What follows belongs to an exercise in optimizing a design on an open flow for small area, a short achievable clock period and few clock cycles per item; a production flow would make more cautious choices.
At most, simulation tests tie the RTL to the original design; equivalence was not proved.
Not every run is shown, and edits may drop behaviour that the tests do not exercise.
For runs 2 and 7 to 9, only the layout was checked, not whether the RTL still works.

[flow/run.sh]
#!/bin/bash
# synth_recipe.tcl (not shown) runs the flow's synth.tcl, then flattens the netlist and writes it again
# the make line also repeats each setting of config.mk as NAME=value (left out here)
make -C /OpenROAD-flow-scripts/flow DESIGN_CONFIG=/design/flow/config.mk WORK_HOME=/design/flow/orfs CLKGATE_MAP_FILE= SYNTH_SCRIPT=/design/flow/synth_recipe.tcl finish
[flow/constraint.sdc]
create_clock -name core_clock -period 6.0 [get_ports {clk}]
set_input_delay 1.2000 -clock core_clock [delete_from_list [all_inputs] [get_ports {clk}]]
set_output_delay 1.2000 -clock core_clock [all_outputs]
set_load 0.01 [all_outputs]
[flow/design.v]
module single_divider (Xin, Yin, Start, Ack, Clk, Reset, 
				       Quotient, Remainder, tag_in, tag_out, state);
input [7:0] Xin, Yin;
input [2:0] tag_in;
input Start, Ack, Clk, Reset;
output [2:0] state;
output [7:0] Quotient, Remainder;
output [2:0] tag_out;
reg [7:0] Quotient;   
reg [7:0] X, Y;
reg [2:0] state;
reg [2:0] tag_out;
localparam
INITIAL = 3'b001,
COMPUTE	= 3'b010,
DONE_S	= 3'b100;
always @(posedge Clk, posedge Reset) 
  begin  : CU_n_DU
    if (Reset)
       begin
        	state <= INITIAL;
	      X <= 8'hXX;         
	      Y <= 8'hXX;	    
	      Quotient <= 8'hXX;  
       end
    else
       begin
         (* full_case, parallel_case *)
         case (state)
	        INITIAL	: 
	          begin
		         if (Start)
		           state <= COMPUTE;
		           X <= Xin;
		           Y <= Yin;
		           Quotient <= 0;
				   tag_out <= tag_in;
	          end
	        COMPUTE	:
	          begin
		         if (X < Y)
		           state <= DONE_S;
		         if (!(X < Y))
		           begin
		             X <= X - Y;
		             Quotient <= Quotient + 1;
		           end
 	          end
	        DONE_S	:
	          begin  
		         if (Ack)
		           state <= INITIAL;
	          end    
      endcase
    end 
  end
assign Remainder = X;
assign Done = (state == DONE_S) ;
endmodule   
`timescale 1 ns / 100 ps
module Out_of_Order_divider (clk, rst,start, memory_write_complete, dd_addr, dd_data, qr_we, qr_addr, qr_data);
input clk, rst, start;
output memory_write_complete;
output [4:0] dd_addr;
input [15:0] dd_data;
output qr_we;
output [4:0] qr_addr;
output [15:0] qr_data;
reg [4:0] mem_dd_pointer, mem_qr_pointer;  
reg memory_read_complete;
wire memory_write_complete; 
reg [3:0] ack_from_OoE_div, start_from_OoE_div; 
wire [2:0] single_div_states [0:3];  
wire [7:0] dividend_of_OoE_div; 
wire [7:0] divisor_of_OoE_div; 
wire [7:0] quotient_of_OoE_div [0:3]; 
wire [7:0] remainder_of_OoE_div [0:3]; 
wire no_divider_available; 
wire [2:0] rob_tag_from_OoE_div; 
wire [2:0] rob_tag_to_OoE_div [0:3]; 
reg [3:0] rob_wp, rob_rp;
reg [15:0] rob_qr [0:7]; 
reg [7:0] rob_ready; 
wire [3:0] rob_depth;
wire rob_full;
wire stall;
integer i,j,k;
reg found_signal_for_dispatch, found_signal_for_issue_1, found_signal_for_issue_2; 
reg [2:0] state;
localparam
Initial  = 3'b001,
Execution = 3'b010,
Complete = 3'b100,
Qi = 3'b001,
Qc = 3'b010,
Qd = 3'b100;
single_divider divider0 (.Xin(dividend_of_OoE_div), .Yin(divisor_of_OoE_div), .Start(start_from_OoE_div[0]),.Ack(ack_from_OoE_div[0]),.Clk(clk),.Reset(rst),.Quotient(quotient_of_OoE_div[0]), .Remainder(remainder_of_OoE_div[0]), .tag_in(rob_tag_from_OoE_div), .tag_out(rob_tag_to_OoE_div[0]), .state(single_div_states[0]));
single_divider divider1 (.Xin(dividend_of_OoE_div), .Yin(divisor_of_OoE_div), .Start(start_from_OoE_div[1]),.Ack(ack_from_OoE_div[1]),.Clk(clk),.Reset(rst),.Quotient(quotient_of_OoE_div[1]), .Remainder(remainder_of_OoE_div[1]), .tag_in(rob_tag_from_OoE_div), .tag_out(rob_tag_to_OoE_div[1]), .state(single_div_states[1]));
single_divider divider2 (.Xin(dividend_of_OoE_div), .Yin(divisor_of_OoE_div), .Start(start_from_OoE_div[2]),.Ack(ack_from_OoE_div[2]),.Clk(clk),.Reset(rst),.Quotient(quotient_of_OoE_div[2]), .Remainder(remainder_of_OoE_div[2]), .tag_in(rob_tag_from_OoE_div), .tag_out(rob_tag_to_OoE_div[2]), .state(single_div_states[2]));
single_divider divider3 (.Xin(dividend_of_OoE_div), .Yin(divisor_of_OoE_div), .Start(start_from_OoE_div[3]),.Ack(ack_from_OoE_div[3]),.Clk(clk),.Reset(rst),.Quotient(quotient_of_OoE_div[3]), .Remainder(remainder_of_OoE_div[3]), .tag_in(rob_tag_from_OoE_div), .tag_out(rob_tag_to_OoE_div[3]), .state(single_div_states[3]));
assign rob_depth = rob_wp - rob_rp;
assign rob_full = (rob_depth==4'b1000); 
assign no_divider_available = (single_div_states[0]!=Qi)&&(single_div_states[1]!=Qi)&&(single_div_states[2]!=Qi)&&(single_div_states[3]!=Qi);
assign stall = rob_full || no_divider_available;
assign memory_write_complete = (state == Complete);
assign	dd_addr = mem_dd_pointer;
assign	dividend_of_OoE_div = dd_data[15:8]; 
assign	divisor_of_OoE_div  = dd_data[7:0]; 
assign	qr_we = (state == Execution) && (rob_ready[rob_rp[2:0]] == 1'b1);
assign	qr_addr = mem_qr_pointer;
assign	qr_data = rob_qr[rob_rp[2:0]];
assign	rob_tag_from_OoE_div = rob_wp[2:0]; 
always @(posedge clk, posedge rst)
begin
if (rst) 
     begin
	     state <= Initial;
	     mem_dd_pointer <= 5'bxxxxx;  
         mem_qr_pointer <= 5'bxxxxx;
         rob_wp <= 4'bxxxx;
         rob_rp <= 4'bxxxx;
         rob_ready <= 8'hxx;
	     memory_read_complete <= 1'bx;
     end
else
  begin	
    case(state)
      Initial:
        begin
	     mem_dd_pointer <= 5'b00000;
         mem_qr_pointer <= 5'b00000;
         rob_wp <= 4'b0000;
         rob_rp <= 4'b0000;
         rob_ready <= 8'h00;
	     memory_read_complete <= 1'b0;
	     if (start)
	     state <= Execution;
	    end   
      Execution:	   
		begin   
		if ( !stall )
            begin 			 
				rob_wp <= rob_wp + 1; 
				mem_dd_pointer <= mem_dd_pointer + 1; 
				if (mem_dd_pointer == 5'b11111)
					memory_read_complete <= 1'b1;  
     		end
	    if (rob_ready[rob_rp[2:0]] == 1'b1)
          begin		
            rob_ready[rob_rp[2:0]] <= 1'b0; 
			rob_rp <= rob_rp + 1;   
			mem_qr_pointer <= mem_qr_pointer + 1; 
			if (mem_qr_pointer == 5'b11111)
				 state <= Complete; 
		  end
	     found_signal_for_issue_1 = 1'b0;     
	     for (k=0;k<=3;k=k+1)
          begin
              if ((single_div_states[k]== Qd)&&(found_signal_for_issue_1==1'b0))
                 begin
                    rob_qr[rob_tag_to_OoE_div[k]][15:8] <= quotient_of_OoE_div[k];			   
			        rob_qr[rob_tag_to_OoE_div[k]][7:0] <= remainder_of_OoE_div[k];
			        found_signal_for_issue_1 = 1'b1; 
					rob_ready[rob_tag_to_OoE_div[k]] <= 1'b1; 
			     end
		  end	
	   end
      Complete:
	    begin
	    state <= Initial;
	    end
    endcase	
   end	      
end
always@(*)
begin
		found_signal_for_dispatch = 1'b0;
		start_from_OoE_div = 4'b0000;  
        if ((stall == 1'b0)&&(memory_read_complete == 1'b0)&&(state == Execution))
            begin 
	            for (i=0;i<=3;i=i+1) 
					 begin
						  if ((single_div_states[i] == Qi)&&(found_signal_for_dispatch==1'b0))
								begin
									start_from_OoE_div[i] = 1'b1; 
									found_signal_for_dispatch = 1'b1;	 
								end
					 end 
            end	
			found_signal_for_issue_2 = 1'b0; 
			ack_from_OoE_div = 4'b0000;
			for (i=0;i<=3;i=i+1) begin
				if ((single_div_states[i] == Qd)&&(found_signal_for_issue_2==1'b0)) begin
					found_signal_for_issue_2 = 1'b1;
					ack_from_OoE_div[i] = 1'b1;
				end
			end
end
endmodule
[flow/config.mk]
export PLATFORM = sky130hd
export DESIGN_NAME = Out_of_Order_divider
export DESIGN_NICKNAME = Out_of_Order_divider
export VERILOG_FILES = /design/flow/design.v
export SDC_FILE = /design/flow/constraint.sdc
export NUM_CORES = 4
export LEC_CHECK = 0
export CAP_MARGIN = 20
export CORE_MARGIN = 2
export CORE_UTILIZATION = 40
export PLACE_DENSITY = 0.6
export SLEW_MARGIN = 20
==> impl_summary.log, run 1 <==
INFO  metric outcome = no timing/DRC/antenna violations
INFO  metric drt_iter0_drc = 2333
INFO  metric synth_top_cell_by_area = edfxtp_1
INFO  metric grt.overflow.total = 0
INFO  metric synth_commonest_cells = nand2_1, o21ai_0, nor2_1
INFO  metric antenna_diode_count = 0
INFO  metric routed_wl = 67500 µm
INFO  metric synth.yosys.seq_area_share = 0.407
INFO  metric arrival = 3.78 ns
INFO  metric ys_top_cells_by_area = edfxtp_1, dfrtp_1, mux2i_1
INFO  metric drv_slew = 0
INFO  metric worst-endpoint-required = approximately 4.8 ns
INFO  metric placement.io_buffers = 46
INFO  metric multiInputGateArea = 10000 µm²
INFO  metric layout_common_cells = nand2_1, o21ai_0, nor2_1
INFO  metric grt_pass1_vias = 15700
INFO  metric synth-seq-cells = 278
INFO  metric dieArea = between 40000 and 50000 µm²
INFO  metric yosysTopAreaCellShare = 0.223
INFO  metric cts_inserted_buffers = 35
INFO  metric grt.total_usage = 0.267
INFO  metric clk_path_buf_depth = 3
INFO  metric pre_cts_slack = around 1.7 ns
INFO  metric synth_enable_flop_cells = 140
INFO  metric min-delay-path-class = reg2reg
INFO  metric cp_common_cell = ha_1
INFO  metric num-nets-final = 2086
INFO  metric slowest_stage = ha_1
INFO  metric worst_setup_path_start_kind = flop
INFO  metric floorplan.initialDensity = 0.405
INFO  metric tritoncts = done
INFO  metric drt_pre_antenna_iters = 7
INFO  metric dominantRegCellSynth = edfxtp_1
INFO  metric fmaxAchievable = 201 MHz
INFO  metric detail_route.wl_per_cell = 25.8 µm
INFO  metric worst_hold_path.num_cells = 2
INFO  metric vias_per_cell = roughly 6.5
INFO  metric post_synth_instance_area = 18800 µm²
INFO  metric global_placement_routability_congestion = 0.886
INFO  metric final.setup.worst_slack = 1.02 ns
INFO  metric setup-violations-final = 0
INFO  metric cell_by_cell_trace_of_the_critical_path = inv_1 > ha_1 > ha_1 > nor3_1 > nand2_1 > buf_4 > nor2_1 > a41oi_1 > clkdlybuf4s50_1
INFO  metric cap_viol_max_count = 0
INFO  metric postCtsSetupRepairBufs = 0
INFO  metric grt_setup_unrepaired = no
INFO  metric holdBufCountCts = 0
INFO  metric critical_path_peak_fanout = 29
INFO  metric place.detailed.hpwl = 44100 µm
INFO  metric drc_violations_left = 0
INFO  metric placedCellCount = 2554
INFO  metric r2r_cells = 9
INFO  metric cts_root_buffer = clkbuf_16
INFO  metric post_synthesis_cells = 2065
INFO  metric critical_path.max_stage_delay = between 0.7 and 0.8 ns
INFO  metric grt_antenna_before_repair = 0
INFO  metric finalNonFillerCells = 2618
INFO  metric layout.area.seq = 7660 µm²
INFO  metric grt_first_pass_wirelength = 100000 µm
INFO  metric syn_avg_cell_area = between 9 and 10 µm²
INFO  metric synthesis.nets = ~2200
INFO  metric post_cts_resized = 0
Testbench counts for the RTL of run 1, summed over its fixed seeds: cycles 87,457, jobs 192.
==> run 1: worst paths after layout <==
| kind | start | endpoint | slack [ns] |
|---|---|---|---|
| worst max-delay path | rob_rp[1] | qr_data[2] | 1.02 |
| worst min-delay path | divider3.Y[0] | divider3.Y[0] | 0.49 |
| worst max register to register | divider1.X[0] | divider1.X[6] | 2.44 |
| worst min register to register | divider3.Y[0] | divider3.Y[0] | 0.49 |
| max in group asynchronous | rst | divider2.Quotient[6] | 3.59 |
| min in group asynchronous | rst | mem_qr_pointer[1] | 1.20 |
==> run 1: metal layers <==
layer	track usage	wire [µm]	part of all wire	up-vias
li1	-	-	-	7426
met3	0.0649	7690	0.11	182
met1	0.370	28000	0.42	8280
met5	0	0	0	-
met4	0.103	2670	0.040	0
met2	0.403	29100	0.43	1014
==> run 1: kinds of logic (layout without fill, tap and decap cells) <==
group | Yosys count | count (layout) | share of synthesized area
buf+inv | 281 | 227 | 0.0615
fa+ha+maj | 82 | 82 | 0.0561
simple gates | 604 | 604 | 0.144
xor+xnor | 45 | 45 | 0.0210
compound gates | 615 | 615 | 0.222
mux | 160 | 160 | 0.0875
flops | 278 | 278 | 0.407
==> run 1: critical path, delay by kind of cell (launching register included) <==
| family | cells | cell delay [ns] |
|---|---|---|
| AOI/OAI and AO/OA | 1 | 0.33 |
| buffers and inverters | 3 | 1.16 |
| DFF | 1 | 0.45 |
| and+or+nand+nor | 3 | 0.28 |
| adders and majority gates | 2 | 0.99 |
==> run 1: layout make-up <==
type,instances,share of cell area
Multi-Input combinational cell,1506,0.483
Sequential cell,278,0.369
Clock buffer,47,0.0478
Timing Repair Buffer,90,0.0397
Tap cell,607,0.0366
Inverter,74,0.0136
Clock inverter,16,0.0100
==> run 1: state kept, by name, summed over array words and instances (netlist names), 4 cells and up <==
register	flops
rob_ready	8
divider3.Y	8
divider2.Y	8
divider2.Quotient	8
rob_wp	4
divider3.Quotient	8
divider0.Quotient	8
mem_dd_pointer	5
rob_rp	4
divider1.Quotient	8
divider0.Y	8
divider1.Y	8
mem_qr_pointer	5
divider0.X	8
divider2.X	8
rob_qr	128
divider3.X	8
divider1.X	8
==> run 1: metrics by stage <==
stage	area, µm²	hold WS [ns]	utilization
4_1_cts	20700	0.488	0.446
6_report	20800	0.485	0.447
2_1_floorplan	18800	0.452	-
5_1_grt	20800	0.518	0.447
3_5_place_dp	19500	0.475	0.420
3_3_place_gp	19500	0.481	0.420
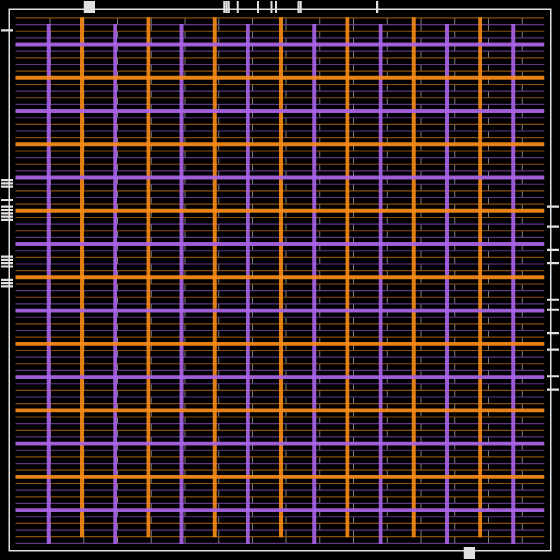
Figure 1: run 1, power grid.
Pins as bars on the die edge. Tap cells in grey.
colour	net
orange	VDD
purple	VSS
tap cells	607
rows	79
met1 rails	80
signal pins	47
met5 straps	15
die width: 221 µm
chip height: 221 µm
placeable core region: 46500 µm²

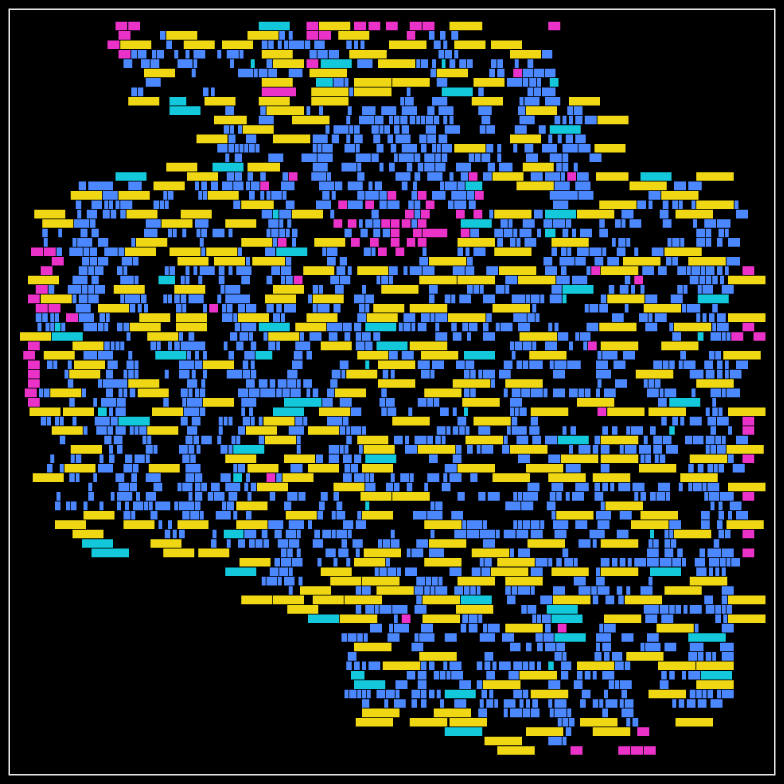
Figure 2: run 1, cells coloured by class.
colour	class	cells	share of their area
cyan	clock drivers and dummy loads	63	6.0%
yellow	registers	278	38%
blue	remaining logic cells	1580	52%
magenta	remaining buffers and delay cells	90	4.1%
number of standard-cell rows in the floorplan: 79
final instance area: 20800 µm²
fin util: 0.447
share of cell area taken by flip-flops and latches: 0.369

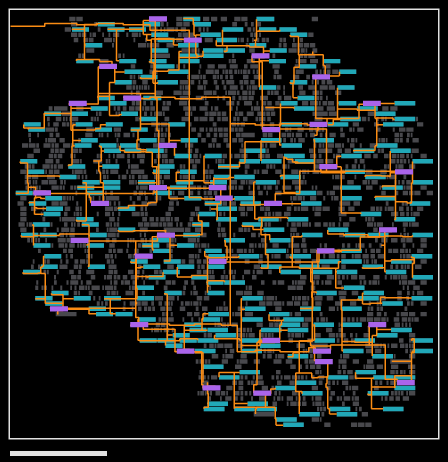
Figure 3: run 1, clock network drawn from the DEF.
Bar = 50 µm.
[purple] clock-net drivers | count: 35
[cyan] flip-flops | count: 278
[orange] clock wires | length: 4510 µm
routed clock nets	36
skew final: 0.0361 ns
insertion delay of the later-clocked pin in the worst-skew pair: 0.58 ns

==> inputs of run 2 (changes only) <==
==> flow/design.v (replaced) <==
module single_divider (Clk, a_in, d_in, q_out, r_out);
input Clk;
input [7:0] a_in, d_in;
output [7:0] q_out, r_out;
wire [0:0] pr0 = a_in[7];
wire ge0 = (d_in[7:1] == 0) && (pr0 >= d_in[0:0]);
wire [0:0] nr0 = ge0 ? (pr0 - d_in[0:0]) : pr0;
wire [0:0] r1 = nr0;
wire [0:0] q1 = ge0;
wire [6:0] a1 = a_in[6:0];
wire [7:0] d1 = d_in;
wire [1:0] pr1 = {r1, a1[6]};
wire ge1 = (d1[7:2] == 0) && (pr1 >= d1[1:0]);
wire [1:0] nr1 = ge1 ? (pr1 - d1[1:0]) : pr1;
wire [1:0] r2 = nr1;
wire [1:0] q2 = {q1, ge1};
wire [5:0] a2 = a1[5:0];
wire [7:0] d2 = d1;
wire [2:0] pr2 = {r2, a2[5]};
wire ge2 = (d2[7:3] == 0) && (pr2 >= d2[2:0]);
wire [2:0] nr2 = ge2 ? (pr2 - d2[2:0]) : pr2;
reg [2:0] r3;
always @(posedge Clk) r3 <= nr2;
reg [2:0] q3;
always @(posedge Clk) q3 <= {q2, ge2};
reg [4:0] a3;
always @(posedge Clk) a3 <= a2[4:0];
reg [7:0] d3;
always @(posedge Clk) d3 <= d2;
wire [3:0] pr3 = {r3, a3[4]};
wire ge3 = (d3[7:4] == 0) && (pr3 >= d3[3:0]);
wire [3:0] nr3 = ge3 ? (pr3 - d3[3:0]) : pr3;
wire [3:0] r4 = nr3;
wire [3:0] q4 = {q3, ge3};
wire [3:0] a4 = a3[3:0];
wire [7:0] d4 = d3;
wire [4:0] pr4 = {r4, a4[3]};
wire ge4 = (d4[7:5] == 0) && (pr4 >= d4[4:0]);
wire [4:0] nr4 = ge4 ? (pr4 - d4[4:0]) : pr4;
wire [4:0] r5 = nr4;
wire [4:0] q5 = {q4, ge4};
wire [2:0] a5 = a4[2:0];
wire [7:0] d5 = d4;
wire [5:0] pr5 = {r5, a5[2]};
wire ge5 = (d5[7:6] == 0) && (pr5 >= d5[5:0]);
wire [5:0] nr5 = ge5 ? (pr5 - d5[5:0]) : pr5;
reg [5:0] r6;
always @(posedge Clk) r6 <= nr5;
reg [5:0] q6;
always @(posedge Clk) q6 <= {q5, ge5};
reg [1:0] a6;
always @(posedge Clk) a6 <= a5[1:0];
reg [7:0] d6;
always @(posedge Clk) d6 <= d5;
wire [6:0] pr6 = {r6, a6[1]};
wire ge6 = (d6[7:7] == 0) && (pr6 >= d6[6:0]);
wire [6:0] nr6 = ge6 ? (pr6 - d6[6:0]) : pr6;
wire [6:0] r7 = nr6;
wire [6:0] q7 = {q6, ge6};
wire [0:0] a7 = a6[0:0];
wire [7:0] d7 = d6;
wire [7:0] pr7 = {r7, a7[0]};
wire ge7 = (pr7 >= d7);
wire [7:0] nr7 = ge7 ? (pr7 - d7) : pr7;
wire [7:0] r8 = nr7;
wire [7:0] q8 = {q7, ge7};
assign q_out = q8;
assign r_out = r8;
endmodule
`timescale 1 ns / 100 ps
module Out_of_Order_divider (clk, rst, start, memory_write_complete, dd_addr, dd_data, qr_we, qr_addr, qr_data);
input clk, rst, start;
output memory_write_complete;
output [4:0] dd_addr;
input [15:0] dd_data;
output qr_we;
output [4:0] qr_addr;
output [15:0] qr_data;
reg [4:0] rd_ptr, wr_ptr;
reg rd_run;
reg [1:0] valid;    
wire rd_active = start | rd_run;
always @(posedge clk, posedge rst)
begin
  if (rst) begin
    rd_ptr <= 5'd0;
    wr_ptr <= 5'd0;
    rd_run <= 1'b0;
    valid <= 0;
  end else begin
    valid <= {valid[0:0], rd_active};
    if (rd_active) begin
      rd_ptr <= rd_ptr + 5'd1;
      rd_run <= (rd_ptr != 5'd31);
    end
    if (qr_we)
      wr_ptr <= wr_ptr + 5'd1;
  end
end
assign dd_addr = rd_ptr;
assign qr_we = valid[1];
assign qr_addr = wr_ptr;
assign memory_write_complete = qr_we && (wr_ptr == 5'd31);
single_divider divider (.Clk(clk), .a_in(dd_data[15:8]), .d_in(dd_data[7:0]), .q_out(qr_data[15:8]), .r_out(qr_data[7:0]));
endmodule
==> run 2 against run 1 <==
  * Still clean on timing, DRC and antenna
  * Flip-flop and latch count shrank 224
  * Synthesized cell count down 85%
  * Critical path depth is 4 higher
==> impl_summary.log, run 2 <==
INFO  metric syn_avg_cell_area = 10.2 µm² (was 9.11 µm²)
INFO  metric arrival = 4.44 ns (was 3.78 ns)
INFO  metric synth.yosys.seq_area_share = 0.353 (was 0.407)
INFO  metric floorplan.initialDensity = 0.416 (was 0.405)
INFO  metric hold_start = divider.a3[0] (was divider3.Y[0])
INFO  metric critPathLaunch = divider.d6[1] (was rob_rp[1])
INFO  metric grt_pass1_vias = 2265 (was 15700)
INFO  metric global_placement_routability_congestion = 0.871 (was 0.886)
INFO  metric post_synthesis_cells = 319 (was 2065)
INFO  metric drc_violations_left = 0 (unchanged)
INFO  metric placement.io_buffers = 46 (unchanged)
INFO  metric holdBufCountCts = 0 (unchanged)
INFO  metric num-nets-final = 436 (was 2086)
INFO  metric finalNonFillerCells = 473 (was 2618)
INFO  metric largest_registers = divider.d3 (8), divider.d6 (8)
INFO  metric place.detailed.hpwl = 5130 µm (was 44100 µm)
INFO  metric dominantRegCellSynth = dfxtp_1 (was edfxtp_1)
INFO  metric synth_commonest_cells = dfxtp_1, ha_1, inv_1 (was nand2_1, o21ai_0, nor2_1)
INFO  metric critical_path_peak_fanout = 10 (was 29)
INFO  metric dieArea = 8850 µm² (was 48800 µm²)
INFO  metric synth_top_cell_by_area = dfxtp_1 (was edfxtp_1)
INFO  metric setup-violations-final = 0 (unchanged)
INFO  metric yosysTopAreaCellShare = 0.253 (was 0.223)
INFO  metric worstSkewPairLatency = 0.31 ns (was 0.58 ns)
INFO  metric ys_top_cells_by_area = dfxtp_1, ha_1, dfrtp_1 (was edfxtp_1, dfrtp_1, mux2i_1)
INFO  metric final.setup.worst_slack = 0.365 ns (was 1.02 ns)
INFO  metric worst-endpoint-required = 4.80 ns (about the same)
INFO  metric drt_iter0_drc = 58 (was 2333)
INFO  metric outcome = no timing/DRC/antenna violations (unchanged)
INFO  metric clk_path_buf_depth = 2 (was 3)
INFO  metric cap_viol_max_count = 0 (unchanged)
INFO  metric vias_per_cell = 4.99 (was 6.46)
INFO  metric worst_setup_path_start_kind = flop (unchanged)
-- run 2: cell count changes in the layout (fill, tap and decap cells not counted), sizes merged, moves of 46 or more --
cell,change
edfxtp,-140
a211oi,-51
o21ai,-192
mux2i,-128
nand3,-54
a21oi,-54
o211ai,-46
nand2,-232
nor2,-143
dfrtp,-120
a22oi,-65
-- run 2: worst paths after layout --
path / end / slack, ns / cells past startpoint
max in group asynchronous: wr_ptr[4] / 4.49 / 2
worst max-delay path: qr_data[6] / 0.36 / 13
worst min-delay path: divider.a6[0] / 0.33 / 0
worst min register to register: divider.a6[0] / 0.33 / 0
min in group asynchronous: valid[0] / 1.20 / 2
worst max register to register: divider.r6[2] / 0.77 / 18
-- run 2: routing by layer --
| layer | global-route usage | wire length, µm |
|---|---|---|
| met1 | 0.194 | 2970 |
| met2 | 0.258 | 2890 |
| met3 | 0.0281 | 247 |
| met4 | 0.0471 | 104 |
| met5 | 0 | 0 |
-- run 2: logic make-up (layout without fill, tap and decap cells) --
logic type / after synthesis / in the layout / synth area share
xor+xnor: 23 / 23 / 0.0620
buf+inv: 39 / 91 / 0.0478
flops: 54 / 54 / 0.353
mux: 32 / 32 / 0.113
simple gates: 61 / 61 / 0.0933
fa+ha+maj: 47 / 47 / 0.197
compound gates: 63 / 63 / 0.134
-- run 2: critical path: stages (launching register included) --
cell	delay [ns]
dfxtp_1	0.40
inv_1	0.11
ha_1	0.30
o21ai_0	0.09
a211oi_1	0.23
o31a_1	0.29
mux2_2	0.42
fa_1	0.43
nand2b_1	0.16
a21oi_1	0.26
a41oi_1	0.11
o21ai_2	0.46
mux2_2	0.40
clkdlybuf4s50_1	0.48
-- run 2: final cells by class --
| cell class | instances | area [µm²] | share of cell area |
|---|---|---|---|
| clock buffer | 5 | 68.8 | 0.0175 |
| clock inverter | 3 | 47.5 | 0.0121 |
| inverter | 36 | 135 | 0.0343 |
| multi-input combinational | 226 | 1950 | 0.494 |
| sequential | 54 | 1150 | 0.291 |
| tap | 102 | 128 | 0.0324 |
| timing repair buffer | 47 | 468 | 0.119 |
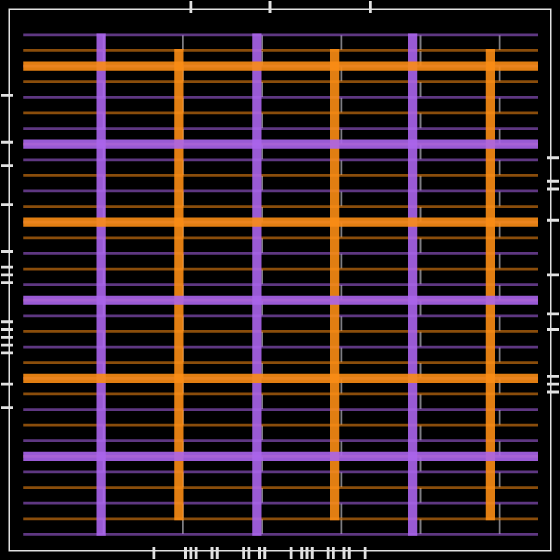
Figure 4: run 2, power grid.
Pins as bars on the die edge. Tap cells in grey.
colour	net
purple	VSS
orange	VDD
met5 straps	6
signal pins	47
die width: 94.1 µm
placeable core region: 7810 µm²
chip height: 94.1 µm

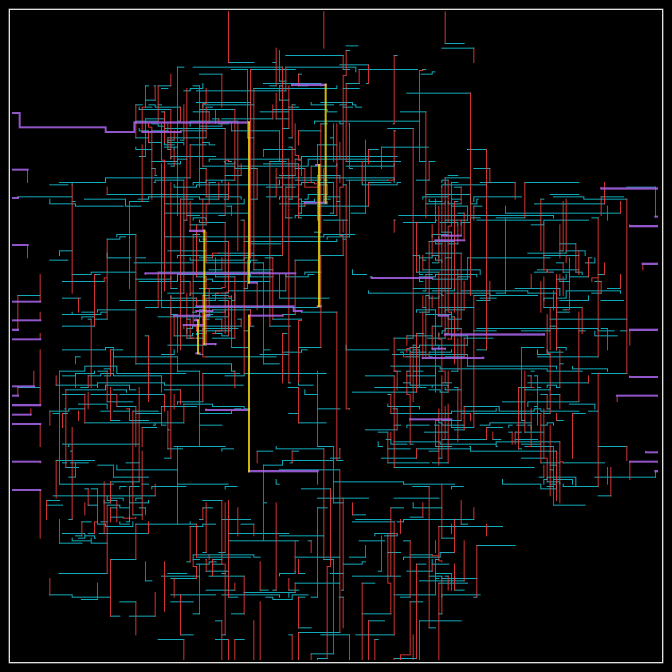
Figure 5: run 2, signal wires by layer.
colour	layer	wire length
cyan	M1	2970 µm
red	M2	2890 µm
purple	M3	247 µm
yellow	M4	104 µm
via count: 2358
global-route usage over all layers: 0.152
wire length per cell: 13.1 µm
wirelength, routed: 6210 µm

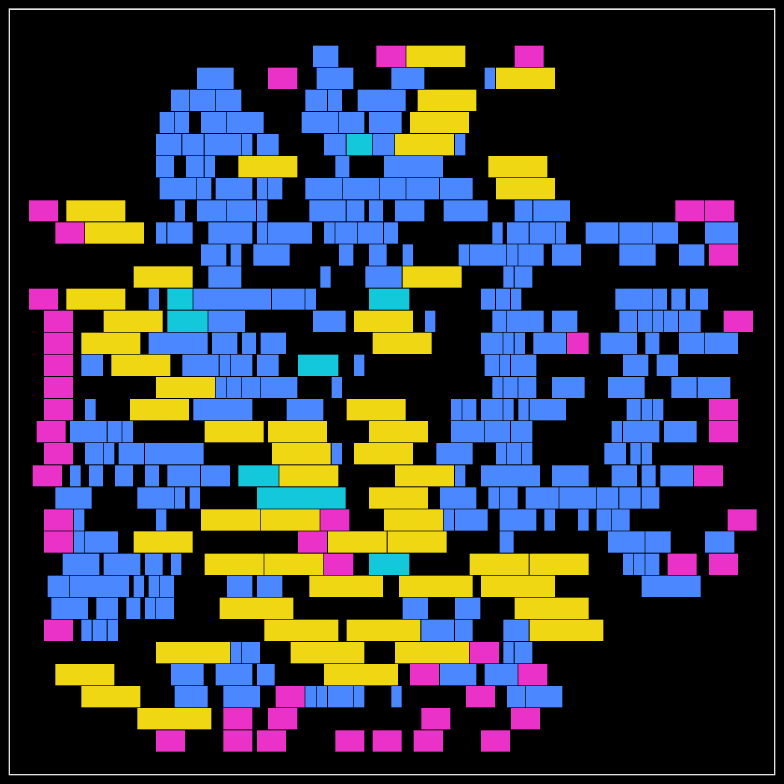
Figure 6: run 2, cells coloured by class.
colour	class	cells	share of their area
blue	remaining logic cells	262	55%
cyan	clock drivers and dummy loads	8	3.1%
yellow	registers	54	30%
magenta	remaining buffers and delay cells	47	12%
share of cell area taken by flip-flops and latches: 0.291
final instance area: 3940 µm²
number of standard-cell rows in the floorplan: 32
fin util: 0.504

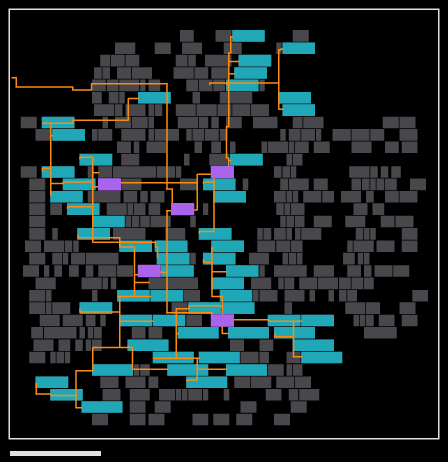
Figure 7: run 2, clock network drawn from the DEF.
Bar = 20 µm.
[cyan] flip-flops | count: 54
[orange] clock wires | length: 573 µm
[purple] clock-net drivers | count: 5
routed clock nets	6
skew final: 0.00473 ns

==> inputs of run 3 (changes only) <==
--- a/flow/design.v
+++ b/flow/design.v
@@ -60,8 +60,8 @@
 wire [0:0] a7 = a6[0:0];
 wire [7:0] d7 = d6;
 wire [7:0] pr7 = {r7, a7[0]};
-wire ge7 = (pr7 >= d7);
-wire [7:0] nr7 = ge7 ? (pr7 - d7) : pr7;
+wire ge7 = 1'b1 && (pr7 >= d7[7:0]);
+wire [7:0] nr7 = ge7 ? (pr7 - d7[7:0]) : pr7;
 wire [7:0] r8 = nr7;
 wire [7:0] q8 = {q7, ge7};
 assign q_out = q8;
--- a/flow/config.mk
+++ b/flow/config.mk
@@ -5,6 +5,7 @@
 export SDC_FILE = /design/flow/constraint.sdc
 export NUM_CORES = 4
 export LEC_CHECK = 0
+export ABC_AREA = 1
 export CAP_MARGIN = 20
 export CORE_MARGIN = 2
 export CORE_UTILIZATION = 40
==> run 3 against run 2 <==
  * Still clean on timing, DRC and antenna
  * Cell count increased by 33%
  * Worst setup slack improved by 0.48 ns
  * Critical path depth increased by 4
  * Clock-buffer cell count increased by 1
  * Synthesized cell count increased by 48%
  * Sequential share of layout area decreased by 2.1 points
  * Critical path type unchanged
==> impl_summary.log, run 3 <==
INFO  metric grt_setup_unrepaired = no (unchanged)
INFO  metric critical_path_peak_fanout = 10 (unchanged)
INFO  metric tritoncts = done (unchanged)
INFO  metric synth.yosys.seq_area_share = 0.324 (was 0.353)
INFO  metric cell_by_cell_trace_of_the_critical_path = inv_1 > ha_1 > nand2_1 > nand2_1 > nand3_1 > nand3_2 > nand2_1 > nand2_1 > and2_1 > ha_1 > a21oi_1 > a21boi_0 > o21ai_4 > inv_4 > nand3_1 > nand2_1 > clkdlybuf4s50_1 (was inv_1 > ha_1 > o21ai_0 > a211oi_1 > o31a_1 > mux2_2 > fa_1 > nand2b_1 > a21oi_1 > a41oi_1 > o21ai_2 > mux2_2 > clkdlybuf4s50_1)
INFO  metric vias_per_cell = 4.67 (was 4.99)
INFO  metric post_synth_instance_area = 3540 µm² (was 3250 µm²)
INFO  metric min_delay_worst_endpoint = divider.a6[0] (unchanged)
INFO  metric layout_common_cells = nand2_1, inv_1, clkdlybuf4s50_1 (was clkdlybuf4s50_1, dfxtp_1, ha_1)
INFO  metric min-delay-path-class = reg2reg (unchanged)
INFO  metric post_cts_resized = 0 (unchanged)
INFO  metric clk_path_buf_depth = 2 (unchanged)
INFO  metric dieArea = 9620 µm² (was 8850 µm²)
INFO  metric critical_path.max_stage_delay = 0.53 ns (was 0.48 ns)
INFO  metric syn_avg_cell_area = 7.50 µm² (was 10.2 µm²)
INFO  metric cp_common_cell = nand2_1 (was mux2_2)
INFO  metric setup-violations-final = 0 (unchanged)
INFO  metric die_h = 98.1 µm (was 94.1 µm)
INFO  metric placement.io_buffers = 46 (unchanged)
INFO  metric synth_enable_flop_cells = 0 (unchanged)
INFO  metric drv_slew = 0 (unchanged)
INFO  metric r2r_cells = 27 (was 18)
INFO  metric slowest_stage = clkdlybuf4s50_1 (unchanged)
INFO  metric total_buffers_and_inverters_traversed_by_the_critical_path = 3 (was 2)
INFO  metric drc_violations_left = 0 (unchanged)
INFO  metric cap_viol_max_count = 0 (unchanged)
INFO  metric largest_registers = divider.d3 (8), divider.d6 (8) (unchanged)
INFO  metric cts_root_buffer = clkbuf_8 (unchanged)
INFO  metric synthesis.nets = 538 (was 385)
INFO  metric worst_path_dominant_cell_family = simple AND/OR/NAND/NOR gates (was compound AO/OA/AOI/OAI gates)
INFO  metric multiInputGateArea = 2060 µm² (was 1950 µm²)
INFO  metric grt_pass1_vias = 2889 (was 2265)
INFO  metric outcome = no timing/DRC/antenna violations (unchanged)
INFO  metric drt_iter0_drc = 105 (was 58)
INFO  metric synth-seq-cells = 54 (unchanged)
INFO  metric postCtsSetupRepairBufs = 0 (unchanged)
INFO  metric regToRegEndpoint = divider.r6[1] (was divider.r6[2])
INFO  metric ys_top_cells_by_area = dfxtp_1, ha_1, nand2_1 (was dfxtp_1, ha_1, dfrtp_1)
INFO  metric drt_pre_antenna_iters = 4 (unchanged)
INFO  metric die_width = 98.1 µm (was 94.1 µm)
INFO  metric worst_setup_path_start_kind = flop (unchanged)
Testbench counts for the RTL of run 3, summed over its fixed seeds: cycles 6,528, jobs 192.
run 3: worst max-delay path by stage:
stage            endpoint     startpoint  cells past startpoint
4_1_cts        qr_data[1]  divider.d6[1]                     17
6_report       qr_data[3]  divider.d6[1]                     17
5_1_grt        qr_data[4]  divider.d6[1]                     18
3_3_place_gp   qr_data[1]  divider.d6[1]                     18
3_5_place_dp   qr_data[1]  divider.d6[1]                     17
2_1_floorplan  qr_data[1]  divider.d6[2]                     16
run 3: metal layers:
layer	GRT usage	vias up	part of all wire	wire length, µm
met5	0	-	0	0
met4	0.0321	0	0.0062	45
met3	0.0258	6	0.032	231
met2	0.277	54	0.47	3430
met1	0.213	1305	0.49	3570
li1	-	1582	-	-
run 3: kinds of logic after synthesis:
logic type / Yosys count / synth area share
and+or+nand+nor: 231 / 0.290
buffers and inverters: 86 / 0.0940
DFF: 54 / 0.324
adders and majority gates: 47 / 0.181
AOI/OAI and AO/OA: 33 / 0.0580
xor gates and xnor gates: 19 / 0.0470
muxes: 2 / 0.00636
run 3: through the flow:
step | std cells | util | hold slack [ns] | worst slack, ns
CTS | 631 | 0.491 | 0.338 | 0.837
floorplan | 472 | - | 0.310 | 2.11
finish | 631 | 0.491 | 0.335 | 0.841
global placement | 623 | 0.477 | 0.310 | 1.22
detailed placement | 623 | 0.477 | 0.314 | 1.20
global route | 631 | 0.491 | 0.348 | 0.566
run 3: layout make-up:
| type | count | area share |
|---|---|---|
| Multi-Input combinational cell | 332 | 0.486 |
| Sequential cell | 54 | 0.270 |
| Timing Repair Buffer | 46 | 0.109 |
| Inverter | 83 | 0.0741 |
| Tap cell | 108 | 0.0319 |
| Clock buffer | 6 | 0.0195 |
| Clock inverter | 2 | 0.00915 |
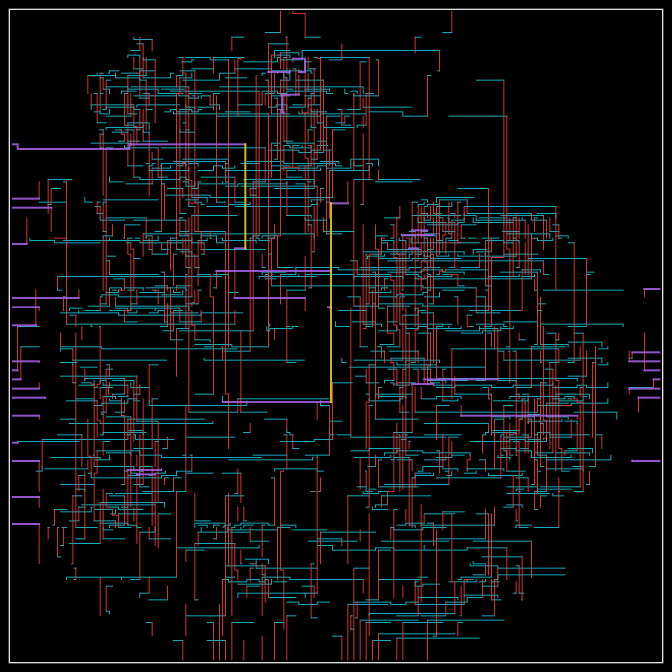
Figure 8: run 3, signal wires by layer.
colour	layer	wire length
purple	M3	232 µm
yellow	M4	45.6 µm
cyan	M1	3570 µm
red	M2	3430 µm
wirelength, routed: 7280 µm
global-route usage over all layers: 0.160
via count: 2947
wire length per cell: 11.5 µm

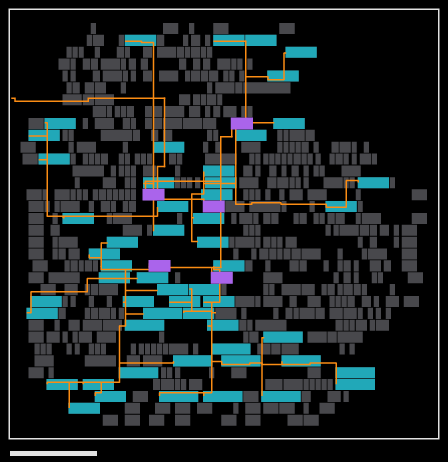
Figure 9: run 3, clock network drawn from the DEF.
Bar = 20 µm.
[orange] clock wires | length: 649 µm
[cyan] flip-flops | count: 54
[purple] clock-net drivers | count: 5
routed clock nets	6
skew final: 0.00726 ns
insertion delay of the later-clocked pin in the worst-skew pair: 0.30 ns

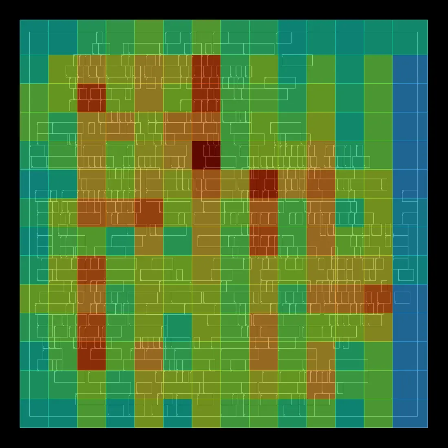
Figure 10: run 3, routing congestion map.
Global Route met1 Usage: 0.213
GR met2 Demand/Resource: 0.277
GRT busiest layer: met2
fin util: 0.491
global-route track usage on met3: 0.0258

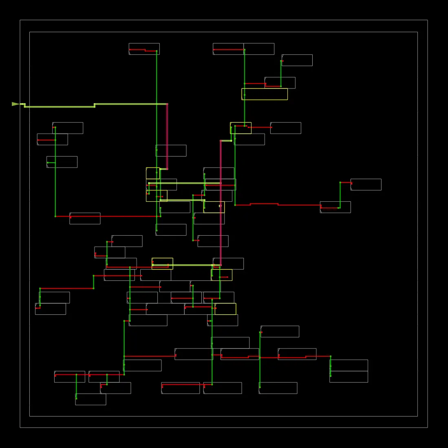
Figure 11: run 3, the clock network.
sequential cells: 54
Clock Buffer Count: 6

==> inputs of run 4 (changes only) <==
--- a/flow/config.mk
+++ b/flow/config.mk
@@ -5,7 +5,6 @@
 export SDC_FILE = /design/flow/constraint.sdc
 export NUM_CORES = 4
 export LEC_CHECK = 0
-export ABC_AREA = 1
 export CAP_MARGIN = 20
 export CORE_MARGIN = 2
 export CORE_UTILIZATION = 40
==> run 4 against run 3 <==
  * Critical path depth shrank 4
  * Core utilization up 1.4 points
  * Non-clock buffer count up 1
  * Final area fell by 7.1%
  * Cell count is 25% lower
  * Clock-buffer cell count decreased by 1
  * Still clean
==> impl_summary.log, run 4 <==
INFO  metric vias_per_cell = 4.99 (was 4.67)
INFO  metric post_synthesis_cells = 319 (was 472)
INFO  metric worst_hold_path.num_cells = 0 (unchanged)
INFO  metric cts_root_buffer = clkbuf_8 (unchanged)
INFO  metric worst_setup_path_start_kind = flop (unchanged)
INFO  metric number_of_cells_on_the_critical_path = 13 (was 17)
INFO  metric synth_enable_flop_cells = 0 (unchanged)
INFO  metric drt_iter0_drc = 58 (was 105)
INFO  metric final_instance_area = 3940 µm² (was 4240 µm²)
INFO  metric routed-via-count = 2358 (was 2947)
INFO  metric grt_pass1_vias = 2265 (was 2889)
INFO  metric placement.io_buffers = 46 (unchanged)
INFO  metric synth_commonest_cells = dfxtp_1, ha_1, inv_1 (was nand2_1, inv_1, dfxtp_1)
INFO  metric antenna_diode_count = 0 (unchanged)
INFO  metric yosysTopAreaCellShare = 0.253 (was 0.232)
INFO  metric grt.overflow.total = 0 (unchanged)
INFO  metric place.detailed.hpwl = 5130 µm (was 6090 µm)
INFO  metric most_common_library_cell_in_the_layout_ignoring_fill_and_taps = clkdlybuf4s50_1 (was nand2_1)
INFO  metric post_synth_instance_area = 3250 µm² (was 3540 µm²)
INFO  metric worst-endpoint-required = 4.80 ns (about the same)
INFO  metric die_h = 94.1 µm (was 98.1 µm)
INFO  metric worstSkewPairLatency = 0.31 ns (was 0.30 ns)
INFO  metric yosysMostFrequentCell = dfxtp_1 (was nand2_1)
INFO  metric placedCellCount = 465 (was 623)
INFO  metric postCtsSetupRepairBufs = 0 (unchanged)
INFO  metric syn_avg_cell_area = 10.2 µm² (was 7.50 µm²)
INFO  metric total_buffers_and_inverters_traversed_by_the_critical_path = 2 (was 3)
INFO  metric drt_pre_antenna_iters = 4 (unchanged)
INFO  metric hold_start = divider.a3[0] (unchanged)
INFO  metric die_width = 94.1 µm (was 98.1 µm)
INFO  metric post_cts_resized = 0 (unchanged)
INFO  metric grt_first_pass_wirelength = 10600 µm (was 12800 µm)
INFO  metric ys_top_cells_by_area = dfxtp_1, ha_1, dfrtp_1 (was dfxtp_1, ha_1, nand2_1)
INFO  metric critical_path_peak_fanout = 10 (unchanged)
INFO  metric fmaxAchievable = 177 MHz (was 194 MHz)
INFO  metric tritoncts = done (unchanged)
INFO  metric worst_path_dominant_cell_family = compound AO/OA/AOI/OAI gates (was simple AND/OR/NAND/NOR gates)
INFO  metric num-nets-final = 436 (was 588)
INFO  metric floorplan.initialDensity = 0.416 (was 0.410)
INFO  metric largest_registers = divider.d3 (8), divider.d6 (8) (unchanged)
INFO  metric min-delay-path-class = reg2reg (unchanged)
INFO  metric fp-row-count = 32 (was 34)
INFO  metric cell_by_cell_trace_of_the_critical_path = inv_1 > ha_1 > o21ai_0 > a211oi_1 > o31a_1 > mux2_2 > fa_1 > nand2b_1 > a21oi_1 > a41oi_1 > o21ai_2 > mux2_2 > clkdlybuf4s50_1 (was inv_1 > ha_1 > nand2_1 > nand2_1 > nand3_1 > nand3_2 > nand2_1 > nand2_1 > and2_1 > ha_1 > a21oi_1 > a21boi_0 > o21ai_4 > inv_4 > nand3_1 > nand2_1 > clkdlybuf4s50_1)
INFO  metric regToRegEndpoint = divider.r6[2] (was divider.r6[1])
INFO  metric routed_wl = 6210 µm (was 7280 µm)
INFO  metric critical_path.max_stage_delay = 0.48 ns (was 0.53 ns)
INFO  metric cts_inserted_buffers = 5 (unchanged)
INFO  metric outcome = no timing/DRC/antenna violations (unchanged)
INFO  metric grt_antenna_before_repair = 0 (unchanged)
INFO  metric finalNonFillerCells = 473 (was 631)
INFO  metric core = 7810 µm² (was 8640 µm²)
INFO  metric layout_common_cells = clkdlybuf4s50_1, dfxtp_1, ha_1 (was nand2_1, inv_1, clkdlybuf4s50_1)
INFO  metric timing.reg2reg.setup_slack = 0.77 ns (was 1.52 ns)
INFO  metric min_delay_worst_endpoint = divider.a6[0] (unchanged)
INFO  metric worstReg2RegStart = divider.d3[1] (was divider.d3[0])
INFO  metric slowest_stage = clkdlybuf4s50_1 (unchanged)
INFO  metric setup-violations-final = 0 (unchanged)
INFO  metric r2r_cells = 18 (was 27)
INFO  metric global_placement_routability_congestion = 0.871 (was 0.861)
INFO  metric dieArea = 8850 µm² (was 9620 µm²)
INFO  metric grt_max_degree = 19 (was 18)
INFO  metric drv_slew = 0 (unchanged)
INFO  metric synth.yosys.seq_area_share = 0.353 (was 0.324)
INFO  metric cp_common_cell = mux2_2 (was nand2_1)
INFO  metric synth-seq-cells = 54 (unchanged)
INFO  metric drc_violations_left = 0 (unchanged)
[run 4: cell types whose count changed in the layout (fill, tap and decap cells not counted), sizes merged, moves of 6 or more]
| cell | previous run | this run |
|---|---|---|
| mux2 | 2 | 27 |
| inv | 84 | 38 |
| nand3 | 39 | 1 |
| nand3b | 8 | 2 |
| and2 | 12 | 1 |
| nand2 | 133 | 10 |
| o21ai | 10 | 16 |
| xnor2 | 7 | 16 |
[run 4: cell families after synthesis]
group / after synthesis / share of synthesized area
AO/OA/AOI/OAI: 63 / 0.134
AND/OR/NAND/NOR: 61 / 0.0933
flip-flops: 54 / 0.353
adder cells (fa/ha/maj): 47 / 0.197
buffers and inverters: 39 / 0.0478
multiplexers: 32 / 0.113
XOR/XNOR: 23 / 0.0620
[run 4: worst max-delay path by stage]
| stage | from | end | slack [ns] |
|---|---|---|---|
| after global placement | dd_data[4] | divider.r3[2] | 0.57 |
| after CTS | divider.d6[1] | qr_data[6] | 0.29 |
| after floorplan | divider.d3[0] | divider.r6[1] | 1.31 |
| final | divider.d6[1] | qr_data[6] | 0.36 |
| after global routing | divider.d6[1] | qr_data[6] | 0.02 |
| after detailed placement | dd_data[4] | divider.r3[2] | 0.57 |
[run 4: stage by stage]
stage | worst slack (ns) | utilization | hold WS, ns
6_report | 0.365 | 0.504 | 0.334
3_5_place_dp | 0.573 | 0.490 | 0.312
3_3_place_gp | 0.568 | 0.490 | 0.310
2_1_floorplan | 1.31 | - | 0.310
5_1_grt | 0.0171 | 0.504 | 0.340
4_1_cts | 0.294 | 0.504 | 0.336
[run 4: routing by layer]
layer | vias up | share of wire | global-route usage
li1 | 1208 | - | -
met1 | 1073 | 0.48 | 0.194
met2 | 64 | 0.46 | 0.258
met3 | 13 | 0.040 | 0.0281
met4 | 0 | 0.017 | 0.0471
met5 | - | 0 | 0
[run 4: cell type report]
cell class / count / area (µm²)
fillers: 736 / 3870
clock inverters: 3 / 47.5
multi-input cells: 226 / 1950
inverters: 36 / 135
clock buffers: 5 / 68.8
flip-flops and latches: 54 / 1150
repair buffers: 47 / 468
well taps: 102 / 128
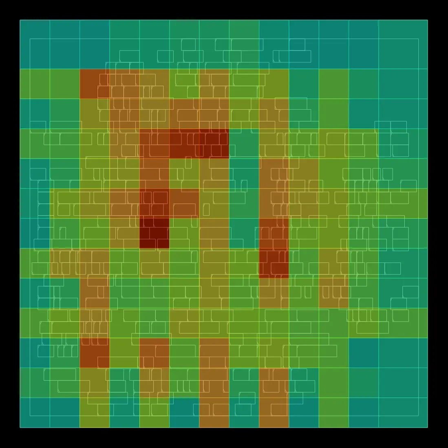
Figure 12: run 4, routing congestion map.
GR met2 Demand/Resource: 0.258
global-route usage over all layers: 0.152
Global Route met1 Usage: 0.194
wire length per cell: 13.1 µm
global-route track usage on met3: 0.0281

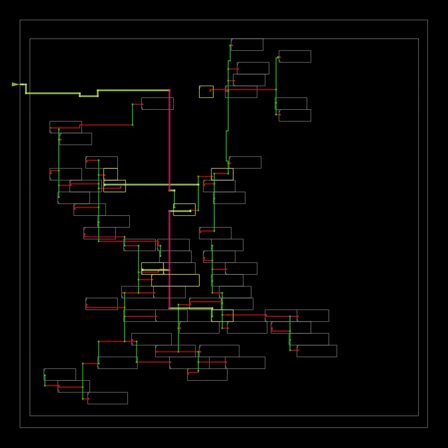
Figure 13: run 4, the clock network.
Sinks on Clock Net: 54
Clock Buffer Count: 5
skew final: 0.00473 ns

==> inputs of run 5 (changes only) <==
--- a/flow/config.mk
+++ b/flow/config.mk
@@ -9,4 +9,5 @@
 export CORE_MARGIN = 2
 export CORE_UTILIZATION = 40
 export PLACE_DENSITY = 0.6
+export SETUP_SLACK_MARGIN = 1.5
 export SLEW_MARGIN = 20
==> run 5 against run 4 <==
  * Maximum frequency increased by 19%
  * Worst hold slack barely moved
  * Clock-buffer cell count up 1
  * Flip-flop and latch count is the same
  * Largest cell class unchanged
==> impl_summary.log, run 5 <==
INFO  metric outcome = no timing/DRC/antenna violations (unchanged)
INFO  metric grt_first_pass_wirelength = 12200 µm (was 10600 µm)
INFO  metric placed_area = 3850 µm² (was 3820 µm²)
INFO  metric layout_common_cells = buf_4, clkdlybuf4s50_1, dfxtp_1 (was clkdlybuf4s50_1, dfxtp_1, ha_1)
INFO  metric yosysMostFrequentCell = dfxtp_1 (unchanged)
INFO  metric pre_cts_slack = 0.518 ns (was 0.573 ns)
INFO  metric synthesis.nets = 385 (unchanged)
INFO  metric synth_commonest_cells = dfxtp_1, ha_1, inv_1 (unchanged)
INFO  metric clk_path_buf_depth = 2 (unchanged)
INFO  metric area_growth_synth_to_finish = 53.6% (was 21.3%)
INFO  metric cap_viol_max_count = 0 (unchanged)
INFO  metric grt-busiest-layer = met2 (unchanged)
INFO  metric tritoncts = done (unchanged)
INFO  metric core = 7810 µm² (unchanged)
INFO  metric floorplan.initialDensity = 0.416 (unchanged)
INFO  metric final_instance_area = 4990 µm² (was 3940 µm²)
INFO  metric worst_path_dominant_cell_family = compound AO/OA/AOI/OAI gates (unchanged)
INFO  metric vias_per_cell = 5.05 (was 4.99)
INFO  metric synth.yosys.seq_area_share = 0.353 (unchanged)
INFO  metric largest_registers = divider.d3 (8), divider.d6 (8) (unchanged)
INFO  metric antenna_diode_count = 0 (unchanged)
INFO  metric dominantRegCellSynth = dfxtp_1 (unchanged)
INFO  metric yosysTopAreaCellShare = 0.253 (unchanged)
INFO  metric yosysUniqueCellTypes = 51 (unchanged)
INFO  metric final.setup.tns = 0 ns (unchanged)
INFO  metric ys_async_sr_fraction = 0.241 (unchanged)
INFO  metric report.final.hold_viol_count = 0 (unchanged)
INFO  metric htree_levels = 2 (unchanged)
INFO  metric total_buffers_and_inverters_traversed_by_the_critical_path = 4 (was 2)
INFO  metric synth_top_cell_by_area = dfxtp_1 (unchanged)
INFO  metric post_synthesis_cells = 319 (unchanged)
INFO  metric least_margin_pin_slew = 0.495 ns (was 0.496 ns)
INFO  metric worst-endpoint-required = 6.21 ns (was 4.80 ns)
INFO  metric grt_pass1_vias = 2614 (was 2265)
INFO  metric synth_enable_flop_cells = 0 (unchanged)
INFO  metric io-pin-count = 47 (unchanged)
INFO  metric arrival = 4.94 ns (was 4.44 ns)
INFO  metric cp_common_cell = ha_4 (was mux2_2)
INFO  metric min_delay_worst_endpoint = divider.a6[0] (unchanged)
INFO  metric die_width = 94.1 µm (unchanged)
INFO  metric most_common_library_cell_in_the_layout_ignoring_fill_and_taps = buf_4 (was clkdlybuf4s50_1)
INFO  metric timing.reg2reg.setup_slack = 1.27 ns (was 0.77 ns)
INFO  metric critical_path_peak_fanout = 6 (was 10)
INFO  metric fmaxAchievable = 212 MHz (was 177 MHz)
INFO  metric cts_root_buffer = clkbuf_8 (unchanged)
INFO  metric grt_antenna_before_repair = 0 (unchanged)
INFO  metric worst_hold_path.num_cells = 0 (unchanged)
INFO  metric hold_start = divider.a3[0] (unchanged)
INFO  metric drt_pre_antenna_iters = 4 (unchanged)
INFO  metric numClockSinks = 54 (unchanged)
INFO  metric setup-violations-final = 0 (unchanged)
INFO  metric die_h = 94.1 µm (unchanged)
INFO  metric detail-route-antenna-nets = 0 (unchanged)
INFO  metric cell_by_cell_trace_of_the_critical_path = inv_2 > ha_4 > inv_2 > fa_2 > a211oi_2 > nor2_2 > o2111ai_4 > buf_6 > nor2_4 > a21o_4 > ha_4 > a32oi_4 > a31oi_4 > o211ai_4 > mux2i_4 > ha_4 > a21o_1 > a21oi_2 > a21boi_1 > o21a_1 > o21ai_4 > buf_12 > mux2_4 (was inv_1 > ha_1 > o21ai_0 > a211oi_1 > o31a_1 > mux2_2 > fa_1 > nand2b_1 > a21oi_1 > a41oi_1 > o21ai_2 > mux2_2 > clkdlybuf4s50_1)
INFO  metric drive_gt1_frac = 0.472 (was 0.121)
INFO  metric post_synth_instance_area = 3250 µm² (unchanged)
INFO  metric regToRegEndpoint = divider.r6[1] (was divider.r6[2])
INFO  metric slowest_stage = fa_2 (was clkdlybuf4s50_1)
INFO  metric worstReg2RegStart = divider.a3[4] (was divider.d3[1])
INFO  metric routed-via-count = 2619 (was 2358)
INFO  metric drv_slew = 0 (unchanged)
INFO  metric worst_setup_path_start_kind = flop (unchanged)
INFO  metric ys.warnings.count = 2 (unchanged)
INFO  metric global_placement_routability_congestion = 0.899 (was 0.871)
INFO  metric routed_wl = 7860 µm (was 6210 µm)
INFO  metric min-delay-path-class = reg2reg (unchanged)
INFO  metric drc_violations_left = 0 (unchanged)
INFO  metric grt_max_degree = 18 (was 19)
INFO  metric placement.io_buffers = 46 (unchanged)
INFO  metric place.detailed.hpwl = 5110 µm (was 5130 µm)
INFO  metric synth-seq-cells = 54 (unchanged)
INFO  metric r2r_cells = 23 (was 18)
INFO  metric grt.overflow.total = 0 (unchanged)
INFO  metric dieArea = 8850 µm² (unchanged)
INFO  metric final.setup.worst_slack = 1.27 ns (was 0.365 ns)
INFO  metric post-route-period-util = 0.788 (was 0.939)
INFO  metric number_of_cells_on_the_critical_path = 23 (was 13)
INFO  metric num-nets-final = 482 (was 436)
INFO  metric critical_path.max_stage_delay = 0.35 ns (was 0.48 ns)
INFO  metric fp-row-count = 32 (unchanged)
INFO  metric grt_setup_unrepaired = yes (was no)
INFO  metric period_minus_slack = 4.73 ns (was 5.64 ns)
INFO  metric ws_path_type = reg2reg (was reg2out)
INFO  metric relSlewSlack = 0.670 (about the same)
INFO  metric cp-end-kind = flop (was primary output)
INFO  metric cts.clk_slew.worst_paths = 0.10 ns (was 0.09 ns)
INFO  metric syn_avg_cell_area = 10.2 µm² (unchanged)
INFO  metric drt_iter0_drc = 63 (was 58)
INFO  metric ys_top_cells_by_area = dfxtp_1, ha_1, dfrtp_1 (unchanged)
==> run 5: cell counts after synthesis <==
Identical to the previous run, type by type.
==> run 5: how the worst max path moves through the flow <==
stage,startpoint,endpoint,slack (ns)
6_report,divider.a3[4],divider.r6[1],1.27
5_1_grt,divider.a3[4],divider.r6[1],1.04
4_1_cts,divider.a6[1],qr_data[6],1.32
3_5_place_dp,divider.d6[4],qr_data[6],0.52
3_3_place_gp,divider.d6[4],qr_data[6],0.50
2_1_floorplan,dd_data[4],divider.r3[2],1.51
==> run 5: repair_timing <==
item,4_1_cts,5_1_grt
hold buffers,0,0
endpoints found under the hold margin,0,0
endpoints found under the setup margin,20,19
setup buffers,33,14
resized for setup,124,66
pin swaps,38,32
==> run 5: area by class of cell <==
cell class	count	area (µm²)
inverters	36	143
fillers	617	2820
clock buffers	6	82.6
repair buffers	93	860
multi-input cells	226	2600
flip-flops and latches	54	1160
clock inverters	2	16.3
well taps	102	128
==> run 5: cells by family after synthesis <==
family / synth area share
buffers and inverters: 0.0478
xor gates and xnor gates: 0.0620
adders and majority gates: 0.197
and+or+nand+nor: 0.0933
AOI/OAI and AO/OA: 0.134
DFF: 0.353
muxes: 0.113
==> run 5: metal layers <==
layer | routed length, µm | share of wire | vias to the layer above
li1 | - | - | 1299
met1 | 3260 | 0.41 | 1251
met2 | 4100 | 0.52 | 50
met3 | 201 | 0.026 | 19
met4 | 293 | 0.037 | 0
met5 | 0 | 0 | -
==> run 5: through the flow <==
| step | std cells | hold slack (ns) | util |
|---|---|---|---|
| 6_report | 519 | 0.334 | 0.639 |
| 3_3_place_gp | 464 | 0.311 | 0.493 |
| 3_5_place_dp | 464 | 0.312 | 0.493 |
| 2_1_floorplan | 319 | 0.310 | - |
| 4_1_cts | 505 | 0.336 | 0.591 |
| 5_1_grt | 519 | 0.344 | 0.639 |
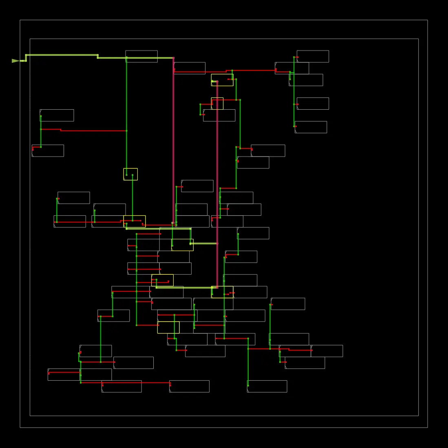
Figure 14: run 5, the clock network.
clock buffer count from CTS: 5
Clock Buffer Count: 6
insertion delay of the later-clocked pin in the worst-skew pair: 0.31 ns
skew final: 0.00844 ns

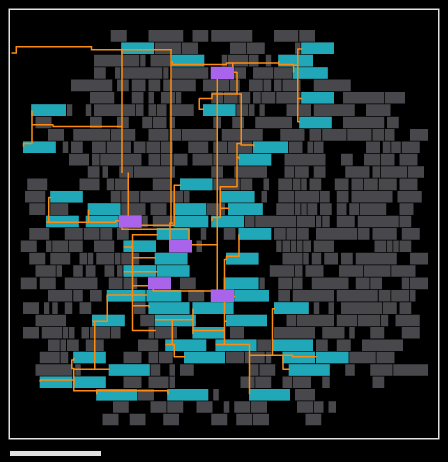
Figure 15: run 5, clock network drawn from the DEF.
Bar = 20 µm.
[orange] clock wires | length: 645 µm
[cyan] flip-flops | count: 54
[purple] clock-net drivers | count: 5
routed clock nets	6

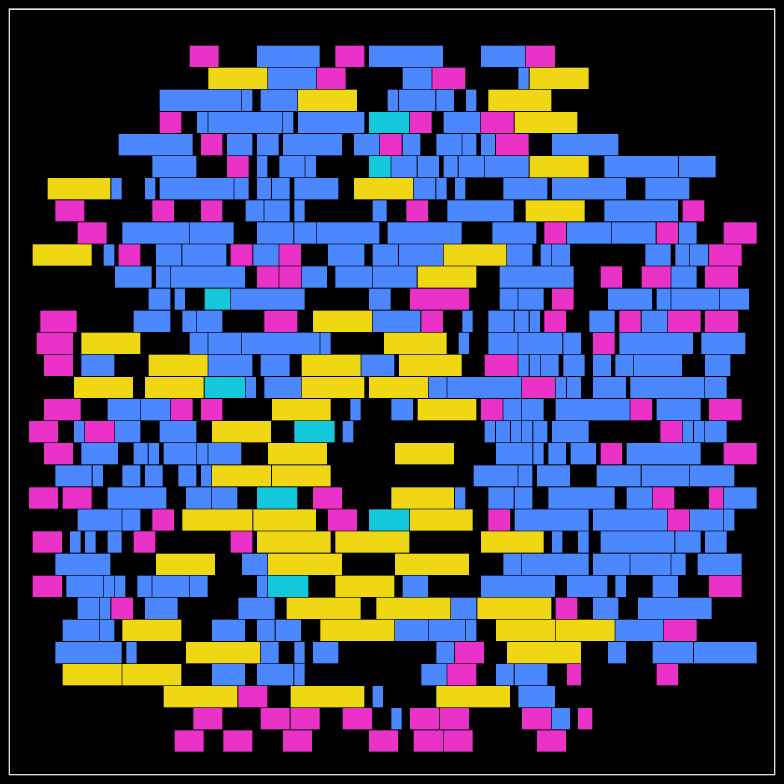
Figure 16: run 5, cells coloured by class.
colour	class	cells	share of their area
cyan	clock drivers and dummy loads	8	2.0%
blue	remaining logic cells	262	56%
yellow	registers	54	24%
magenta	remaining buffers and delay cells	93	18%
share of cell area taken by flip-flops and latches: 0.233
fin util: 0.639

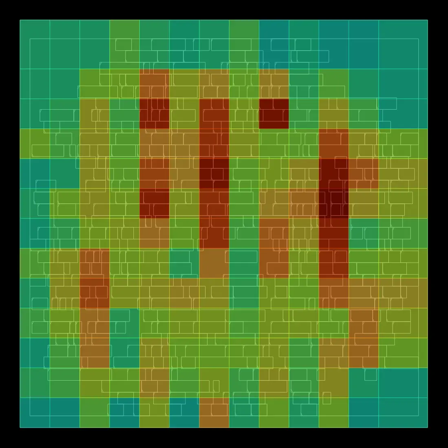
Figure 17: run 5, routing congestion map.
global-route usage over all layers: 0.176
global-route track usage on met3: 0.0257
Global Route met1 Usage: 0.210
wire length per cell: 15.1 µm
GR met2 Demand/Resource: 0.317

==> inputs of run 6 (changes only) <==
--- a/flow/config.mk
+++ b/flow/config.mk
@@ -5,6 +5,7 @@
 export SDC_FILE = /design/flow/constraint.sdc
 export NUM_CORES = 4
 export LEC_CHECK = 0
+export ABC_CLOCK_PERIOD_IN_PS = 4000
 export CAP_MARGIN = 20
 export CORE_MARGIN = 2
 export CORE_UTILIZATION = 40
==> run 6 against run 5 <==
  * Clock-buffer cell count is the same
  * Non-clock buffer count is the same
  * Worst hold slack is the same
  * Clock skew is the same
  * Flip-flop and latch count is the same
  * Critical endpoint unchanged
  * Largest cell class unchanged
==> impl_summary.log, run 6 <==
INFO  metric worst_path_dominant_cell_family = compound AO/OA/AOI/OAI gates (unchanged)
INFO  metric grt_first_pass_wirelength = 12200 µm (unchanged)
INFO  metric ws_path_type = reg2reg (unchanged)
INFO  metric yosysUniqueCellTypes = 51 (unchanged)
INFO  metric yosys.area_share.adder = 0.197 (unchanged)
INFO  metric drive_gt1_frac = 0.472 (unchanged)
INFO  metric grt_setup_unrepaired = yes (unchanged)
INFO  metric slowest_stage = fa_2 (unchanged)
INFO  metric setup-violations-final = 0 (unchanged)
INFO  metric post_synthesis_cells = 319 (unchanged)
INFO  metric grt.total_usage = 0.176 (unchanged)
INFO  metric synthesis.nets = 385 (unchanged)
INFO  metric worst_hold_path.num_cells = 0 (unchanged)
INFO  metric ys_top_cells_by_area = dfxtp_1, ha_1, dfrtp_1 (unchanged)
INFO  metric yosysTopAreaCellShare = 0.253 (unchanged)
INFO  metric worst-endpoint-required = 6.21 ns (about the same)
INFO  metric final.setup.worst_slack = 1.27 ns (unchanged)
INFO  metric cts.clk_slew.worst_paths = 0.10 ns (about the same)
INFO  metric holdBufCountCts = 0 (unchanged)
INFO  metric cp-end-kind = flop (unchanged)
INFO  metric die_h = 94.1 µm (unchanged)
INFO  metric dieArea = 8850 µm² (unchanged)
INFO  metric post_synth_and_or_nand_nor_area_fraction = 0.0933 (unchanged)
INFO  metric grt_pass1_vias = 2614 (unchanged)
INFO  metric core = 7810 µm² (unchanged)
INFO  metric placement.io_buffers = 46 (unchanged)
INFO  metric synth.mux.area_fraction = 0.113 (unchanged)
INFO  metric min-delay-path-class = reg2reg (unchanged)
INFO  metric ys_async_sr_fraction = 0.241 (unchanged)
INFO  metric total_buffers_and_inverters_traversed_by_the_critical_path = 4 (unchanged)
INFO  metric synth_compound_area_frac = 0.134 (unchanged)
INFO  metric least_margin_pin_slew = 0.495 ns (unchanged)
INFO  metric outcome = no timing/DRC/antenna violations (unchanged)
INFO  metric post-route-period-util = 0.788 (unchanged)
INFO  metric layout_common_cells = buf_4, clkdlybuf4s50_1, dfxtp_1 (unchanged)
INFO  metric detail_route.wl_per_cell = 15.1 µm (unchanged)
INFO  metric layout.area.seq = 1160 µm² (unchanged)
INFO  metric grt.overflow.total = 0 (unchanged)
INFO  metric cell_by_cell_trace_of_the_critical_path = inv_2 > ha_4 > inv_2 > fa_2 > a211oi_2 > nor2_2 > o2111ai_4 > buf_6 > nor2_4 > a21o_4 > ha_4 > a32oi_4 > a31oi_4 > o211ai_4 > mux2i_4 > ha_4 > a21o_1 > a21oi_2 > a21boi_1 > o21a_1 > o21ai_4 > buf_12 > mux2_4 (unchanged)
INFO  metric fmaxAchievable = 212 MHz (unchanged)
INFO  metric period_minus_slack = 4.73 ns (unchanged)
INFO  metric arrival = 4.94 ns (about the same)
INFO  metric antenna_diode_count = 0 (unchanged)
INFO  metric drt_iter0_drc = 63 (unchanged)
INFO  metric grt_max_degree = 18 (unchanged)
INFO  metric synth_commonest_cells = dfxtp_1, ha_1, inv_1 (unchanged)
INFO  metric die_width = 94.1 µm (unchanged)
INFO  metric drt_pre_antenna_iters = 4 (unchanged)
INFO  metric htree_levels = 2 (unchanged)
INFO  metric worst_setup_path_start_kind = flop (unchanged)
INFO  metric grt_antenna_before_repair = 0 (unchanged)
INFO  metric largest_registers = divider.d3 (8), divider.d6 (8) (unchanged)
INFO  metric timing.reg2reg.setup_slack = 1.27 ns (about the same)
INFO  metric tritoncts = done (unchanged)
INFO  metric worstSkewPairLatency = 0.31 ns (about the same)
INFO  metric dominantRegCellSynth = dfxtp_1 (unchanged)
INFO  metric r2r_cells = 23 (unchanged)
INFO  metric report.final.hold_viol_count = 0 (unchanged)
INFO  metric cts_inserted_buffers = 5 (unchanged)
INFO  metric multiInputGateArea = 2600 µm² (unchanged)
INFO  metric critical_path_peak_fanout = 6 (unchanged)
INFO  metric floorplan.initialDensity = 0.416 (unchanged)
INFO  metric number_of_cells_on_the_critical_path = 23 (unchanged)
INFO  metric synth_enable_flop_cells = 0 (unchanged)
INFO  metric syn_avg_cell_area = 10.2 µm² (unchanged)
INFO  metric io-pin-count = 47 (unchanged)
INFO  metric final.setup.tns = 0 ns (unchanged)
INFO  metric ys.warnings.count = 2 (unchanged)
INFO  metric synth_top_cell_by_area = dfxtp_1 (unchanged)
INFO  metric pre_cts_slack = 0.518 ns (unchanged)
INFO  metric numClockSinks = 54 (unchanged)
INFO  metric fp-row-count = 32 (unchanged)
INFO  metric global_placement_routability_congestion = 0.899 (unchanged)
INFO  metric drc_violations_left = 0 (unchanged)
INFO  metric synth-seq-cells = 54 (unchanged)
INFO  metric cap_viol_max_count = 0 (unchanged)
INFO  metric relSlewSlack = 0.670 (unchanged)
INFO  metric critical_path.max_stage_delay = 0.35 ns (about the same)
-- run 6: logic make-up (layout without fill, tap and decap cells) --
family | after synthesis | count (layout)
AND/OR/NAND/NOR | 61 | 61
multiplexers | 32 | 32
adder cells (fa/ha/maj) | 47 | 47
XOR/XNOR | 23 | 23
AO/OA/AOI/OAI | 63 | 63
buffers and inverters | 39 | 137
flip-flops | 54 | 54
-- run 6: path summary, 6_finish.rpt --
kind | from | to
setup reg to reg | divider.a3[4] | divider.r6[1]
min in group asynchronous | rst | rd_run
hold reg to reg | divider.a3[0] | divider.a6[0]
max in group asynchronous | rst | wr_ptr[0]
hold / removal | divider.a3[0] | divider.a6[0]
setup / recovery | divider.a3[4] | divider.r6[1]
-- run 6: cell type report --
cell class / count / share of cell area
Clock buffer: 6 / 0.0166
Clock inverter: 2 / 0.00326
Inverter: 36 / 0.0286
Multi-Input combinational cell: 226 / 0.520
Sequential cell: 54 / 0.233
Tap cell: 102 / 0.0256
Timing Repair Buffer: 93 / 0.172
-- run 6: timing repair --
| item | CTS | global route |
|---|---|---|
| pin swaps | 38 | 32 |
| resized for setup | 124 | 66 |
| endpoints found under the setup margin | 20 | 19 |
| cloned | 0 | 0 |
| buffers inserted | 33 | 14 |
-- run 6: metrics by stage --
| stage | hold slack, ns | instance area [µm²] |
|---|---|---|
| 2_1_floorplan | 0.310 | 3280 |
| 3_3_place_gp | 0.311 | 3850 |
| 3_5_place_dp | 0.312 | 3850 |
| 4_1_cts | 0.336 | 4610 |
| 5_1_grt | 0.344 | 4990 |
| 6_report | 0.334 | 4990 |
-- run 6: worst reg2reg max path, delay by kind of cell (launching register included) --
kind / cells / cell delay (ns)
mux: 2 / 0.62
buf+inv: 4 / 0.41
fa+ha+maj: 4 / 0.98
compound gates: 11 / 2.19
flops: 1 / 0.33
simple gates: 2 / 0.11
-- run 6: per-layer routing --
layer,GRT usage,up-vias,wire (µm)
li1,-,1299,-
met1,0.210,1251,3260
met2,0.317,50,4100
met3,0.0257,19,201
met4,0.0688,0,293
met5,0,-,0
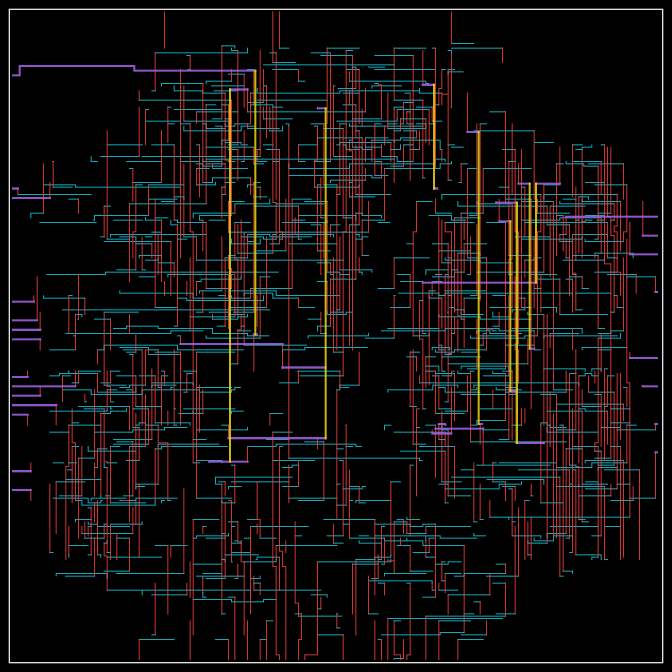
Figure 18: run 6, signal wires by layer.
colour	layer	wire length
red	M2	4100 µm
yellow	M4	294 µm
purple	M3	201 µm
cyan	M1	3260 µm
wirelength, routed: 7860 µm
via count: 2619

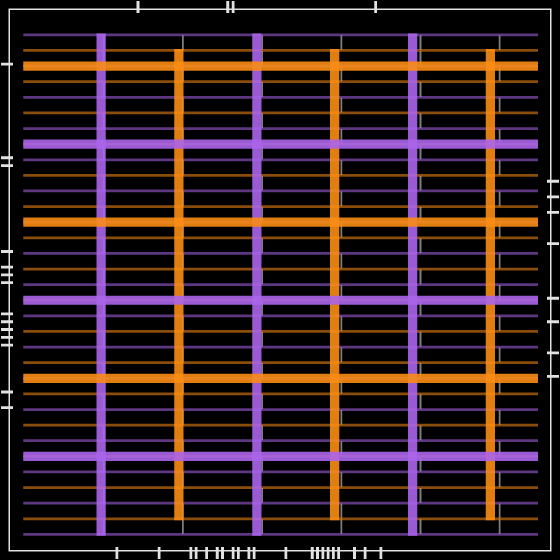
Figure 19: run 6, power grid.
Pins as bars on the die edge. Tap cells in grey.
colour	net
purple	VSS
orange	VDD
signal pins	47
rows	32
met5 straps	6
tap cells	102

==> inputs of run 7 (changes only) <==
--- a/flow/design.v
+++ b/flow/design.v
@@ -19,21 +19,21 @@
 wire [2:0] pr2 = {r2, a2[5]};
 wire ge2 = (d2[7:3] == 0) && (pr2 >= d2[2:0]);
 wire [2:0] nr2 = ge2 ? (pr2 - d2[2:0]) : pr2;
-reg [2:0] r3;
-always @(posedge Clk) r3 <= nr2;
-reg [2:0] q3;
-always @(posedge Clk) q3 <= {q2, ge2};
-reg [4:0] a3;
-always @(posedge Clk) a3 <= a2[4:0];
-reg [7:0] d3;
-always @(posedge Clk) d3 <= d2;
+wire [2:0] r3 = nr2;
+wire [2:0] q3 = {q2, ge2};
+wire [4:0] a3 = a2[4:0];
+wire [7:0] d3 = d2;
 wire [3:0] pr3 = {r3, a3[4]};
 wire ge3 = (d3[7:4] == 0) && (pr3 >= d3[3:0]);
 wire [3:0] nr3 = ge3 ? (pr3 - d3[3:0]) : pr3;
-wire [3:0] r4 = nr3;
-wire [3:0] q4 = {q3, ge3};
-wire [3:0] a4 = a3[3:0];
-wire [7:0] d4 = d3;
+reg [3:0] r4;
+always @(posedge Clk) r4 <= nr3;
+reg [3:0] q4;
+always @(posedge Clk) q4 <= {q3, ge3};
+reg [3:0] a4;
+always @(posedge Clk) a4 <= a3[3:0];
+reg [7:0] d4;
+always @(posedge Clk) d4 <= d3;
 wire [4:0] pr4 = {r4, a4[3]};
 wire ge4 = (d4[7:5] == 0) && (pr4 >= d4[4:0]);
 wire [4:0] nr4 = ge4 ? (pr4 - d4[4:0]) : pr4;
@@ -44,14 +44,10 @@
 wire [5:0] pr5 = {r5, a5[2]};
 wire ge5 = (d5[7:6] == 0) && (pr5 >= d5[5:0]);
 wire [5:0] nr5 = ge5 ? (pr5 - d5[5:0]) : pr5;
-reg [5:0] r6;
-always @(posedge Clk) r6 <= nr5;
-reg [5:0] q6;
-always @(posedge Clk) q6 <= {q5, ge5};
-reg [1:0] a6;
-always @(posedge Clk) a6 <= a5[1:0];
-reg [7:0] d6;
-always @(posedge Clk) d6 <= d5;
+wire [5:0] r6 = nr5;
+wire [5:0] q6 = {q5, ge5};
+wire [1:0] a6 = a5[1:0];
+wire [7:0] d6 = d5;
 wire [6:0] pr6 = {r6, a6[1]};
 wire ge6 = (d6[7:7] == 0) && (pr6 >= d6[6:0]);
 wire [6:0] nr6 = ge6 ? (pr6 - d6[6:0]) : pr6;
@@ -78,7 +74,7 @@
 output [15:0] qr_data;
 reg [4:0] rd_ptr, wr_ptr;
 reg rd_run;
-reg [1:0] valid;    
+reg [0:0] valid;    
 wire rd_active = start | rd_run;
 always @(posedge clk, posedge rst)
 begin
@@ -88,7 +84,7 @@
     rd_run <= 1'b0;
     valid <= 0;
   end else begin
-    valid <= {valid[0:0], rd_active};
+    valid <= rd_active;
     if (rd_active) begin
       rd_ptr <= rd_ptr + 5'd1;
       rd_run <= (rd_ptr != 5'd31);
@@ -98,7 +94,7 @@
   end
 end
 assign dd_addr = rd_ptr;
-assign qr_we = valid[1];
+assign qr_we = valid[0];
 assign qr_addr = wr_ptr;
 assign memory_write_complete = qr_we && (wr_ptr == 5'd31);
 single_divider divider (.Clk(clk), .a_in(dd_data[15:8]), .d_in(dd_data[7:0]), .q_out(qr_data[15:8]), .r_out(qr_data[7:0]));
--- a/flow/config.mk
+++ b/flow/config.mk
@@ -5,10 +5,8 @@
 export SDC_FILE = /design/flow/constraint.sdc
 export NUM_CORES = 4
 export LEC_CHECK = 0
-export ABC_CLOCK_PERIOD_IN_PS = 4000
 export CAP_MARGIN = 20
 export CORE_MARGIN = 2
 export CORE_UTILIZATION = 40
 export PLACE_DENSITY = 0.6
-export SETUP_SLACK_MARGIN = 1.5
 export SLEW_MARGIN = 20
==> run 7 against run 6 <==
  * Die area fell by 12%
  * Worst hold slack gained 0.16 ns
  * Synthesized area is 12% lower
  * Synthesized cell count decreased by 2.5%
  * Critical path depth increased by 5
  * Non-clock buffer count grew 72
  * Now fails the layout checks on setup timing
  * Final area down 2.6%
==> impl_summary.log, run 7 <==
INFO  metric outcome = finished with violations (was no timing/DRC/antenna violations)
INFO  metric so.violations = setup timing
INFO  metric yosysUniqueCellTypes = 58 (was 51)
INFO  metric synthesis.nets = 377 (was 385)
INFO  metric number_of_fill_cells = 521 (was 617)
INFO  metric tritoncts = done (unchanged)
INFO  metric least_margin_pin_slew = 0.446 ns (was 0.495 ns)
INFO  metric grt_antenna_before_repair = 0 (unchanged)
INFO  metric clk_path_buf_depth = 2 (unchanged)
INFO  metric largest_register_ffs = 8
INFO  metric wirelength_met1 = 3710 µm (was 3260 µm)
INFO  metric min-delay-path-class = reg2reg (unchanged)
INFO  metric fmaxAchievable = 133 MHz (was 212 MHz)
INFO  metric highest_layer = met4 (unchanged)
INFO  metric ys_top_cells_by_area = ha_1, dfxtp_1, dfrtp_1 (was dfxtp_1, ha_1, dfrtp_1)
INFO  metric setup-violations-final = 9 (was 0)
INFO  metric num-nets-final = 543 (was 482)
INFO  metric dieArea = 7810 µm² (was 8850 µm²)
INFO  metric yosysMostFrequentCell = ha_1 (was dfxtp_1)
INFO  metric cts_inserted_buffers = 5 (unchanged)
INFO  metric cts_root_buffer = clkbuf_8 (unchanged)
INFO  metric vias_per_cell = 5.06 (was 5.05)
INFO  metric layout_common_cells = buf_4, clkdlybuf4s50_1, inv_1 (was buf_4, clkdlybuf4s50_1, dfxtp_1)
INFO  metric detail-route-antenna-nets = 0 (unchanged)
INFO  metric critical_path.max_stage_delay = 0.39 ns (was 0.35 ns)
INFO  metric detailroute.wirelength.met3 = 400 µm (was 201 µm)
INFO  metric cp_common_cell = mux2_4 (was ha_4)
INFO  metric global_placement_routability_congestion = 0.877 (was 0.899)
INFO  metric syn_avg_cell_area = 9.16 µm² (was 10.2 µm²)
INFO  metric report.final.hold_viol_count = 0 (unchanged)
INFO  metric cts.clk_slew.worst_paths = 0.07 ns (was 0.10 ns)
INFO  metric die_h = 88.4 µm (was 94.1 µm)
INFO  metric place.detailed.hpwl = 6230 µm (was 5110 µm)
INFO  metric pre_cts_slack = -1.90 ns (was 0.518 ns)
INFO  metric worst-endpoint-required = 4.80 ns (was 6.21 ns)
INFO  metric worst_setup_path_start_kind = flop (unchanged)
INFO  metric htree_levels = 2 (unchanged)
INFO  metric ys_async_sr_fraction = 0.375 (was 0.241)
INFO  metric cap_viol_max_count = 0 (unchanged)
INFO  metric dr_wl_met2 = 4000 µm (was 4100 µm)
INFO  metric largest_registers = divider.d4 (8), rd_ptr (5), wr_ptr (5) (was divider.d3 (8), divider.d6 (8))
INFO  metric grt_setup_unrepaired = yes (unchanged)
INFO  metric synth-seq-cells = 32 (was 54)
INFO  metric drt_iter0_drc = 112 (was 63)
INFO  metric drc_violations_left = 0 (unchanged)
INFO  metric final.setup.worst_slack = -1.54 ns (was 1.27 ns)
INFO  metric cp-end-kind = primary output (was flop)
INFO  metric post_synth_instance_area = 2850 µm² (was 3250 µm²)
## run 7: area by class of cell
type,count,share of cell area
Multi-Input combinational cell,235,0.496
Timing Repair Buffer,165,0.279
Sequential cell,32,0.146
Inverter,38,0.0319
Tap cell,96,0.0247
Clock buffer,6,0.0149
Clock inverter,2,0.00721
## run 7: final timing paths
check | startpoint | end | slack, ns | cells after the start
max in group asynchronous | rst | wr_ptr[3] | 4.47 | 2
worst max-delay path | divider.d4[1] | qr_data[2] | -1.54 | 28
min in group asynchronous | rst | rd_run | 1.21 | 2
worst min register to register | wr_ptr[3] | wr_ptr[3] | 0.49 | 1
worst min-delay path | wr_ptr[3] | wr_ptr[3] | 0.49 | 1
worst max register to register | wr_ptr[0] | wr_ptr[4] | 4.53 | 4
## run 7: worst max-delay path: cells and delay by family, from the launching register on
| kind | cells | cell delay (ns) |
|---|---|---|
| multiplexers | 4 | 1.34 |
| AO/OA/AOI/OAI | 10 | 2.27 |
| adder cells (fa/ha/maj) | 4 | 1.01 |
| flip-flops | 1 | 0.37 |
| buffers and inverters | 6 | 0.50 |
| AND/OR/NAND/NOR | 4 | 0.54 |
## run 7: kinds of logic (layout without fill, tap and decap cells)
family / count (synthesis) / count (layout) / share of synthesized area
simple gates: 75 / 75 / 0.139
buf+inv: 44 / 211 / 0.0637
xor+xnor: 18 / 18 / 0.0553
mux: 25 / 25 / 0.0993
fa+ha+maj: 47 / 47 / 0.225
compound gates: 70 / 70 / 0.172
flops: 32 / 32 / 0.246
## run 7: what timing repair did
| item | CTS | global route |
|---|---|---|
| buffers inserted | 14 | 10 |
| pin swaps | 22 | 8 |
| resized for setup | 87 | 26 |
| hold buffers | 0 | 0 |
| endpoints found under the setup margin | 13 | 14 |
## run 7: per-layer routing
layer  track usage  up-vias
li1              -     1435
met1         0.275     1371
met2         0.362       78
met3        0.0410       23
met4        0.0551        0
met5             0        -
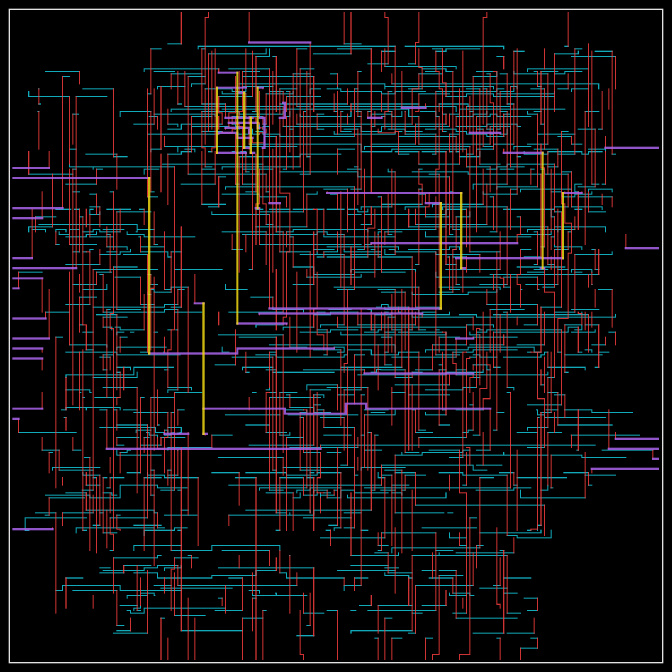
Figure 20: run 7, signal wires by layer.
colour	layer	wire length
yellow	M4	162 µm
red	M2	4000 µm
purple	M3	400 µm
cyan	M1	3710 µm
wirelength, routed: 8270 µm
wire length per cell: 14.4 µm
via count: 2907
global-route usage over all layers: 0.212

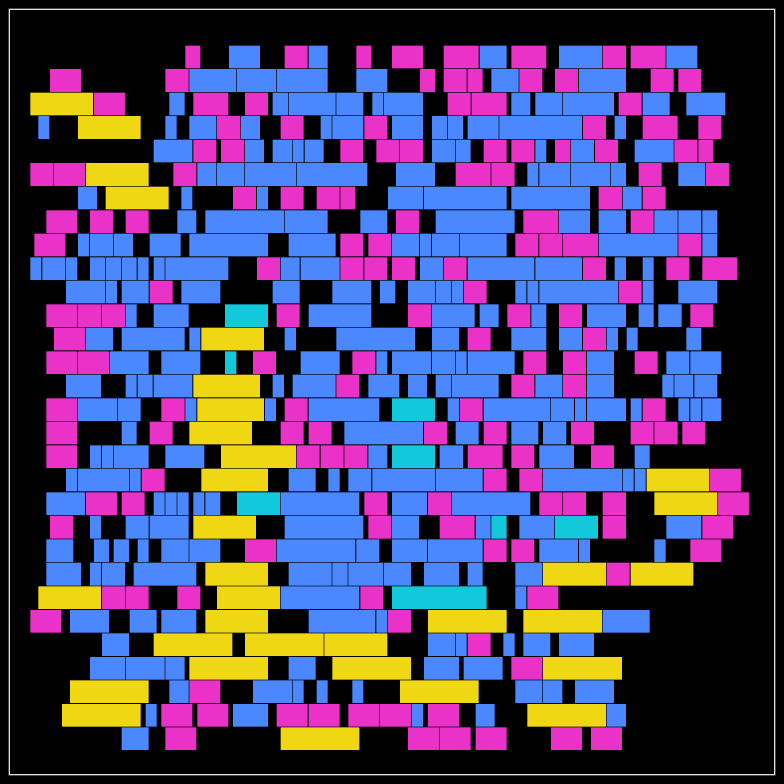
Figure 21: run 7, cells coloured by class.
colour	class	cells	share of their area
cyan	clock drivers and dummy loads	8	2.3%
yellow	registers	32	15%
blue	remaining logic cells	273	54%
magenta	remaining buffers and delay cells	165	29%
fin util: 0.711
placeable core region: 6830 µm²
number of standard-cell rows in the floorplan: 30
final instance area: 4860 µm²
share of cell area taken by flip-flops and latches: 0.146

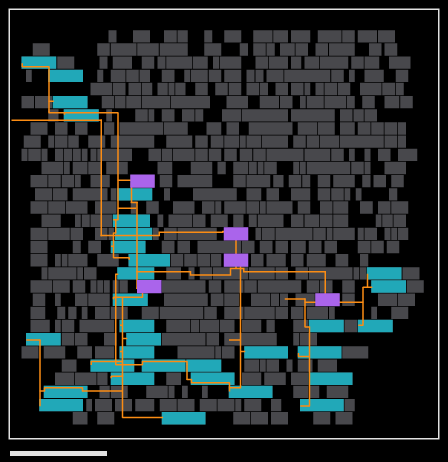
Figure 22: run 7, clock network drawn from the DEF.
Bar = 20 µm.
[orange] clock wires | length: 460 µm
[purple] clock-net drivers | count: 5
[cyan] flip-flops | count: 32
flops lie	spread over the die
routed clock nets	6
insertion delay of the later-clocked pin in the worst-skew pair: 0.28 ns
skew final: 0.00454 ns

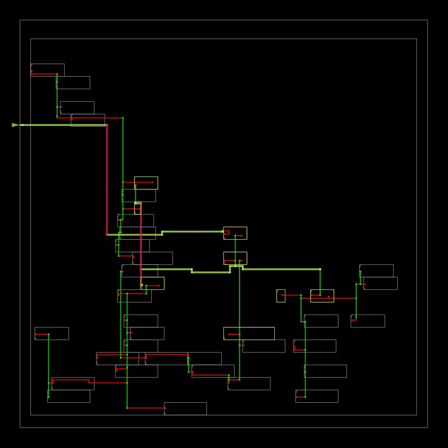
Figure 23: run 7, the clock network.
sequential cells: 32
Sinks on Clock Net: 32

==> inputs of run 8 (changes only) <==
--- a/flow/design.v
+++ b/flow/design.v
@@ -12,10 +12,14 @@
 wire [1:0] pr1 = {r1, a1[6]};
 wire ge1 = (d1[7:2] == 0) && (pr1 >= d1[1:0]);
 wire [1:0] nr1 = ge1 ? (pr1 - d1[1:0]) : pr1;
-wire [1:0] r2 = nr1;
-wire [1:0] q2 = {q1, ge1};
-wire [5:0] a2 = a1[5:0];
-wire [7:0] d2 = d1;
+reg [1:0] r2;
+always @(posedge Clk) r2 <= nr1;
+reg [1:0] q2;
+always @(posedge Clk) q2 <= {q1, ge1};
+reg [5:0] a2;
+always @(posedge Clk) a2 <= a1[5:0];
+reg [7:0] d2;
+always @(posedge Clk) d2 <= d1;
 wire [2:0] pr2 = {r2, a2[5]};
 wire ge2 = (d2[7:3] == 0) && (pr2 >= d2[2:0]);
 wire [2:0] nr2 = ge2 ? (pr2 - d2[2:0]) : pr2;
@@ -44,10 +48,14 @@
 wire [5:0] pr5 = {r5, a5[2]};
 wire ge5 = (d5[7:6] == 0) && (pr5 >= d5[5:0]);
 wire [5:0] nr5 = ge5 ? (pr5 - d5[5:0]) : pr5;
-wire [5:0] r6 = nr5;
-wire [5:0] q6 = {q5, ge5};
-wire [1:0] a6 = a5[1:0];
-wire [7:0] d6 = d5;
+reg [5:0] r6;
+always @(posedge Clk) r6 <= nr5;
+reg [5:0] q6;
+always @(posedge Clk) q6 <= {q5, ge5};
+reg [1:0] a6;
+always @(posedge Clk) a6 <= a5[1:0];
+reg [7:0] d6;
+always @(posedge Clk) d6 <= d5;
 wire [6:0] pr6 = {r6, a6[1]};
 wire ge6 = (d6[7:7] == 0) && (pr6 >= d6[6:0]);
 wire [6:0] nr6 = ge6 ? (pr6 - d6[6:0]) : pr6;
@@ -74,7 +82,7 @@
 output [15:0] qr_data;
 reg [4:0] rd_ptr, wr_ptr;
 reg rd_run;
-reg [0:0] valid;    
+reg [2:0] valid;    
 wire rd_active = start | rd_run;
 always @(posedge clk, posedge rst)
 begin
@@ -84,7 +92,7 @@
     rd_run <= 1'b0;
     valid <= 0;
   end else begin
-    valid <= rd_active;
+    valid <= {valid[1:0], rd_active};
     if (rd_active) begin
       rd_ptr <= rd_ptr + 5'd1;
       rd_run <= (rd_ptr != 5'd31);
@@ -94,7 +102,7 @@
   end
 end
 assign dd_addr = rd_ptr;
-assign qr_we = valid[0];
+assign qr_we = valid[2];
 assign qr_addr = wr_ptr;
 assign memory_write_complete = qr_we && (wr_ptr == 5'd31);
 single_divider divider (.Clk(clk), .a_in(dd_data[15:8]), .d_in(dd_data[7:0]), .q_out(qr_data[15:8]), .r_out(qr_data[7:0]));
==> run 8 against run 7 <==
  * The run now finishes clean
  * Synthesized area grew 29%
  * Register-to-register slack lost 2.4 ns
  * Critical path depth shrank 15
  * Non-clock buffer count shrank 119
  * Synthesized cell count grew 13%
  * Highest routed layer unchanged
==> impl_summary.log, run 8 <==
INFO  metric fp-row-count = 34 (was 30)
INFO  metric synth_top_cell_by_area = dfxtp_1 (was ha_1)
INFO  metric whs = 0.325 ns (was 0.494 ns)
INFO  metric post_synthesis_cells = 352 (was 311)
INFO  metric routed_wl = 6740 µm (was 8270 µm)
INFO  metric grt_max_degree = 15 (was 13)
INFO  metric fmaxAchievable = 178 MHz (was 133 MHz)
INFO  metric arrival = 4.42 ns (was 6.34 ns)
INFO  metric synth.yosys.seq_area_share = 0.422 (was 0.246)
INFO  metric largest_registers = divider.d2 (8), divider.d4 (8), divider.d6 (8) (was divider.d4 (8), rd_ptr (5), wr_ptr (5))
INFO  metric die_width = 99.9 µm (was 88.4 µm)
INFO  metric drv_slew = 0 (unchanged)
INFO  metric synthesis.nets = 418 (was 377)
INFO  metric place.detailed.hpwl = 5350 µm (was 6230 µm)
INFO  metric hold_start = divider.a4[1] (was wr_ptr[3])
INFO  metric layout_common_cells = dfxtp_1, clkdlybuf4s50_1, inv_1 (was buf_4, clkdlybuf4s50_1, inv_1)
INFO  metric dominantRegCellSynth = dfxtp_1 (unchanged)
INFO  metric number_of_fill_cells = 833 (was 521)
INFO  metric yosysMostFrequentCell = dfxtp_1 (was ha_1)
INFO  metric ws_path_type = reg2out (unchanged)
INFO  metric multiInputGateArea = 1960 µm² (was 2410 µm²)
INFO  metric ys_top_cells_by_area = dfxtp_1, ha_1, dfrtp_1 (was ha_1, dfxtp_1, dfrtp_1)
INFO  metric cts.clk_slew.worst_paths = 0.08 ns (was 0.07 ns)
INFO  metric grt_antenna_before_repair = 0 (unchanged)
INFO  metric placed_area = 4250 µm² (was 4300 µm²)
INFO  metric worst_setup_path_start_kind = flop (unchanged)
INFO  metric placement.io_buffers = 46 (unchanged)
INFO  metric post_synth_and_or_nand_nor_area_fraction = 0.0882 (was 0.139)
INFO  metric antenna_diode_count = 0 (unchanged)
INFO  metric synth_enable_flop_cells = 0 (unchanged)
INFO  metric cts_root_buffer = clkbuf_8 (unchanged)
INFO  metric final.setup.worst_slack = 0.377 ns (was -1.54 ns)
INFO  metric min-delay-path-class = reg2reg (unchanged)
INFO  metric drt_iter0_drc = 61 (was 112)
INFO  metric post_synth_instance_area = 3680 µm² (was 2850 µm²)
INFO  metric synth_commonest_cells = dfxtp_1, inv_1, ha_1 (was ha_1, inv_1, nor2_1)
INFO  metric cap_viol_max_count = 0 (unchanged)
INFO  metric htree_levels = 3 (was 2)
INFO  metric die_h = 99.9 µm (was 88.4 µm)
INFO  metric pre_cts_slack = 0.575 ns (was -1.90 ns)
INFO  metric worstReg2RegStart = divider.a4[3] (was wr_ptr[0])
INFO  metric most_common_library_cell_in_the_layout_ignoring_fill_and_taps = dfxtp_1 (was buf_4)
INFO  metric synth-seq-cells = 74 (was 32)
INFO  metric holdBufCountCts = 0 (unchanged)
INFO  metric syn_avg_cell_area = 10.4 µm² (was 9.16 µm²)
INFO  metric synth_top_family_by_area = adder cells (unchanged)
INFO  metric finalNonFillerCells = 518 (was 574)
INFO  metric global_placement_routability_congestion = 0.837 (was 0.877)
INFO  metric drc_violations_left = 0 (unchanged)
INFO  metric worst-endpoint-required = 4.80 ns (about the same)
INFO  metric period_minus_slack = 5.62 ns (was 7.54 ns)
INFO  metric tritoncts = done (unchanged)
INFO  metric detail-route-antenna-nets = 0 (unchanged)
INFO  metric yosysTopAreaCellShare = 0.327 (was 0.176)
INFO  metric outcome = no timing/DRC/antenna violations (was finished with violations)
INFO  metric critical_path_peak_fanout = 10 (was 6)
INFO  metric relSlewSlack = 0.478 (was 0.703)
INFO  metric post-route-period-util = 0.937 (was 1.26)
INFO  metric drive_gt1_frac = 0.115 (was 0.477)
INFO  metric area_growth_synth_to_finish = 21.7% (was 70.5%)
INFO  metric core = 8810 µm² (was 6830 µm²)
INFO  metric setup-violations-final = 0 (was 9)
INFO  metric yosys.area_share.adder = 0.174 (was 0.225)
INFO  metric synth_compound_area_frac = 0.125 (was 0.172)
INFO  metric ys.warnings.count = 2 (unchanged)
INFO  metric final_instance_area = 4470 µm² (was 4860 µm²)
INFO  metric yosys.area_share.xor_xnor = 0.0548 (was 0.0553)
INFO  metric drt_pre_antenna_iters = 5 (was 4)
INFO  metric io-pin-count = 47 (unchanged)
INFO  metric yosysUniqueCellTypes = 45 (was 58)
INFO  metric floorplan.initialDensity = 0.417 (about the same)
INFO  metric clk_path_buf_depth = 2 (unchanged)
==> run 8: changes by cell type in the layout (fill, tap and decap cells not counted), moves of 12 or more <==
| cell | delta |
|---|---|
| buf_6 | -12 |
| buf_4 | -110 |
| dfxtp_1 | +44 |
| a21oi_1 | +13 |
| ha_4 | -14 |
| ha_1 | +14 |
| mux2_2 | +13 |
==> run 8: worst paths after layout <==
check,to,slack [ns],cells after the start
setup / recovery,qr_data[6],0.38,13
hold / removal,divider.a6[1],0.32,0
setup reg to reg,divider.r6[4],2.17,13
hold reg to reg,divider.a6[1],0.32,0
max in group asynchronous,wr_ptr[2],4.49,2
min in group asynchronous,rd_ptr[2],1.17,2
==> run 8: metal layers <==
metal | track usage | share of wire | vias to the layer above
li1 | - | - | 1332
met1 | 0.191 | 0.47 | 1191
met2 | 0.234 | 0.47 | 70
met3 | 0.0481 | 0.055 | 9
met4 | 0.0495 | 0.012 | 0
met5 | 0 | 0 | -
==> run 8: logic make-up (layout without fill, tap and decap cells) <==
kind of cell / Yosys count / in the layout
AO/OA/AOI/OAI: 68 / 68
adder cells (fa/ha/maj): 47 / 47
flip-flops: 74 / 74
multiplexers: 29 / 29
AND/OR/NAND/NOR: 66 / 66
buffers and inverters: 45 / 103
XOR/XNOR: 23 / 23
==> run 8: stage by stage <==
step | utilization
after CTS | 0.507
after floorplan | -
after global routing | 0.508
final | 0.508
after global placement | 0.482
after detailed placement | 0.482
==> run 8: layout make-up <==
| class | instances | area share |
|---|---|---|
| Tap cell | 108 | 0.0302 |
| Clock buffer | 10 | 0.0285 |
| Multi-Input combinational cell | 233 | 0.437 |
| Sequential cell | 74 | 0.347 |
| Clock inverter | 6 | 0.0201 |
| Timing Repair Buffer | 46 | 0.103 |
| Inverter | 41 | 0.0344 |
==> run 8: worst max-delay path: stages, from the launching register on <==
cell,delay (ns)
dfxtp_1,0.31
inv_1,0.06
ha_1,0.38
nand4_1,0.13
a211oi_1,0.26
o31a_2,0.33
mux2_2,0.40
fa_1,0.44
nand2b_1,0.16
a21oi_1,0.24
a41oi_1,0.13
o21ai_4,0.36
mux2_2,0.38
clkdlybuf4s50_1,0.48
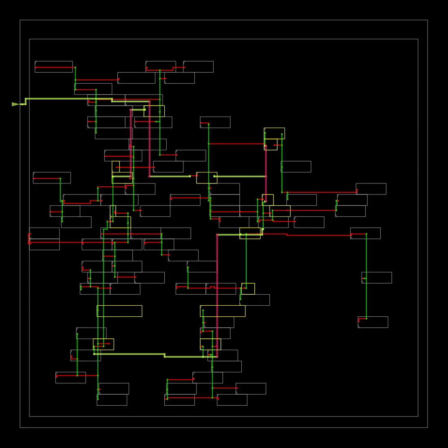
Figure 24: run 8, the clock network.
skew final: 0.00773 ns
clock buffer count from CTS: 9
Sinks on Clock Net: 74

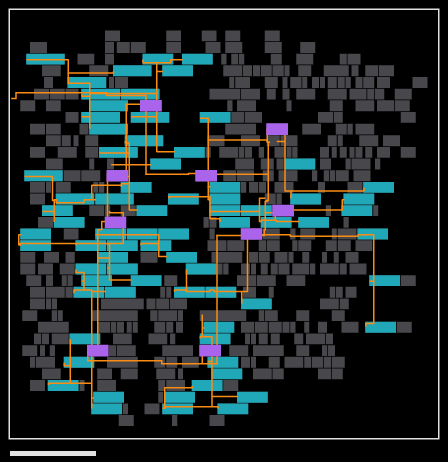
Figure 25: run 8, clock network drawn from the DEF.
Bar = 20 µm.
[cyan] flip-flops | count: 74
[purple] clock-net drivers | count: 9
[orange] clock wires | length: 879 µm
routed clock nets	10
insertion delay of the later-clocked pin in the worst-skew pair: 0.35 ns

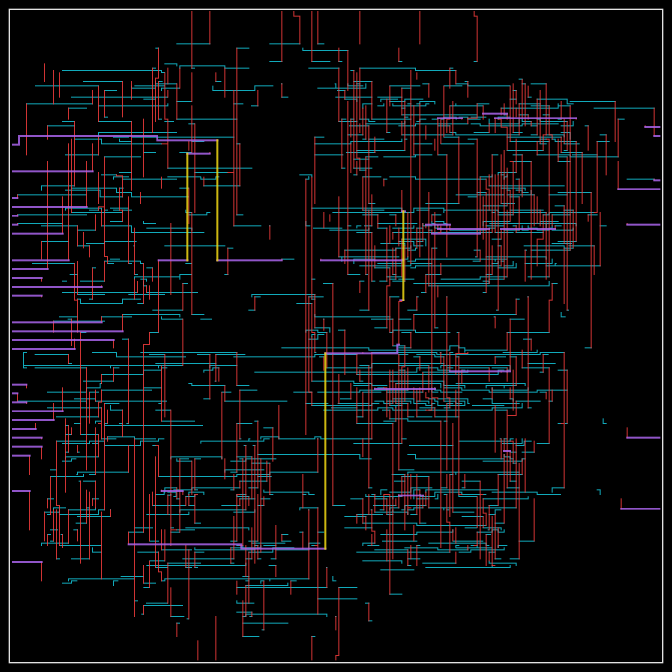
Figure 26: run 8, signal wires by layer.
colour	layer	wire length
purple	M3	371 µm
red	M2	3140 µm
yellow	M4	78.2 µm
cyan	M1	3150 µm
wire length per cell: 13.0 µm
global-route usage over all layers: 0.148
via count: 2602

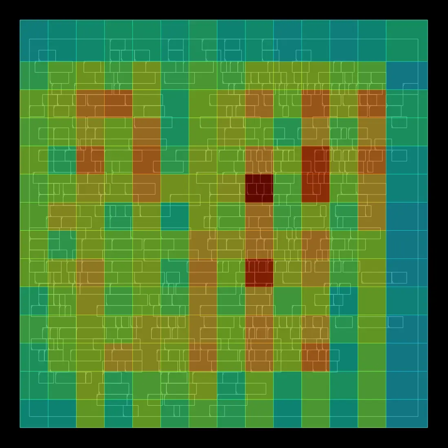
Figure 27: run 8, routing congestion map.
Global Route met1 Usage: 0.191
GR met2 Demand/Resource: 0.234
global-route track usage on met3: 0.0481
fin util: 0.508

==> inputs of run 9 (changes only) <==
--- a/flow/config.mk
+++ b/flow/config.mk
@@ -9,4 +9,5 @@
 export CORE_MARGIN = 2
 export CORE_UTILIZATION = 40
 export PLACE_DENSITY = 0.6
+export SETUP_SLACK_MARGIN = 2.5
 export SLEW_MARGIN = 20
==> run 9 against run 8 <==
  * Highest routed layer unchanged
  * Worst hold slack gained 0.0010 ns
  * Still clean on timing, DRC and antenna
  * Final area increased by 15%
  * Routed wire length up 18%
  * Clock skew up 0.0022 ns
  * Register-to-register slack better by 0.50 ns
  * Flip-flop and latch count unchanged
  * First-iteration DRC count is 25% lower
  * Clock-buffer cell count stayed put
  * Worst setup slack gained 1.0 ns
  * Critical path type unchanged
  * Synthesized area unchanged
==> impl_summary.log, run 9 <==
INFO  metric drt_iter0_drc = 46 (was 61)
INFO  metric largest_registers = divider.d2 (8), divider.d4 (8), divider.d6 (8) (unchanged)
INFO  metric grt.overflow.total = 0 (unchanged)
INFO  metric place.detailed.hpwl = 5610 µm (was 5350 µm)
INFO  metric htree_levels = 3 (unchanged)
INFO  metric yosysTopAreaCellShare = 0.327 (unchanged)
INFO  metric total_buffers_and_inverters_traversed_by_the_critical_path = 4 (was 2)
INFO  metric grt.total_usage = 0.173 (was 0.148)
INFO  metric post-route-period-util = 0.767 (was 0.937)
INFO  metric final.setup.tns = 0 ns (unchanged)
INFO  metric yosys.area_share.adder = 0.174 (unchanged)
INFO  metric synth.mux.area_fraction = 0.0878 (unchanged)
INFO  metric placedCellCount = 502 (unchanged)
INFO  metric arrival = 3.40 ns (was 4.42 ns)
INFO  metric cts_inserted_buffers = 9 (unchanged)
INFO  metric most_common_library_cell_in_the_layout_ignoring_fill_and_taps = dfxtp_1 (unchanged)
INFO  metric number_of_cells_on_the_critical_path = 15 (was 13)
INFO  metric num-nets-final = 501 (was 471)
INFO  metric fmaxAchievable = 217 MHz (was 178 MHz)
INFO  metric numClockSinks = 74 (unchanged)
INFO  metric synth_top_cell_by_area = dfxtp_1 (unchanged)
INFO  metric synth_compound_area_frac = 0.125 (unchanged)
INFO  metric relSlewSlack = 0.653 (was 0.478)
INFO  metric cts.clk_slew.worst_paths = 0.08 ns (about the same)
INFO  metric min-delay-path-class = reg2reg (unchanged)
INFO  metric synth-seq-cells = 74 (unchanged)
INFO  metric synth_commonest_cells = dfxtp_1, inv_1, ha_1 (unchanged)
INFO  metric grt_max_degree = 15 (unchanged)
INFO  metric tritoncts = done (unchanged)
INFO  metric dieArea = 9970 µm² (unchanged)
INFO  metric grt_antenna_before_repair = 0 (unchanged)
INFO  metric drt_pre_antenna_iters = 4 (was 5)
INFO  metric grt_first_pass_wirelength = 13800 µm (was 11600 µm)
INFO  metric placement.io_buffers = 46 (unchanged)
INFO  metric yosysMostFrequentCell = dfxtp_1 (unchanged)
INFO  metric outcome = no timing/DRC/antenna violations (unchanged)
INFO  metric drc_violations_left = 0 (unchanged)
INFO  metric area_growth_synth_to_finish = 40.2% (was 21.7%)
INFO  metric vias_per_cell = 5.14 (was 5.02)
INFO  metric global_placement_routability_congestion = 0.842 (was 0.837)
INFO  metric io-pin-count = 47 (unchanged)
INFO  metric period_minus_slack = 4.60 ns (was 5.62 ns)
INFO  metric cell_by_cell_trace_of_the_critical_path = inv_2 > ha_4 > inv_2 > fa_2 > a211oi_2 > o21bai_1 > a21oi_1 > xnor2_1 > mux2_4 > ha_4 > nand4_1 > o21ai_4 > buf_6 > mux2_4 > buf_6 (was inv_1 > ha_1 > nand4_1 > a211oi_1 > o31a_2 > mux2_2 > fa_1 > nand2b_1 > a21oi_1 > a41oi_1 > o21ai_4 > mux2_2 > clkdlybuf4s50_1)
INFO  metric ws_path_type = reg2out (unchanged)
INFO  metric ys_top_cells_by_area = dfxtp_1, ha_1, dfrtp_1 (unchanged)
INFO  metric dominantRegCellSynth = dfxtp_1 (unchanged)
INFO  metric critical_path_peak_fanout = 5 (was 10)
INFO  metric post_synth_and_or_nand_nor_area_fraction = 0.0882 (unchanged)
INFO  metric worst_setup_path_start_kind = flop (unchanged)
INFO  metric yosys.area_share.xor_xnor = 0.0548 (unchanged)
INFO  metric ys_async_sr_fraction = 0.189 (unchanged)
INFO  metric worst-endpoint-required = 4.80 ns (about the same)
INFO  metric synth_top_family_by_area = adder cells (unchanged)
INFO  metric r2r_cells = 14 (was 13)
INFO  metric finalNonFillerCells = 548 (was 518)
INFO  metric die_width = 99.9 µm (unchanged)
INFO  metric report.final.hold_viol_count = 0 (unchanged)
INFO  metric placed_area = 4380 µm² (was 4250 µm²)
INFO  metric ys.warnings.count = 2 (unchanged)
INFO  metric floorplan.initialDensity = 0.417 (unchanged)
INFO  metric final_instance_area = 5150 µm² (was 4470 µm²)
INFO  metric pre_cts_slack = 0.986 ns (was 0.575 ns)
INFO  metric yosysUniqueCellTypes = 45 (unchanged)
INFO  metric final.setup.worst_slack = 1.40 ns (was 0.377 ns)
INFO  metric routed-via-count = 2815 (was 2602)
INFO  metric grt_setup_unrepaired = yes (was no)
INFO  metric post_synthesis_cells = 352 (unchanged)
INFO  metric setup-violations-final = 0 (unchanged)
INFO  metric drv_slew = 0 (unchanged)
INFO  metric number_of_fill_cells = 739 (was 833)
INFO  metric synthesis.nets = 418 (unchanged)
INFO  metric whs = 0.326 ns (was 0.325 ns)
INFO  metric holdBufCountCts = 0 (unchanged)
INFO  metric post_synth_instance_area = 3680 µm² (unchanged)
==> run 9: timing repair <==
item                                    in CTS  in global routing
endpoints found under the setup margin      17                 17
pin swaps                                   20                 17
buffers inserted                            23                  7
resized for setup                           88                 28
==> run 9: path summary, 6_finish.rpt <==
path / from / to / slack (ns)
max in group asynchronous: rst / rd_ptr[0] / 4.45
setup reg to reg: divider.a4[3] / divider.r6[5] / 2.67
hold / removal: divider.a4[1] / divider.a6[1] / 0.33
min in group asynchronous: rst / rd_ptr[4] / 1.19
hold reg to reg: divider.a4[1] / divider.a6[1] / 0.33
setup / recovery: divider.a6[1] / qr_data[4] / 1.40
==> run 9: logic make-up after synthesis <==
kind of cell	after synthesis
flip-flops	74
AO/OA/AOI/OAI	68
AND/OR/NAND/NOR	66
adder cells (fa/ha/maj)	47
buffers and inverters	45
multiplexers	29
XOR/XNOR	23
==> run 9: stage by stage <==
stage,utilization
after floorplan,-
after global placement,0.497
after detailed placement,0.497
after CTS,0.567
after global routing,0.585
final,0.585
==> run 9: layout make-up <==
cell class	instances	area [µm²]	share of cell area
multi-input cells	233	2360	0.458
flip-flops and latches	74	1560	0.303
repair buffers	76	692	0.134
inverters	41	161	0.0313
well taps	108	135	0.0262
clock buffers	10	128	0.0248
clock inverters	6	115	0.0223
==> run 9: per-layer routing <==
| layer | vias to the layer above | part of all wire | GRT usage |
|---|---|---|---|
| met2 | 71 | 0.49 | 0.298 |
| met1 | 1344 | 0.46 | 0.217 |
| met4 | 0 | 0.015 | 0.0537 |
| met3 | 11 | 0.038 | 0.0383 |
| li1 | 1389 | - | - |
| met5 | - | 0 | 0 |
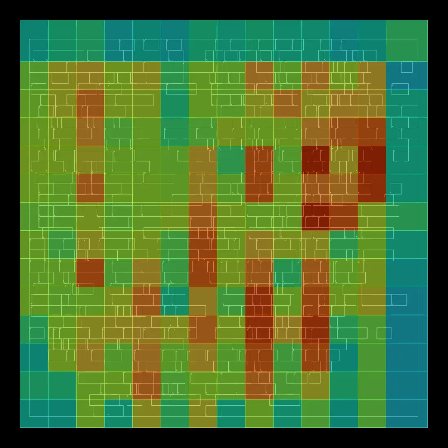
Figure 28: run 9, routing congestion map.
wire length per cell: 14.5 µm
fin util: 0.585

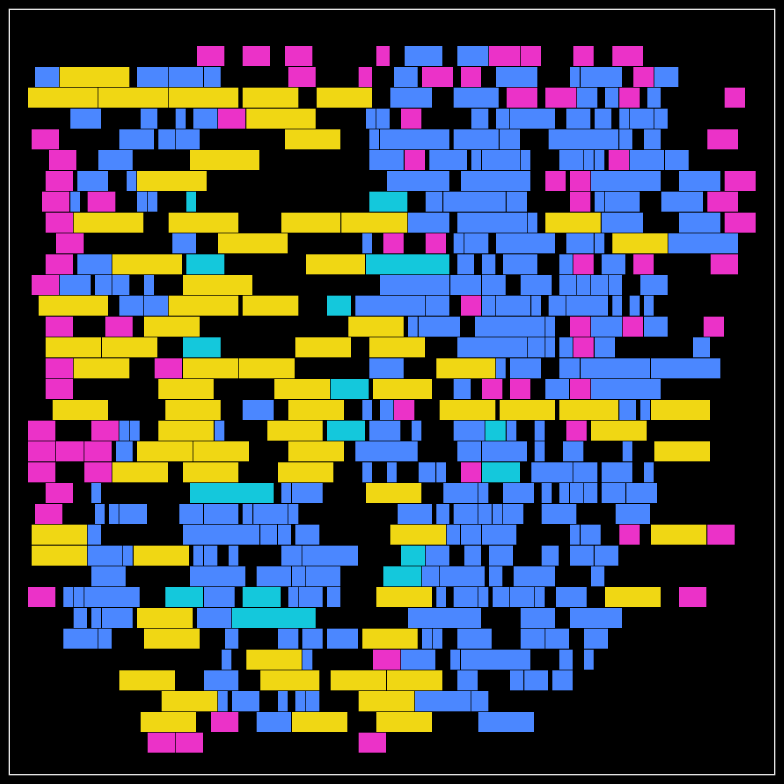
Figure 29: run 9, cells coloured by class.
colour	class	cells	share of their area
cyan	clock drivers and dummy loads	16	4.8%
yellow	registers	74	31%
blue	remaining logic cells	274	50%
magenta	remaining buffers and delay cells	76	14%
placeable core region: 8810 µm²
number of standard-cell rows in the floorplan: 34
share of cell area taken by flip-flops and latches: 0.303

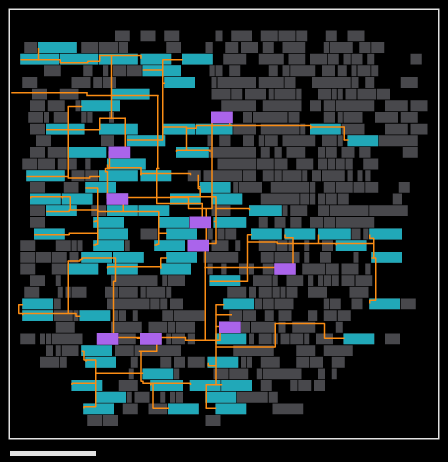
Figure 30: run 9, clock network drawn from the DEF.
Bar = 20 µm.
[orange] clock wires | length: 897 µm
[cyan] flip-flops | count: 74
[purple] clock-net drivers | count: 9
routed clock nets	10
skew final: 0.00995 ns
insertion delay of the later-clocked pin in the worst-skew pair: 0.34 ns

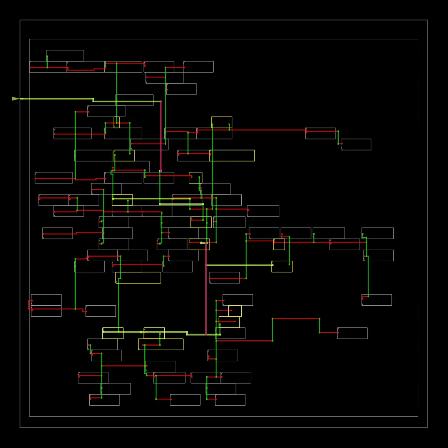
Figure 31: run 9, the clock network.
sequential cells: 74
Clock Buffer Count: 10


==> layout pictures side by side <==
Power grid.
Pins as bars on the die edge. Tap cells in grey.
picture 1
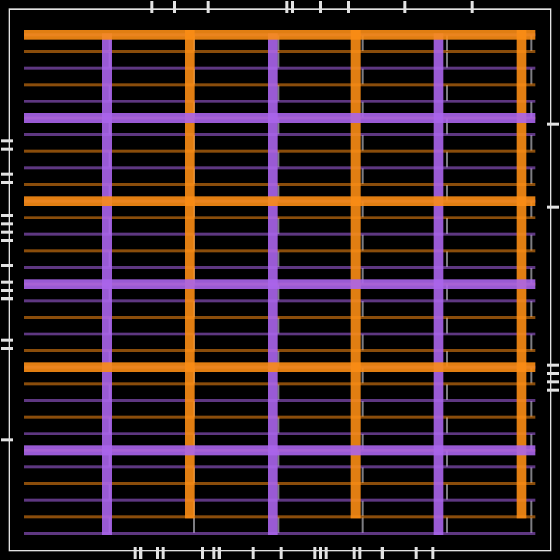
picture 2
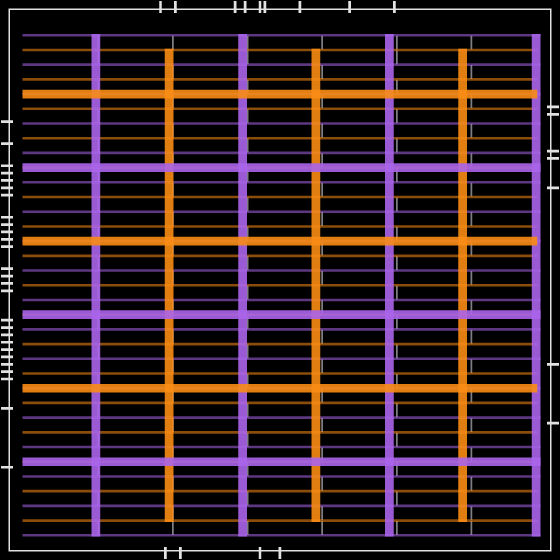
picture 3
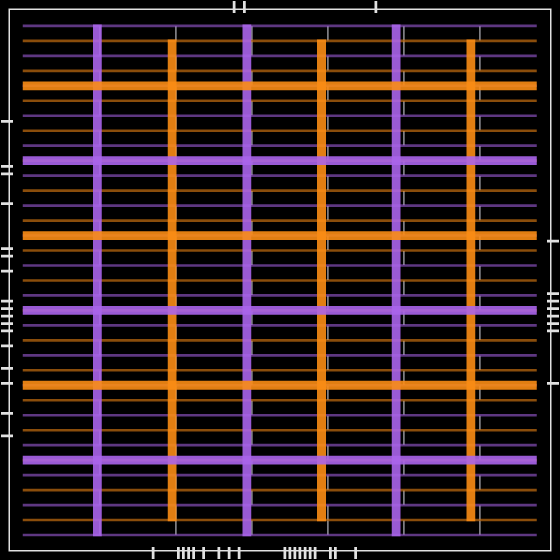
- run 8 = picture 2
- run 7 = picture 1
- run 3 = picture 3
Of these, smallest die: picture 1

==> what the ideal ports hide <==
Ports are ideal in the flow. The routed layouts listed here were re-timed in OpenROAD.
Step 1 sets driving cells, clkbuf_16 on the clock port and buf_2 on the other inputs (assumed; they add their load-dependent delay and slew).
Step 2, shift: input delay + t, output delay - t, t = (earliest + latest rising clock arrival at the registers) / 2. This alone moves slack from input paths to output paths.
Three values: ideal, step 1, step 2; two values: the first two.
run | t (ns) | setup slack, ns | worst hold slack (ns) | clock arrival spread, ns | cell pins on the clock port's net
run 1 | 0.615 | 1.024 / 0.969 / 1.584 | 0.485 / 0.485 / 0.485 | 0.040 / 0.040 | 1
run 2 | 0.332 | 0.365 / 0.336 / 0.588 | 0.334 / 0.334 / 0.334 | 0.006 / 0.006 | 1
run 3 | 0.329 | 0.841 / 0.812 / 1.141 | 0.335 / 0.335 / 0.335 | 0.008 / 0.009 | 1
run 4 | 0.332 | 0.365 / 0.336 / 0.588 | 0.334 / 0.334 / 0.334 | 0.006 / 0.006 | 1
run 5 | 0.340 | 1.273 / 1.273 / 1.273 | 0.334 / 0.334 / 0.334 | 0.010 / 0.010 | 1
run 6 | 0.340 | 1.273 / 1.273 / 1.273 | 0.334 / 0.334 / 0.334 | 0.010 / 0.010 | 1
run 7 | 0.308 | -1.538 / -1.568 / -1.260 | 0.494 / 0.494 / 0.494 | 0.006 / 0.006 | 1
run 8 | 0.370 | 0.377 / 0.351 / 0.721 | 0.325 / 0.325 / 0.325 | 0.010 / 0.010 | 1
run 9 | 0.360 | 1.400 / 1.371 / 1.731 | 0.326 / 0.326 / 0.326 | 0.012 / 0.011 | 1
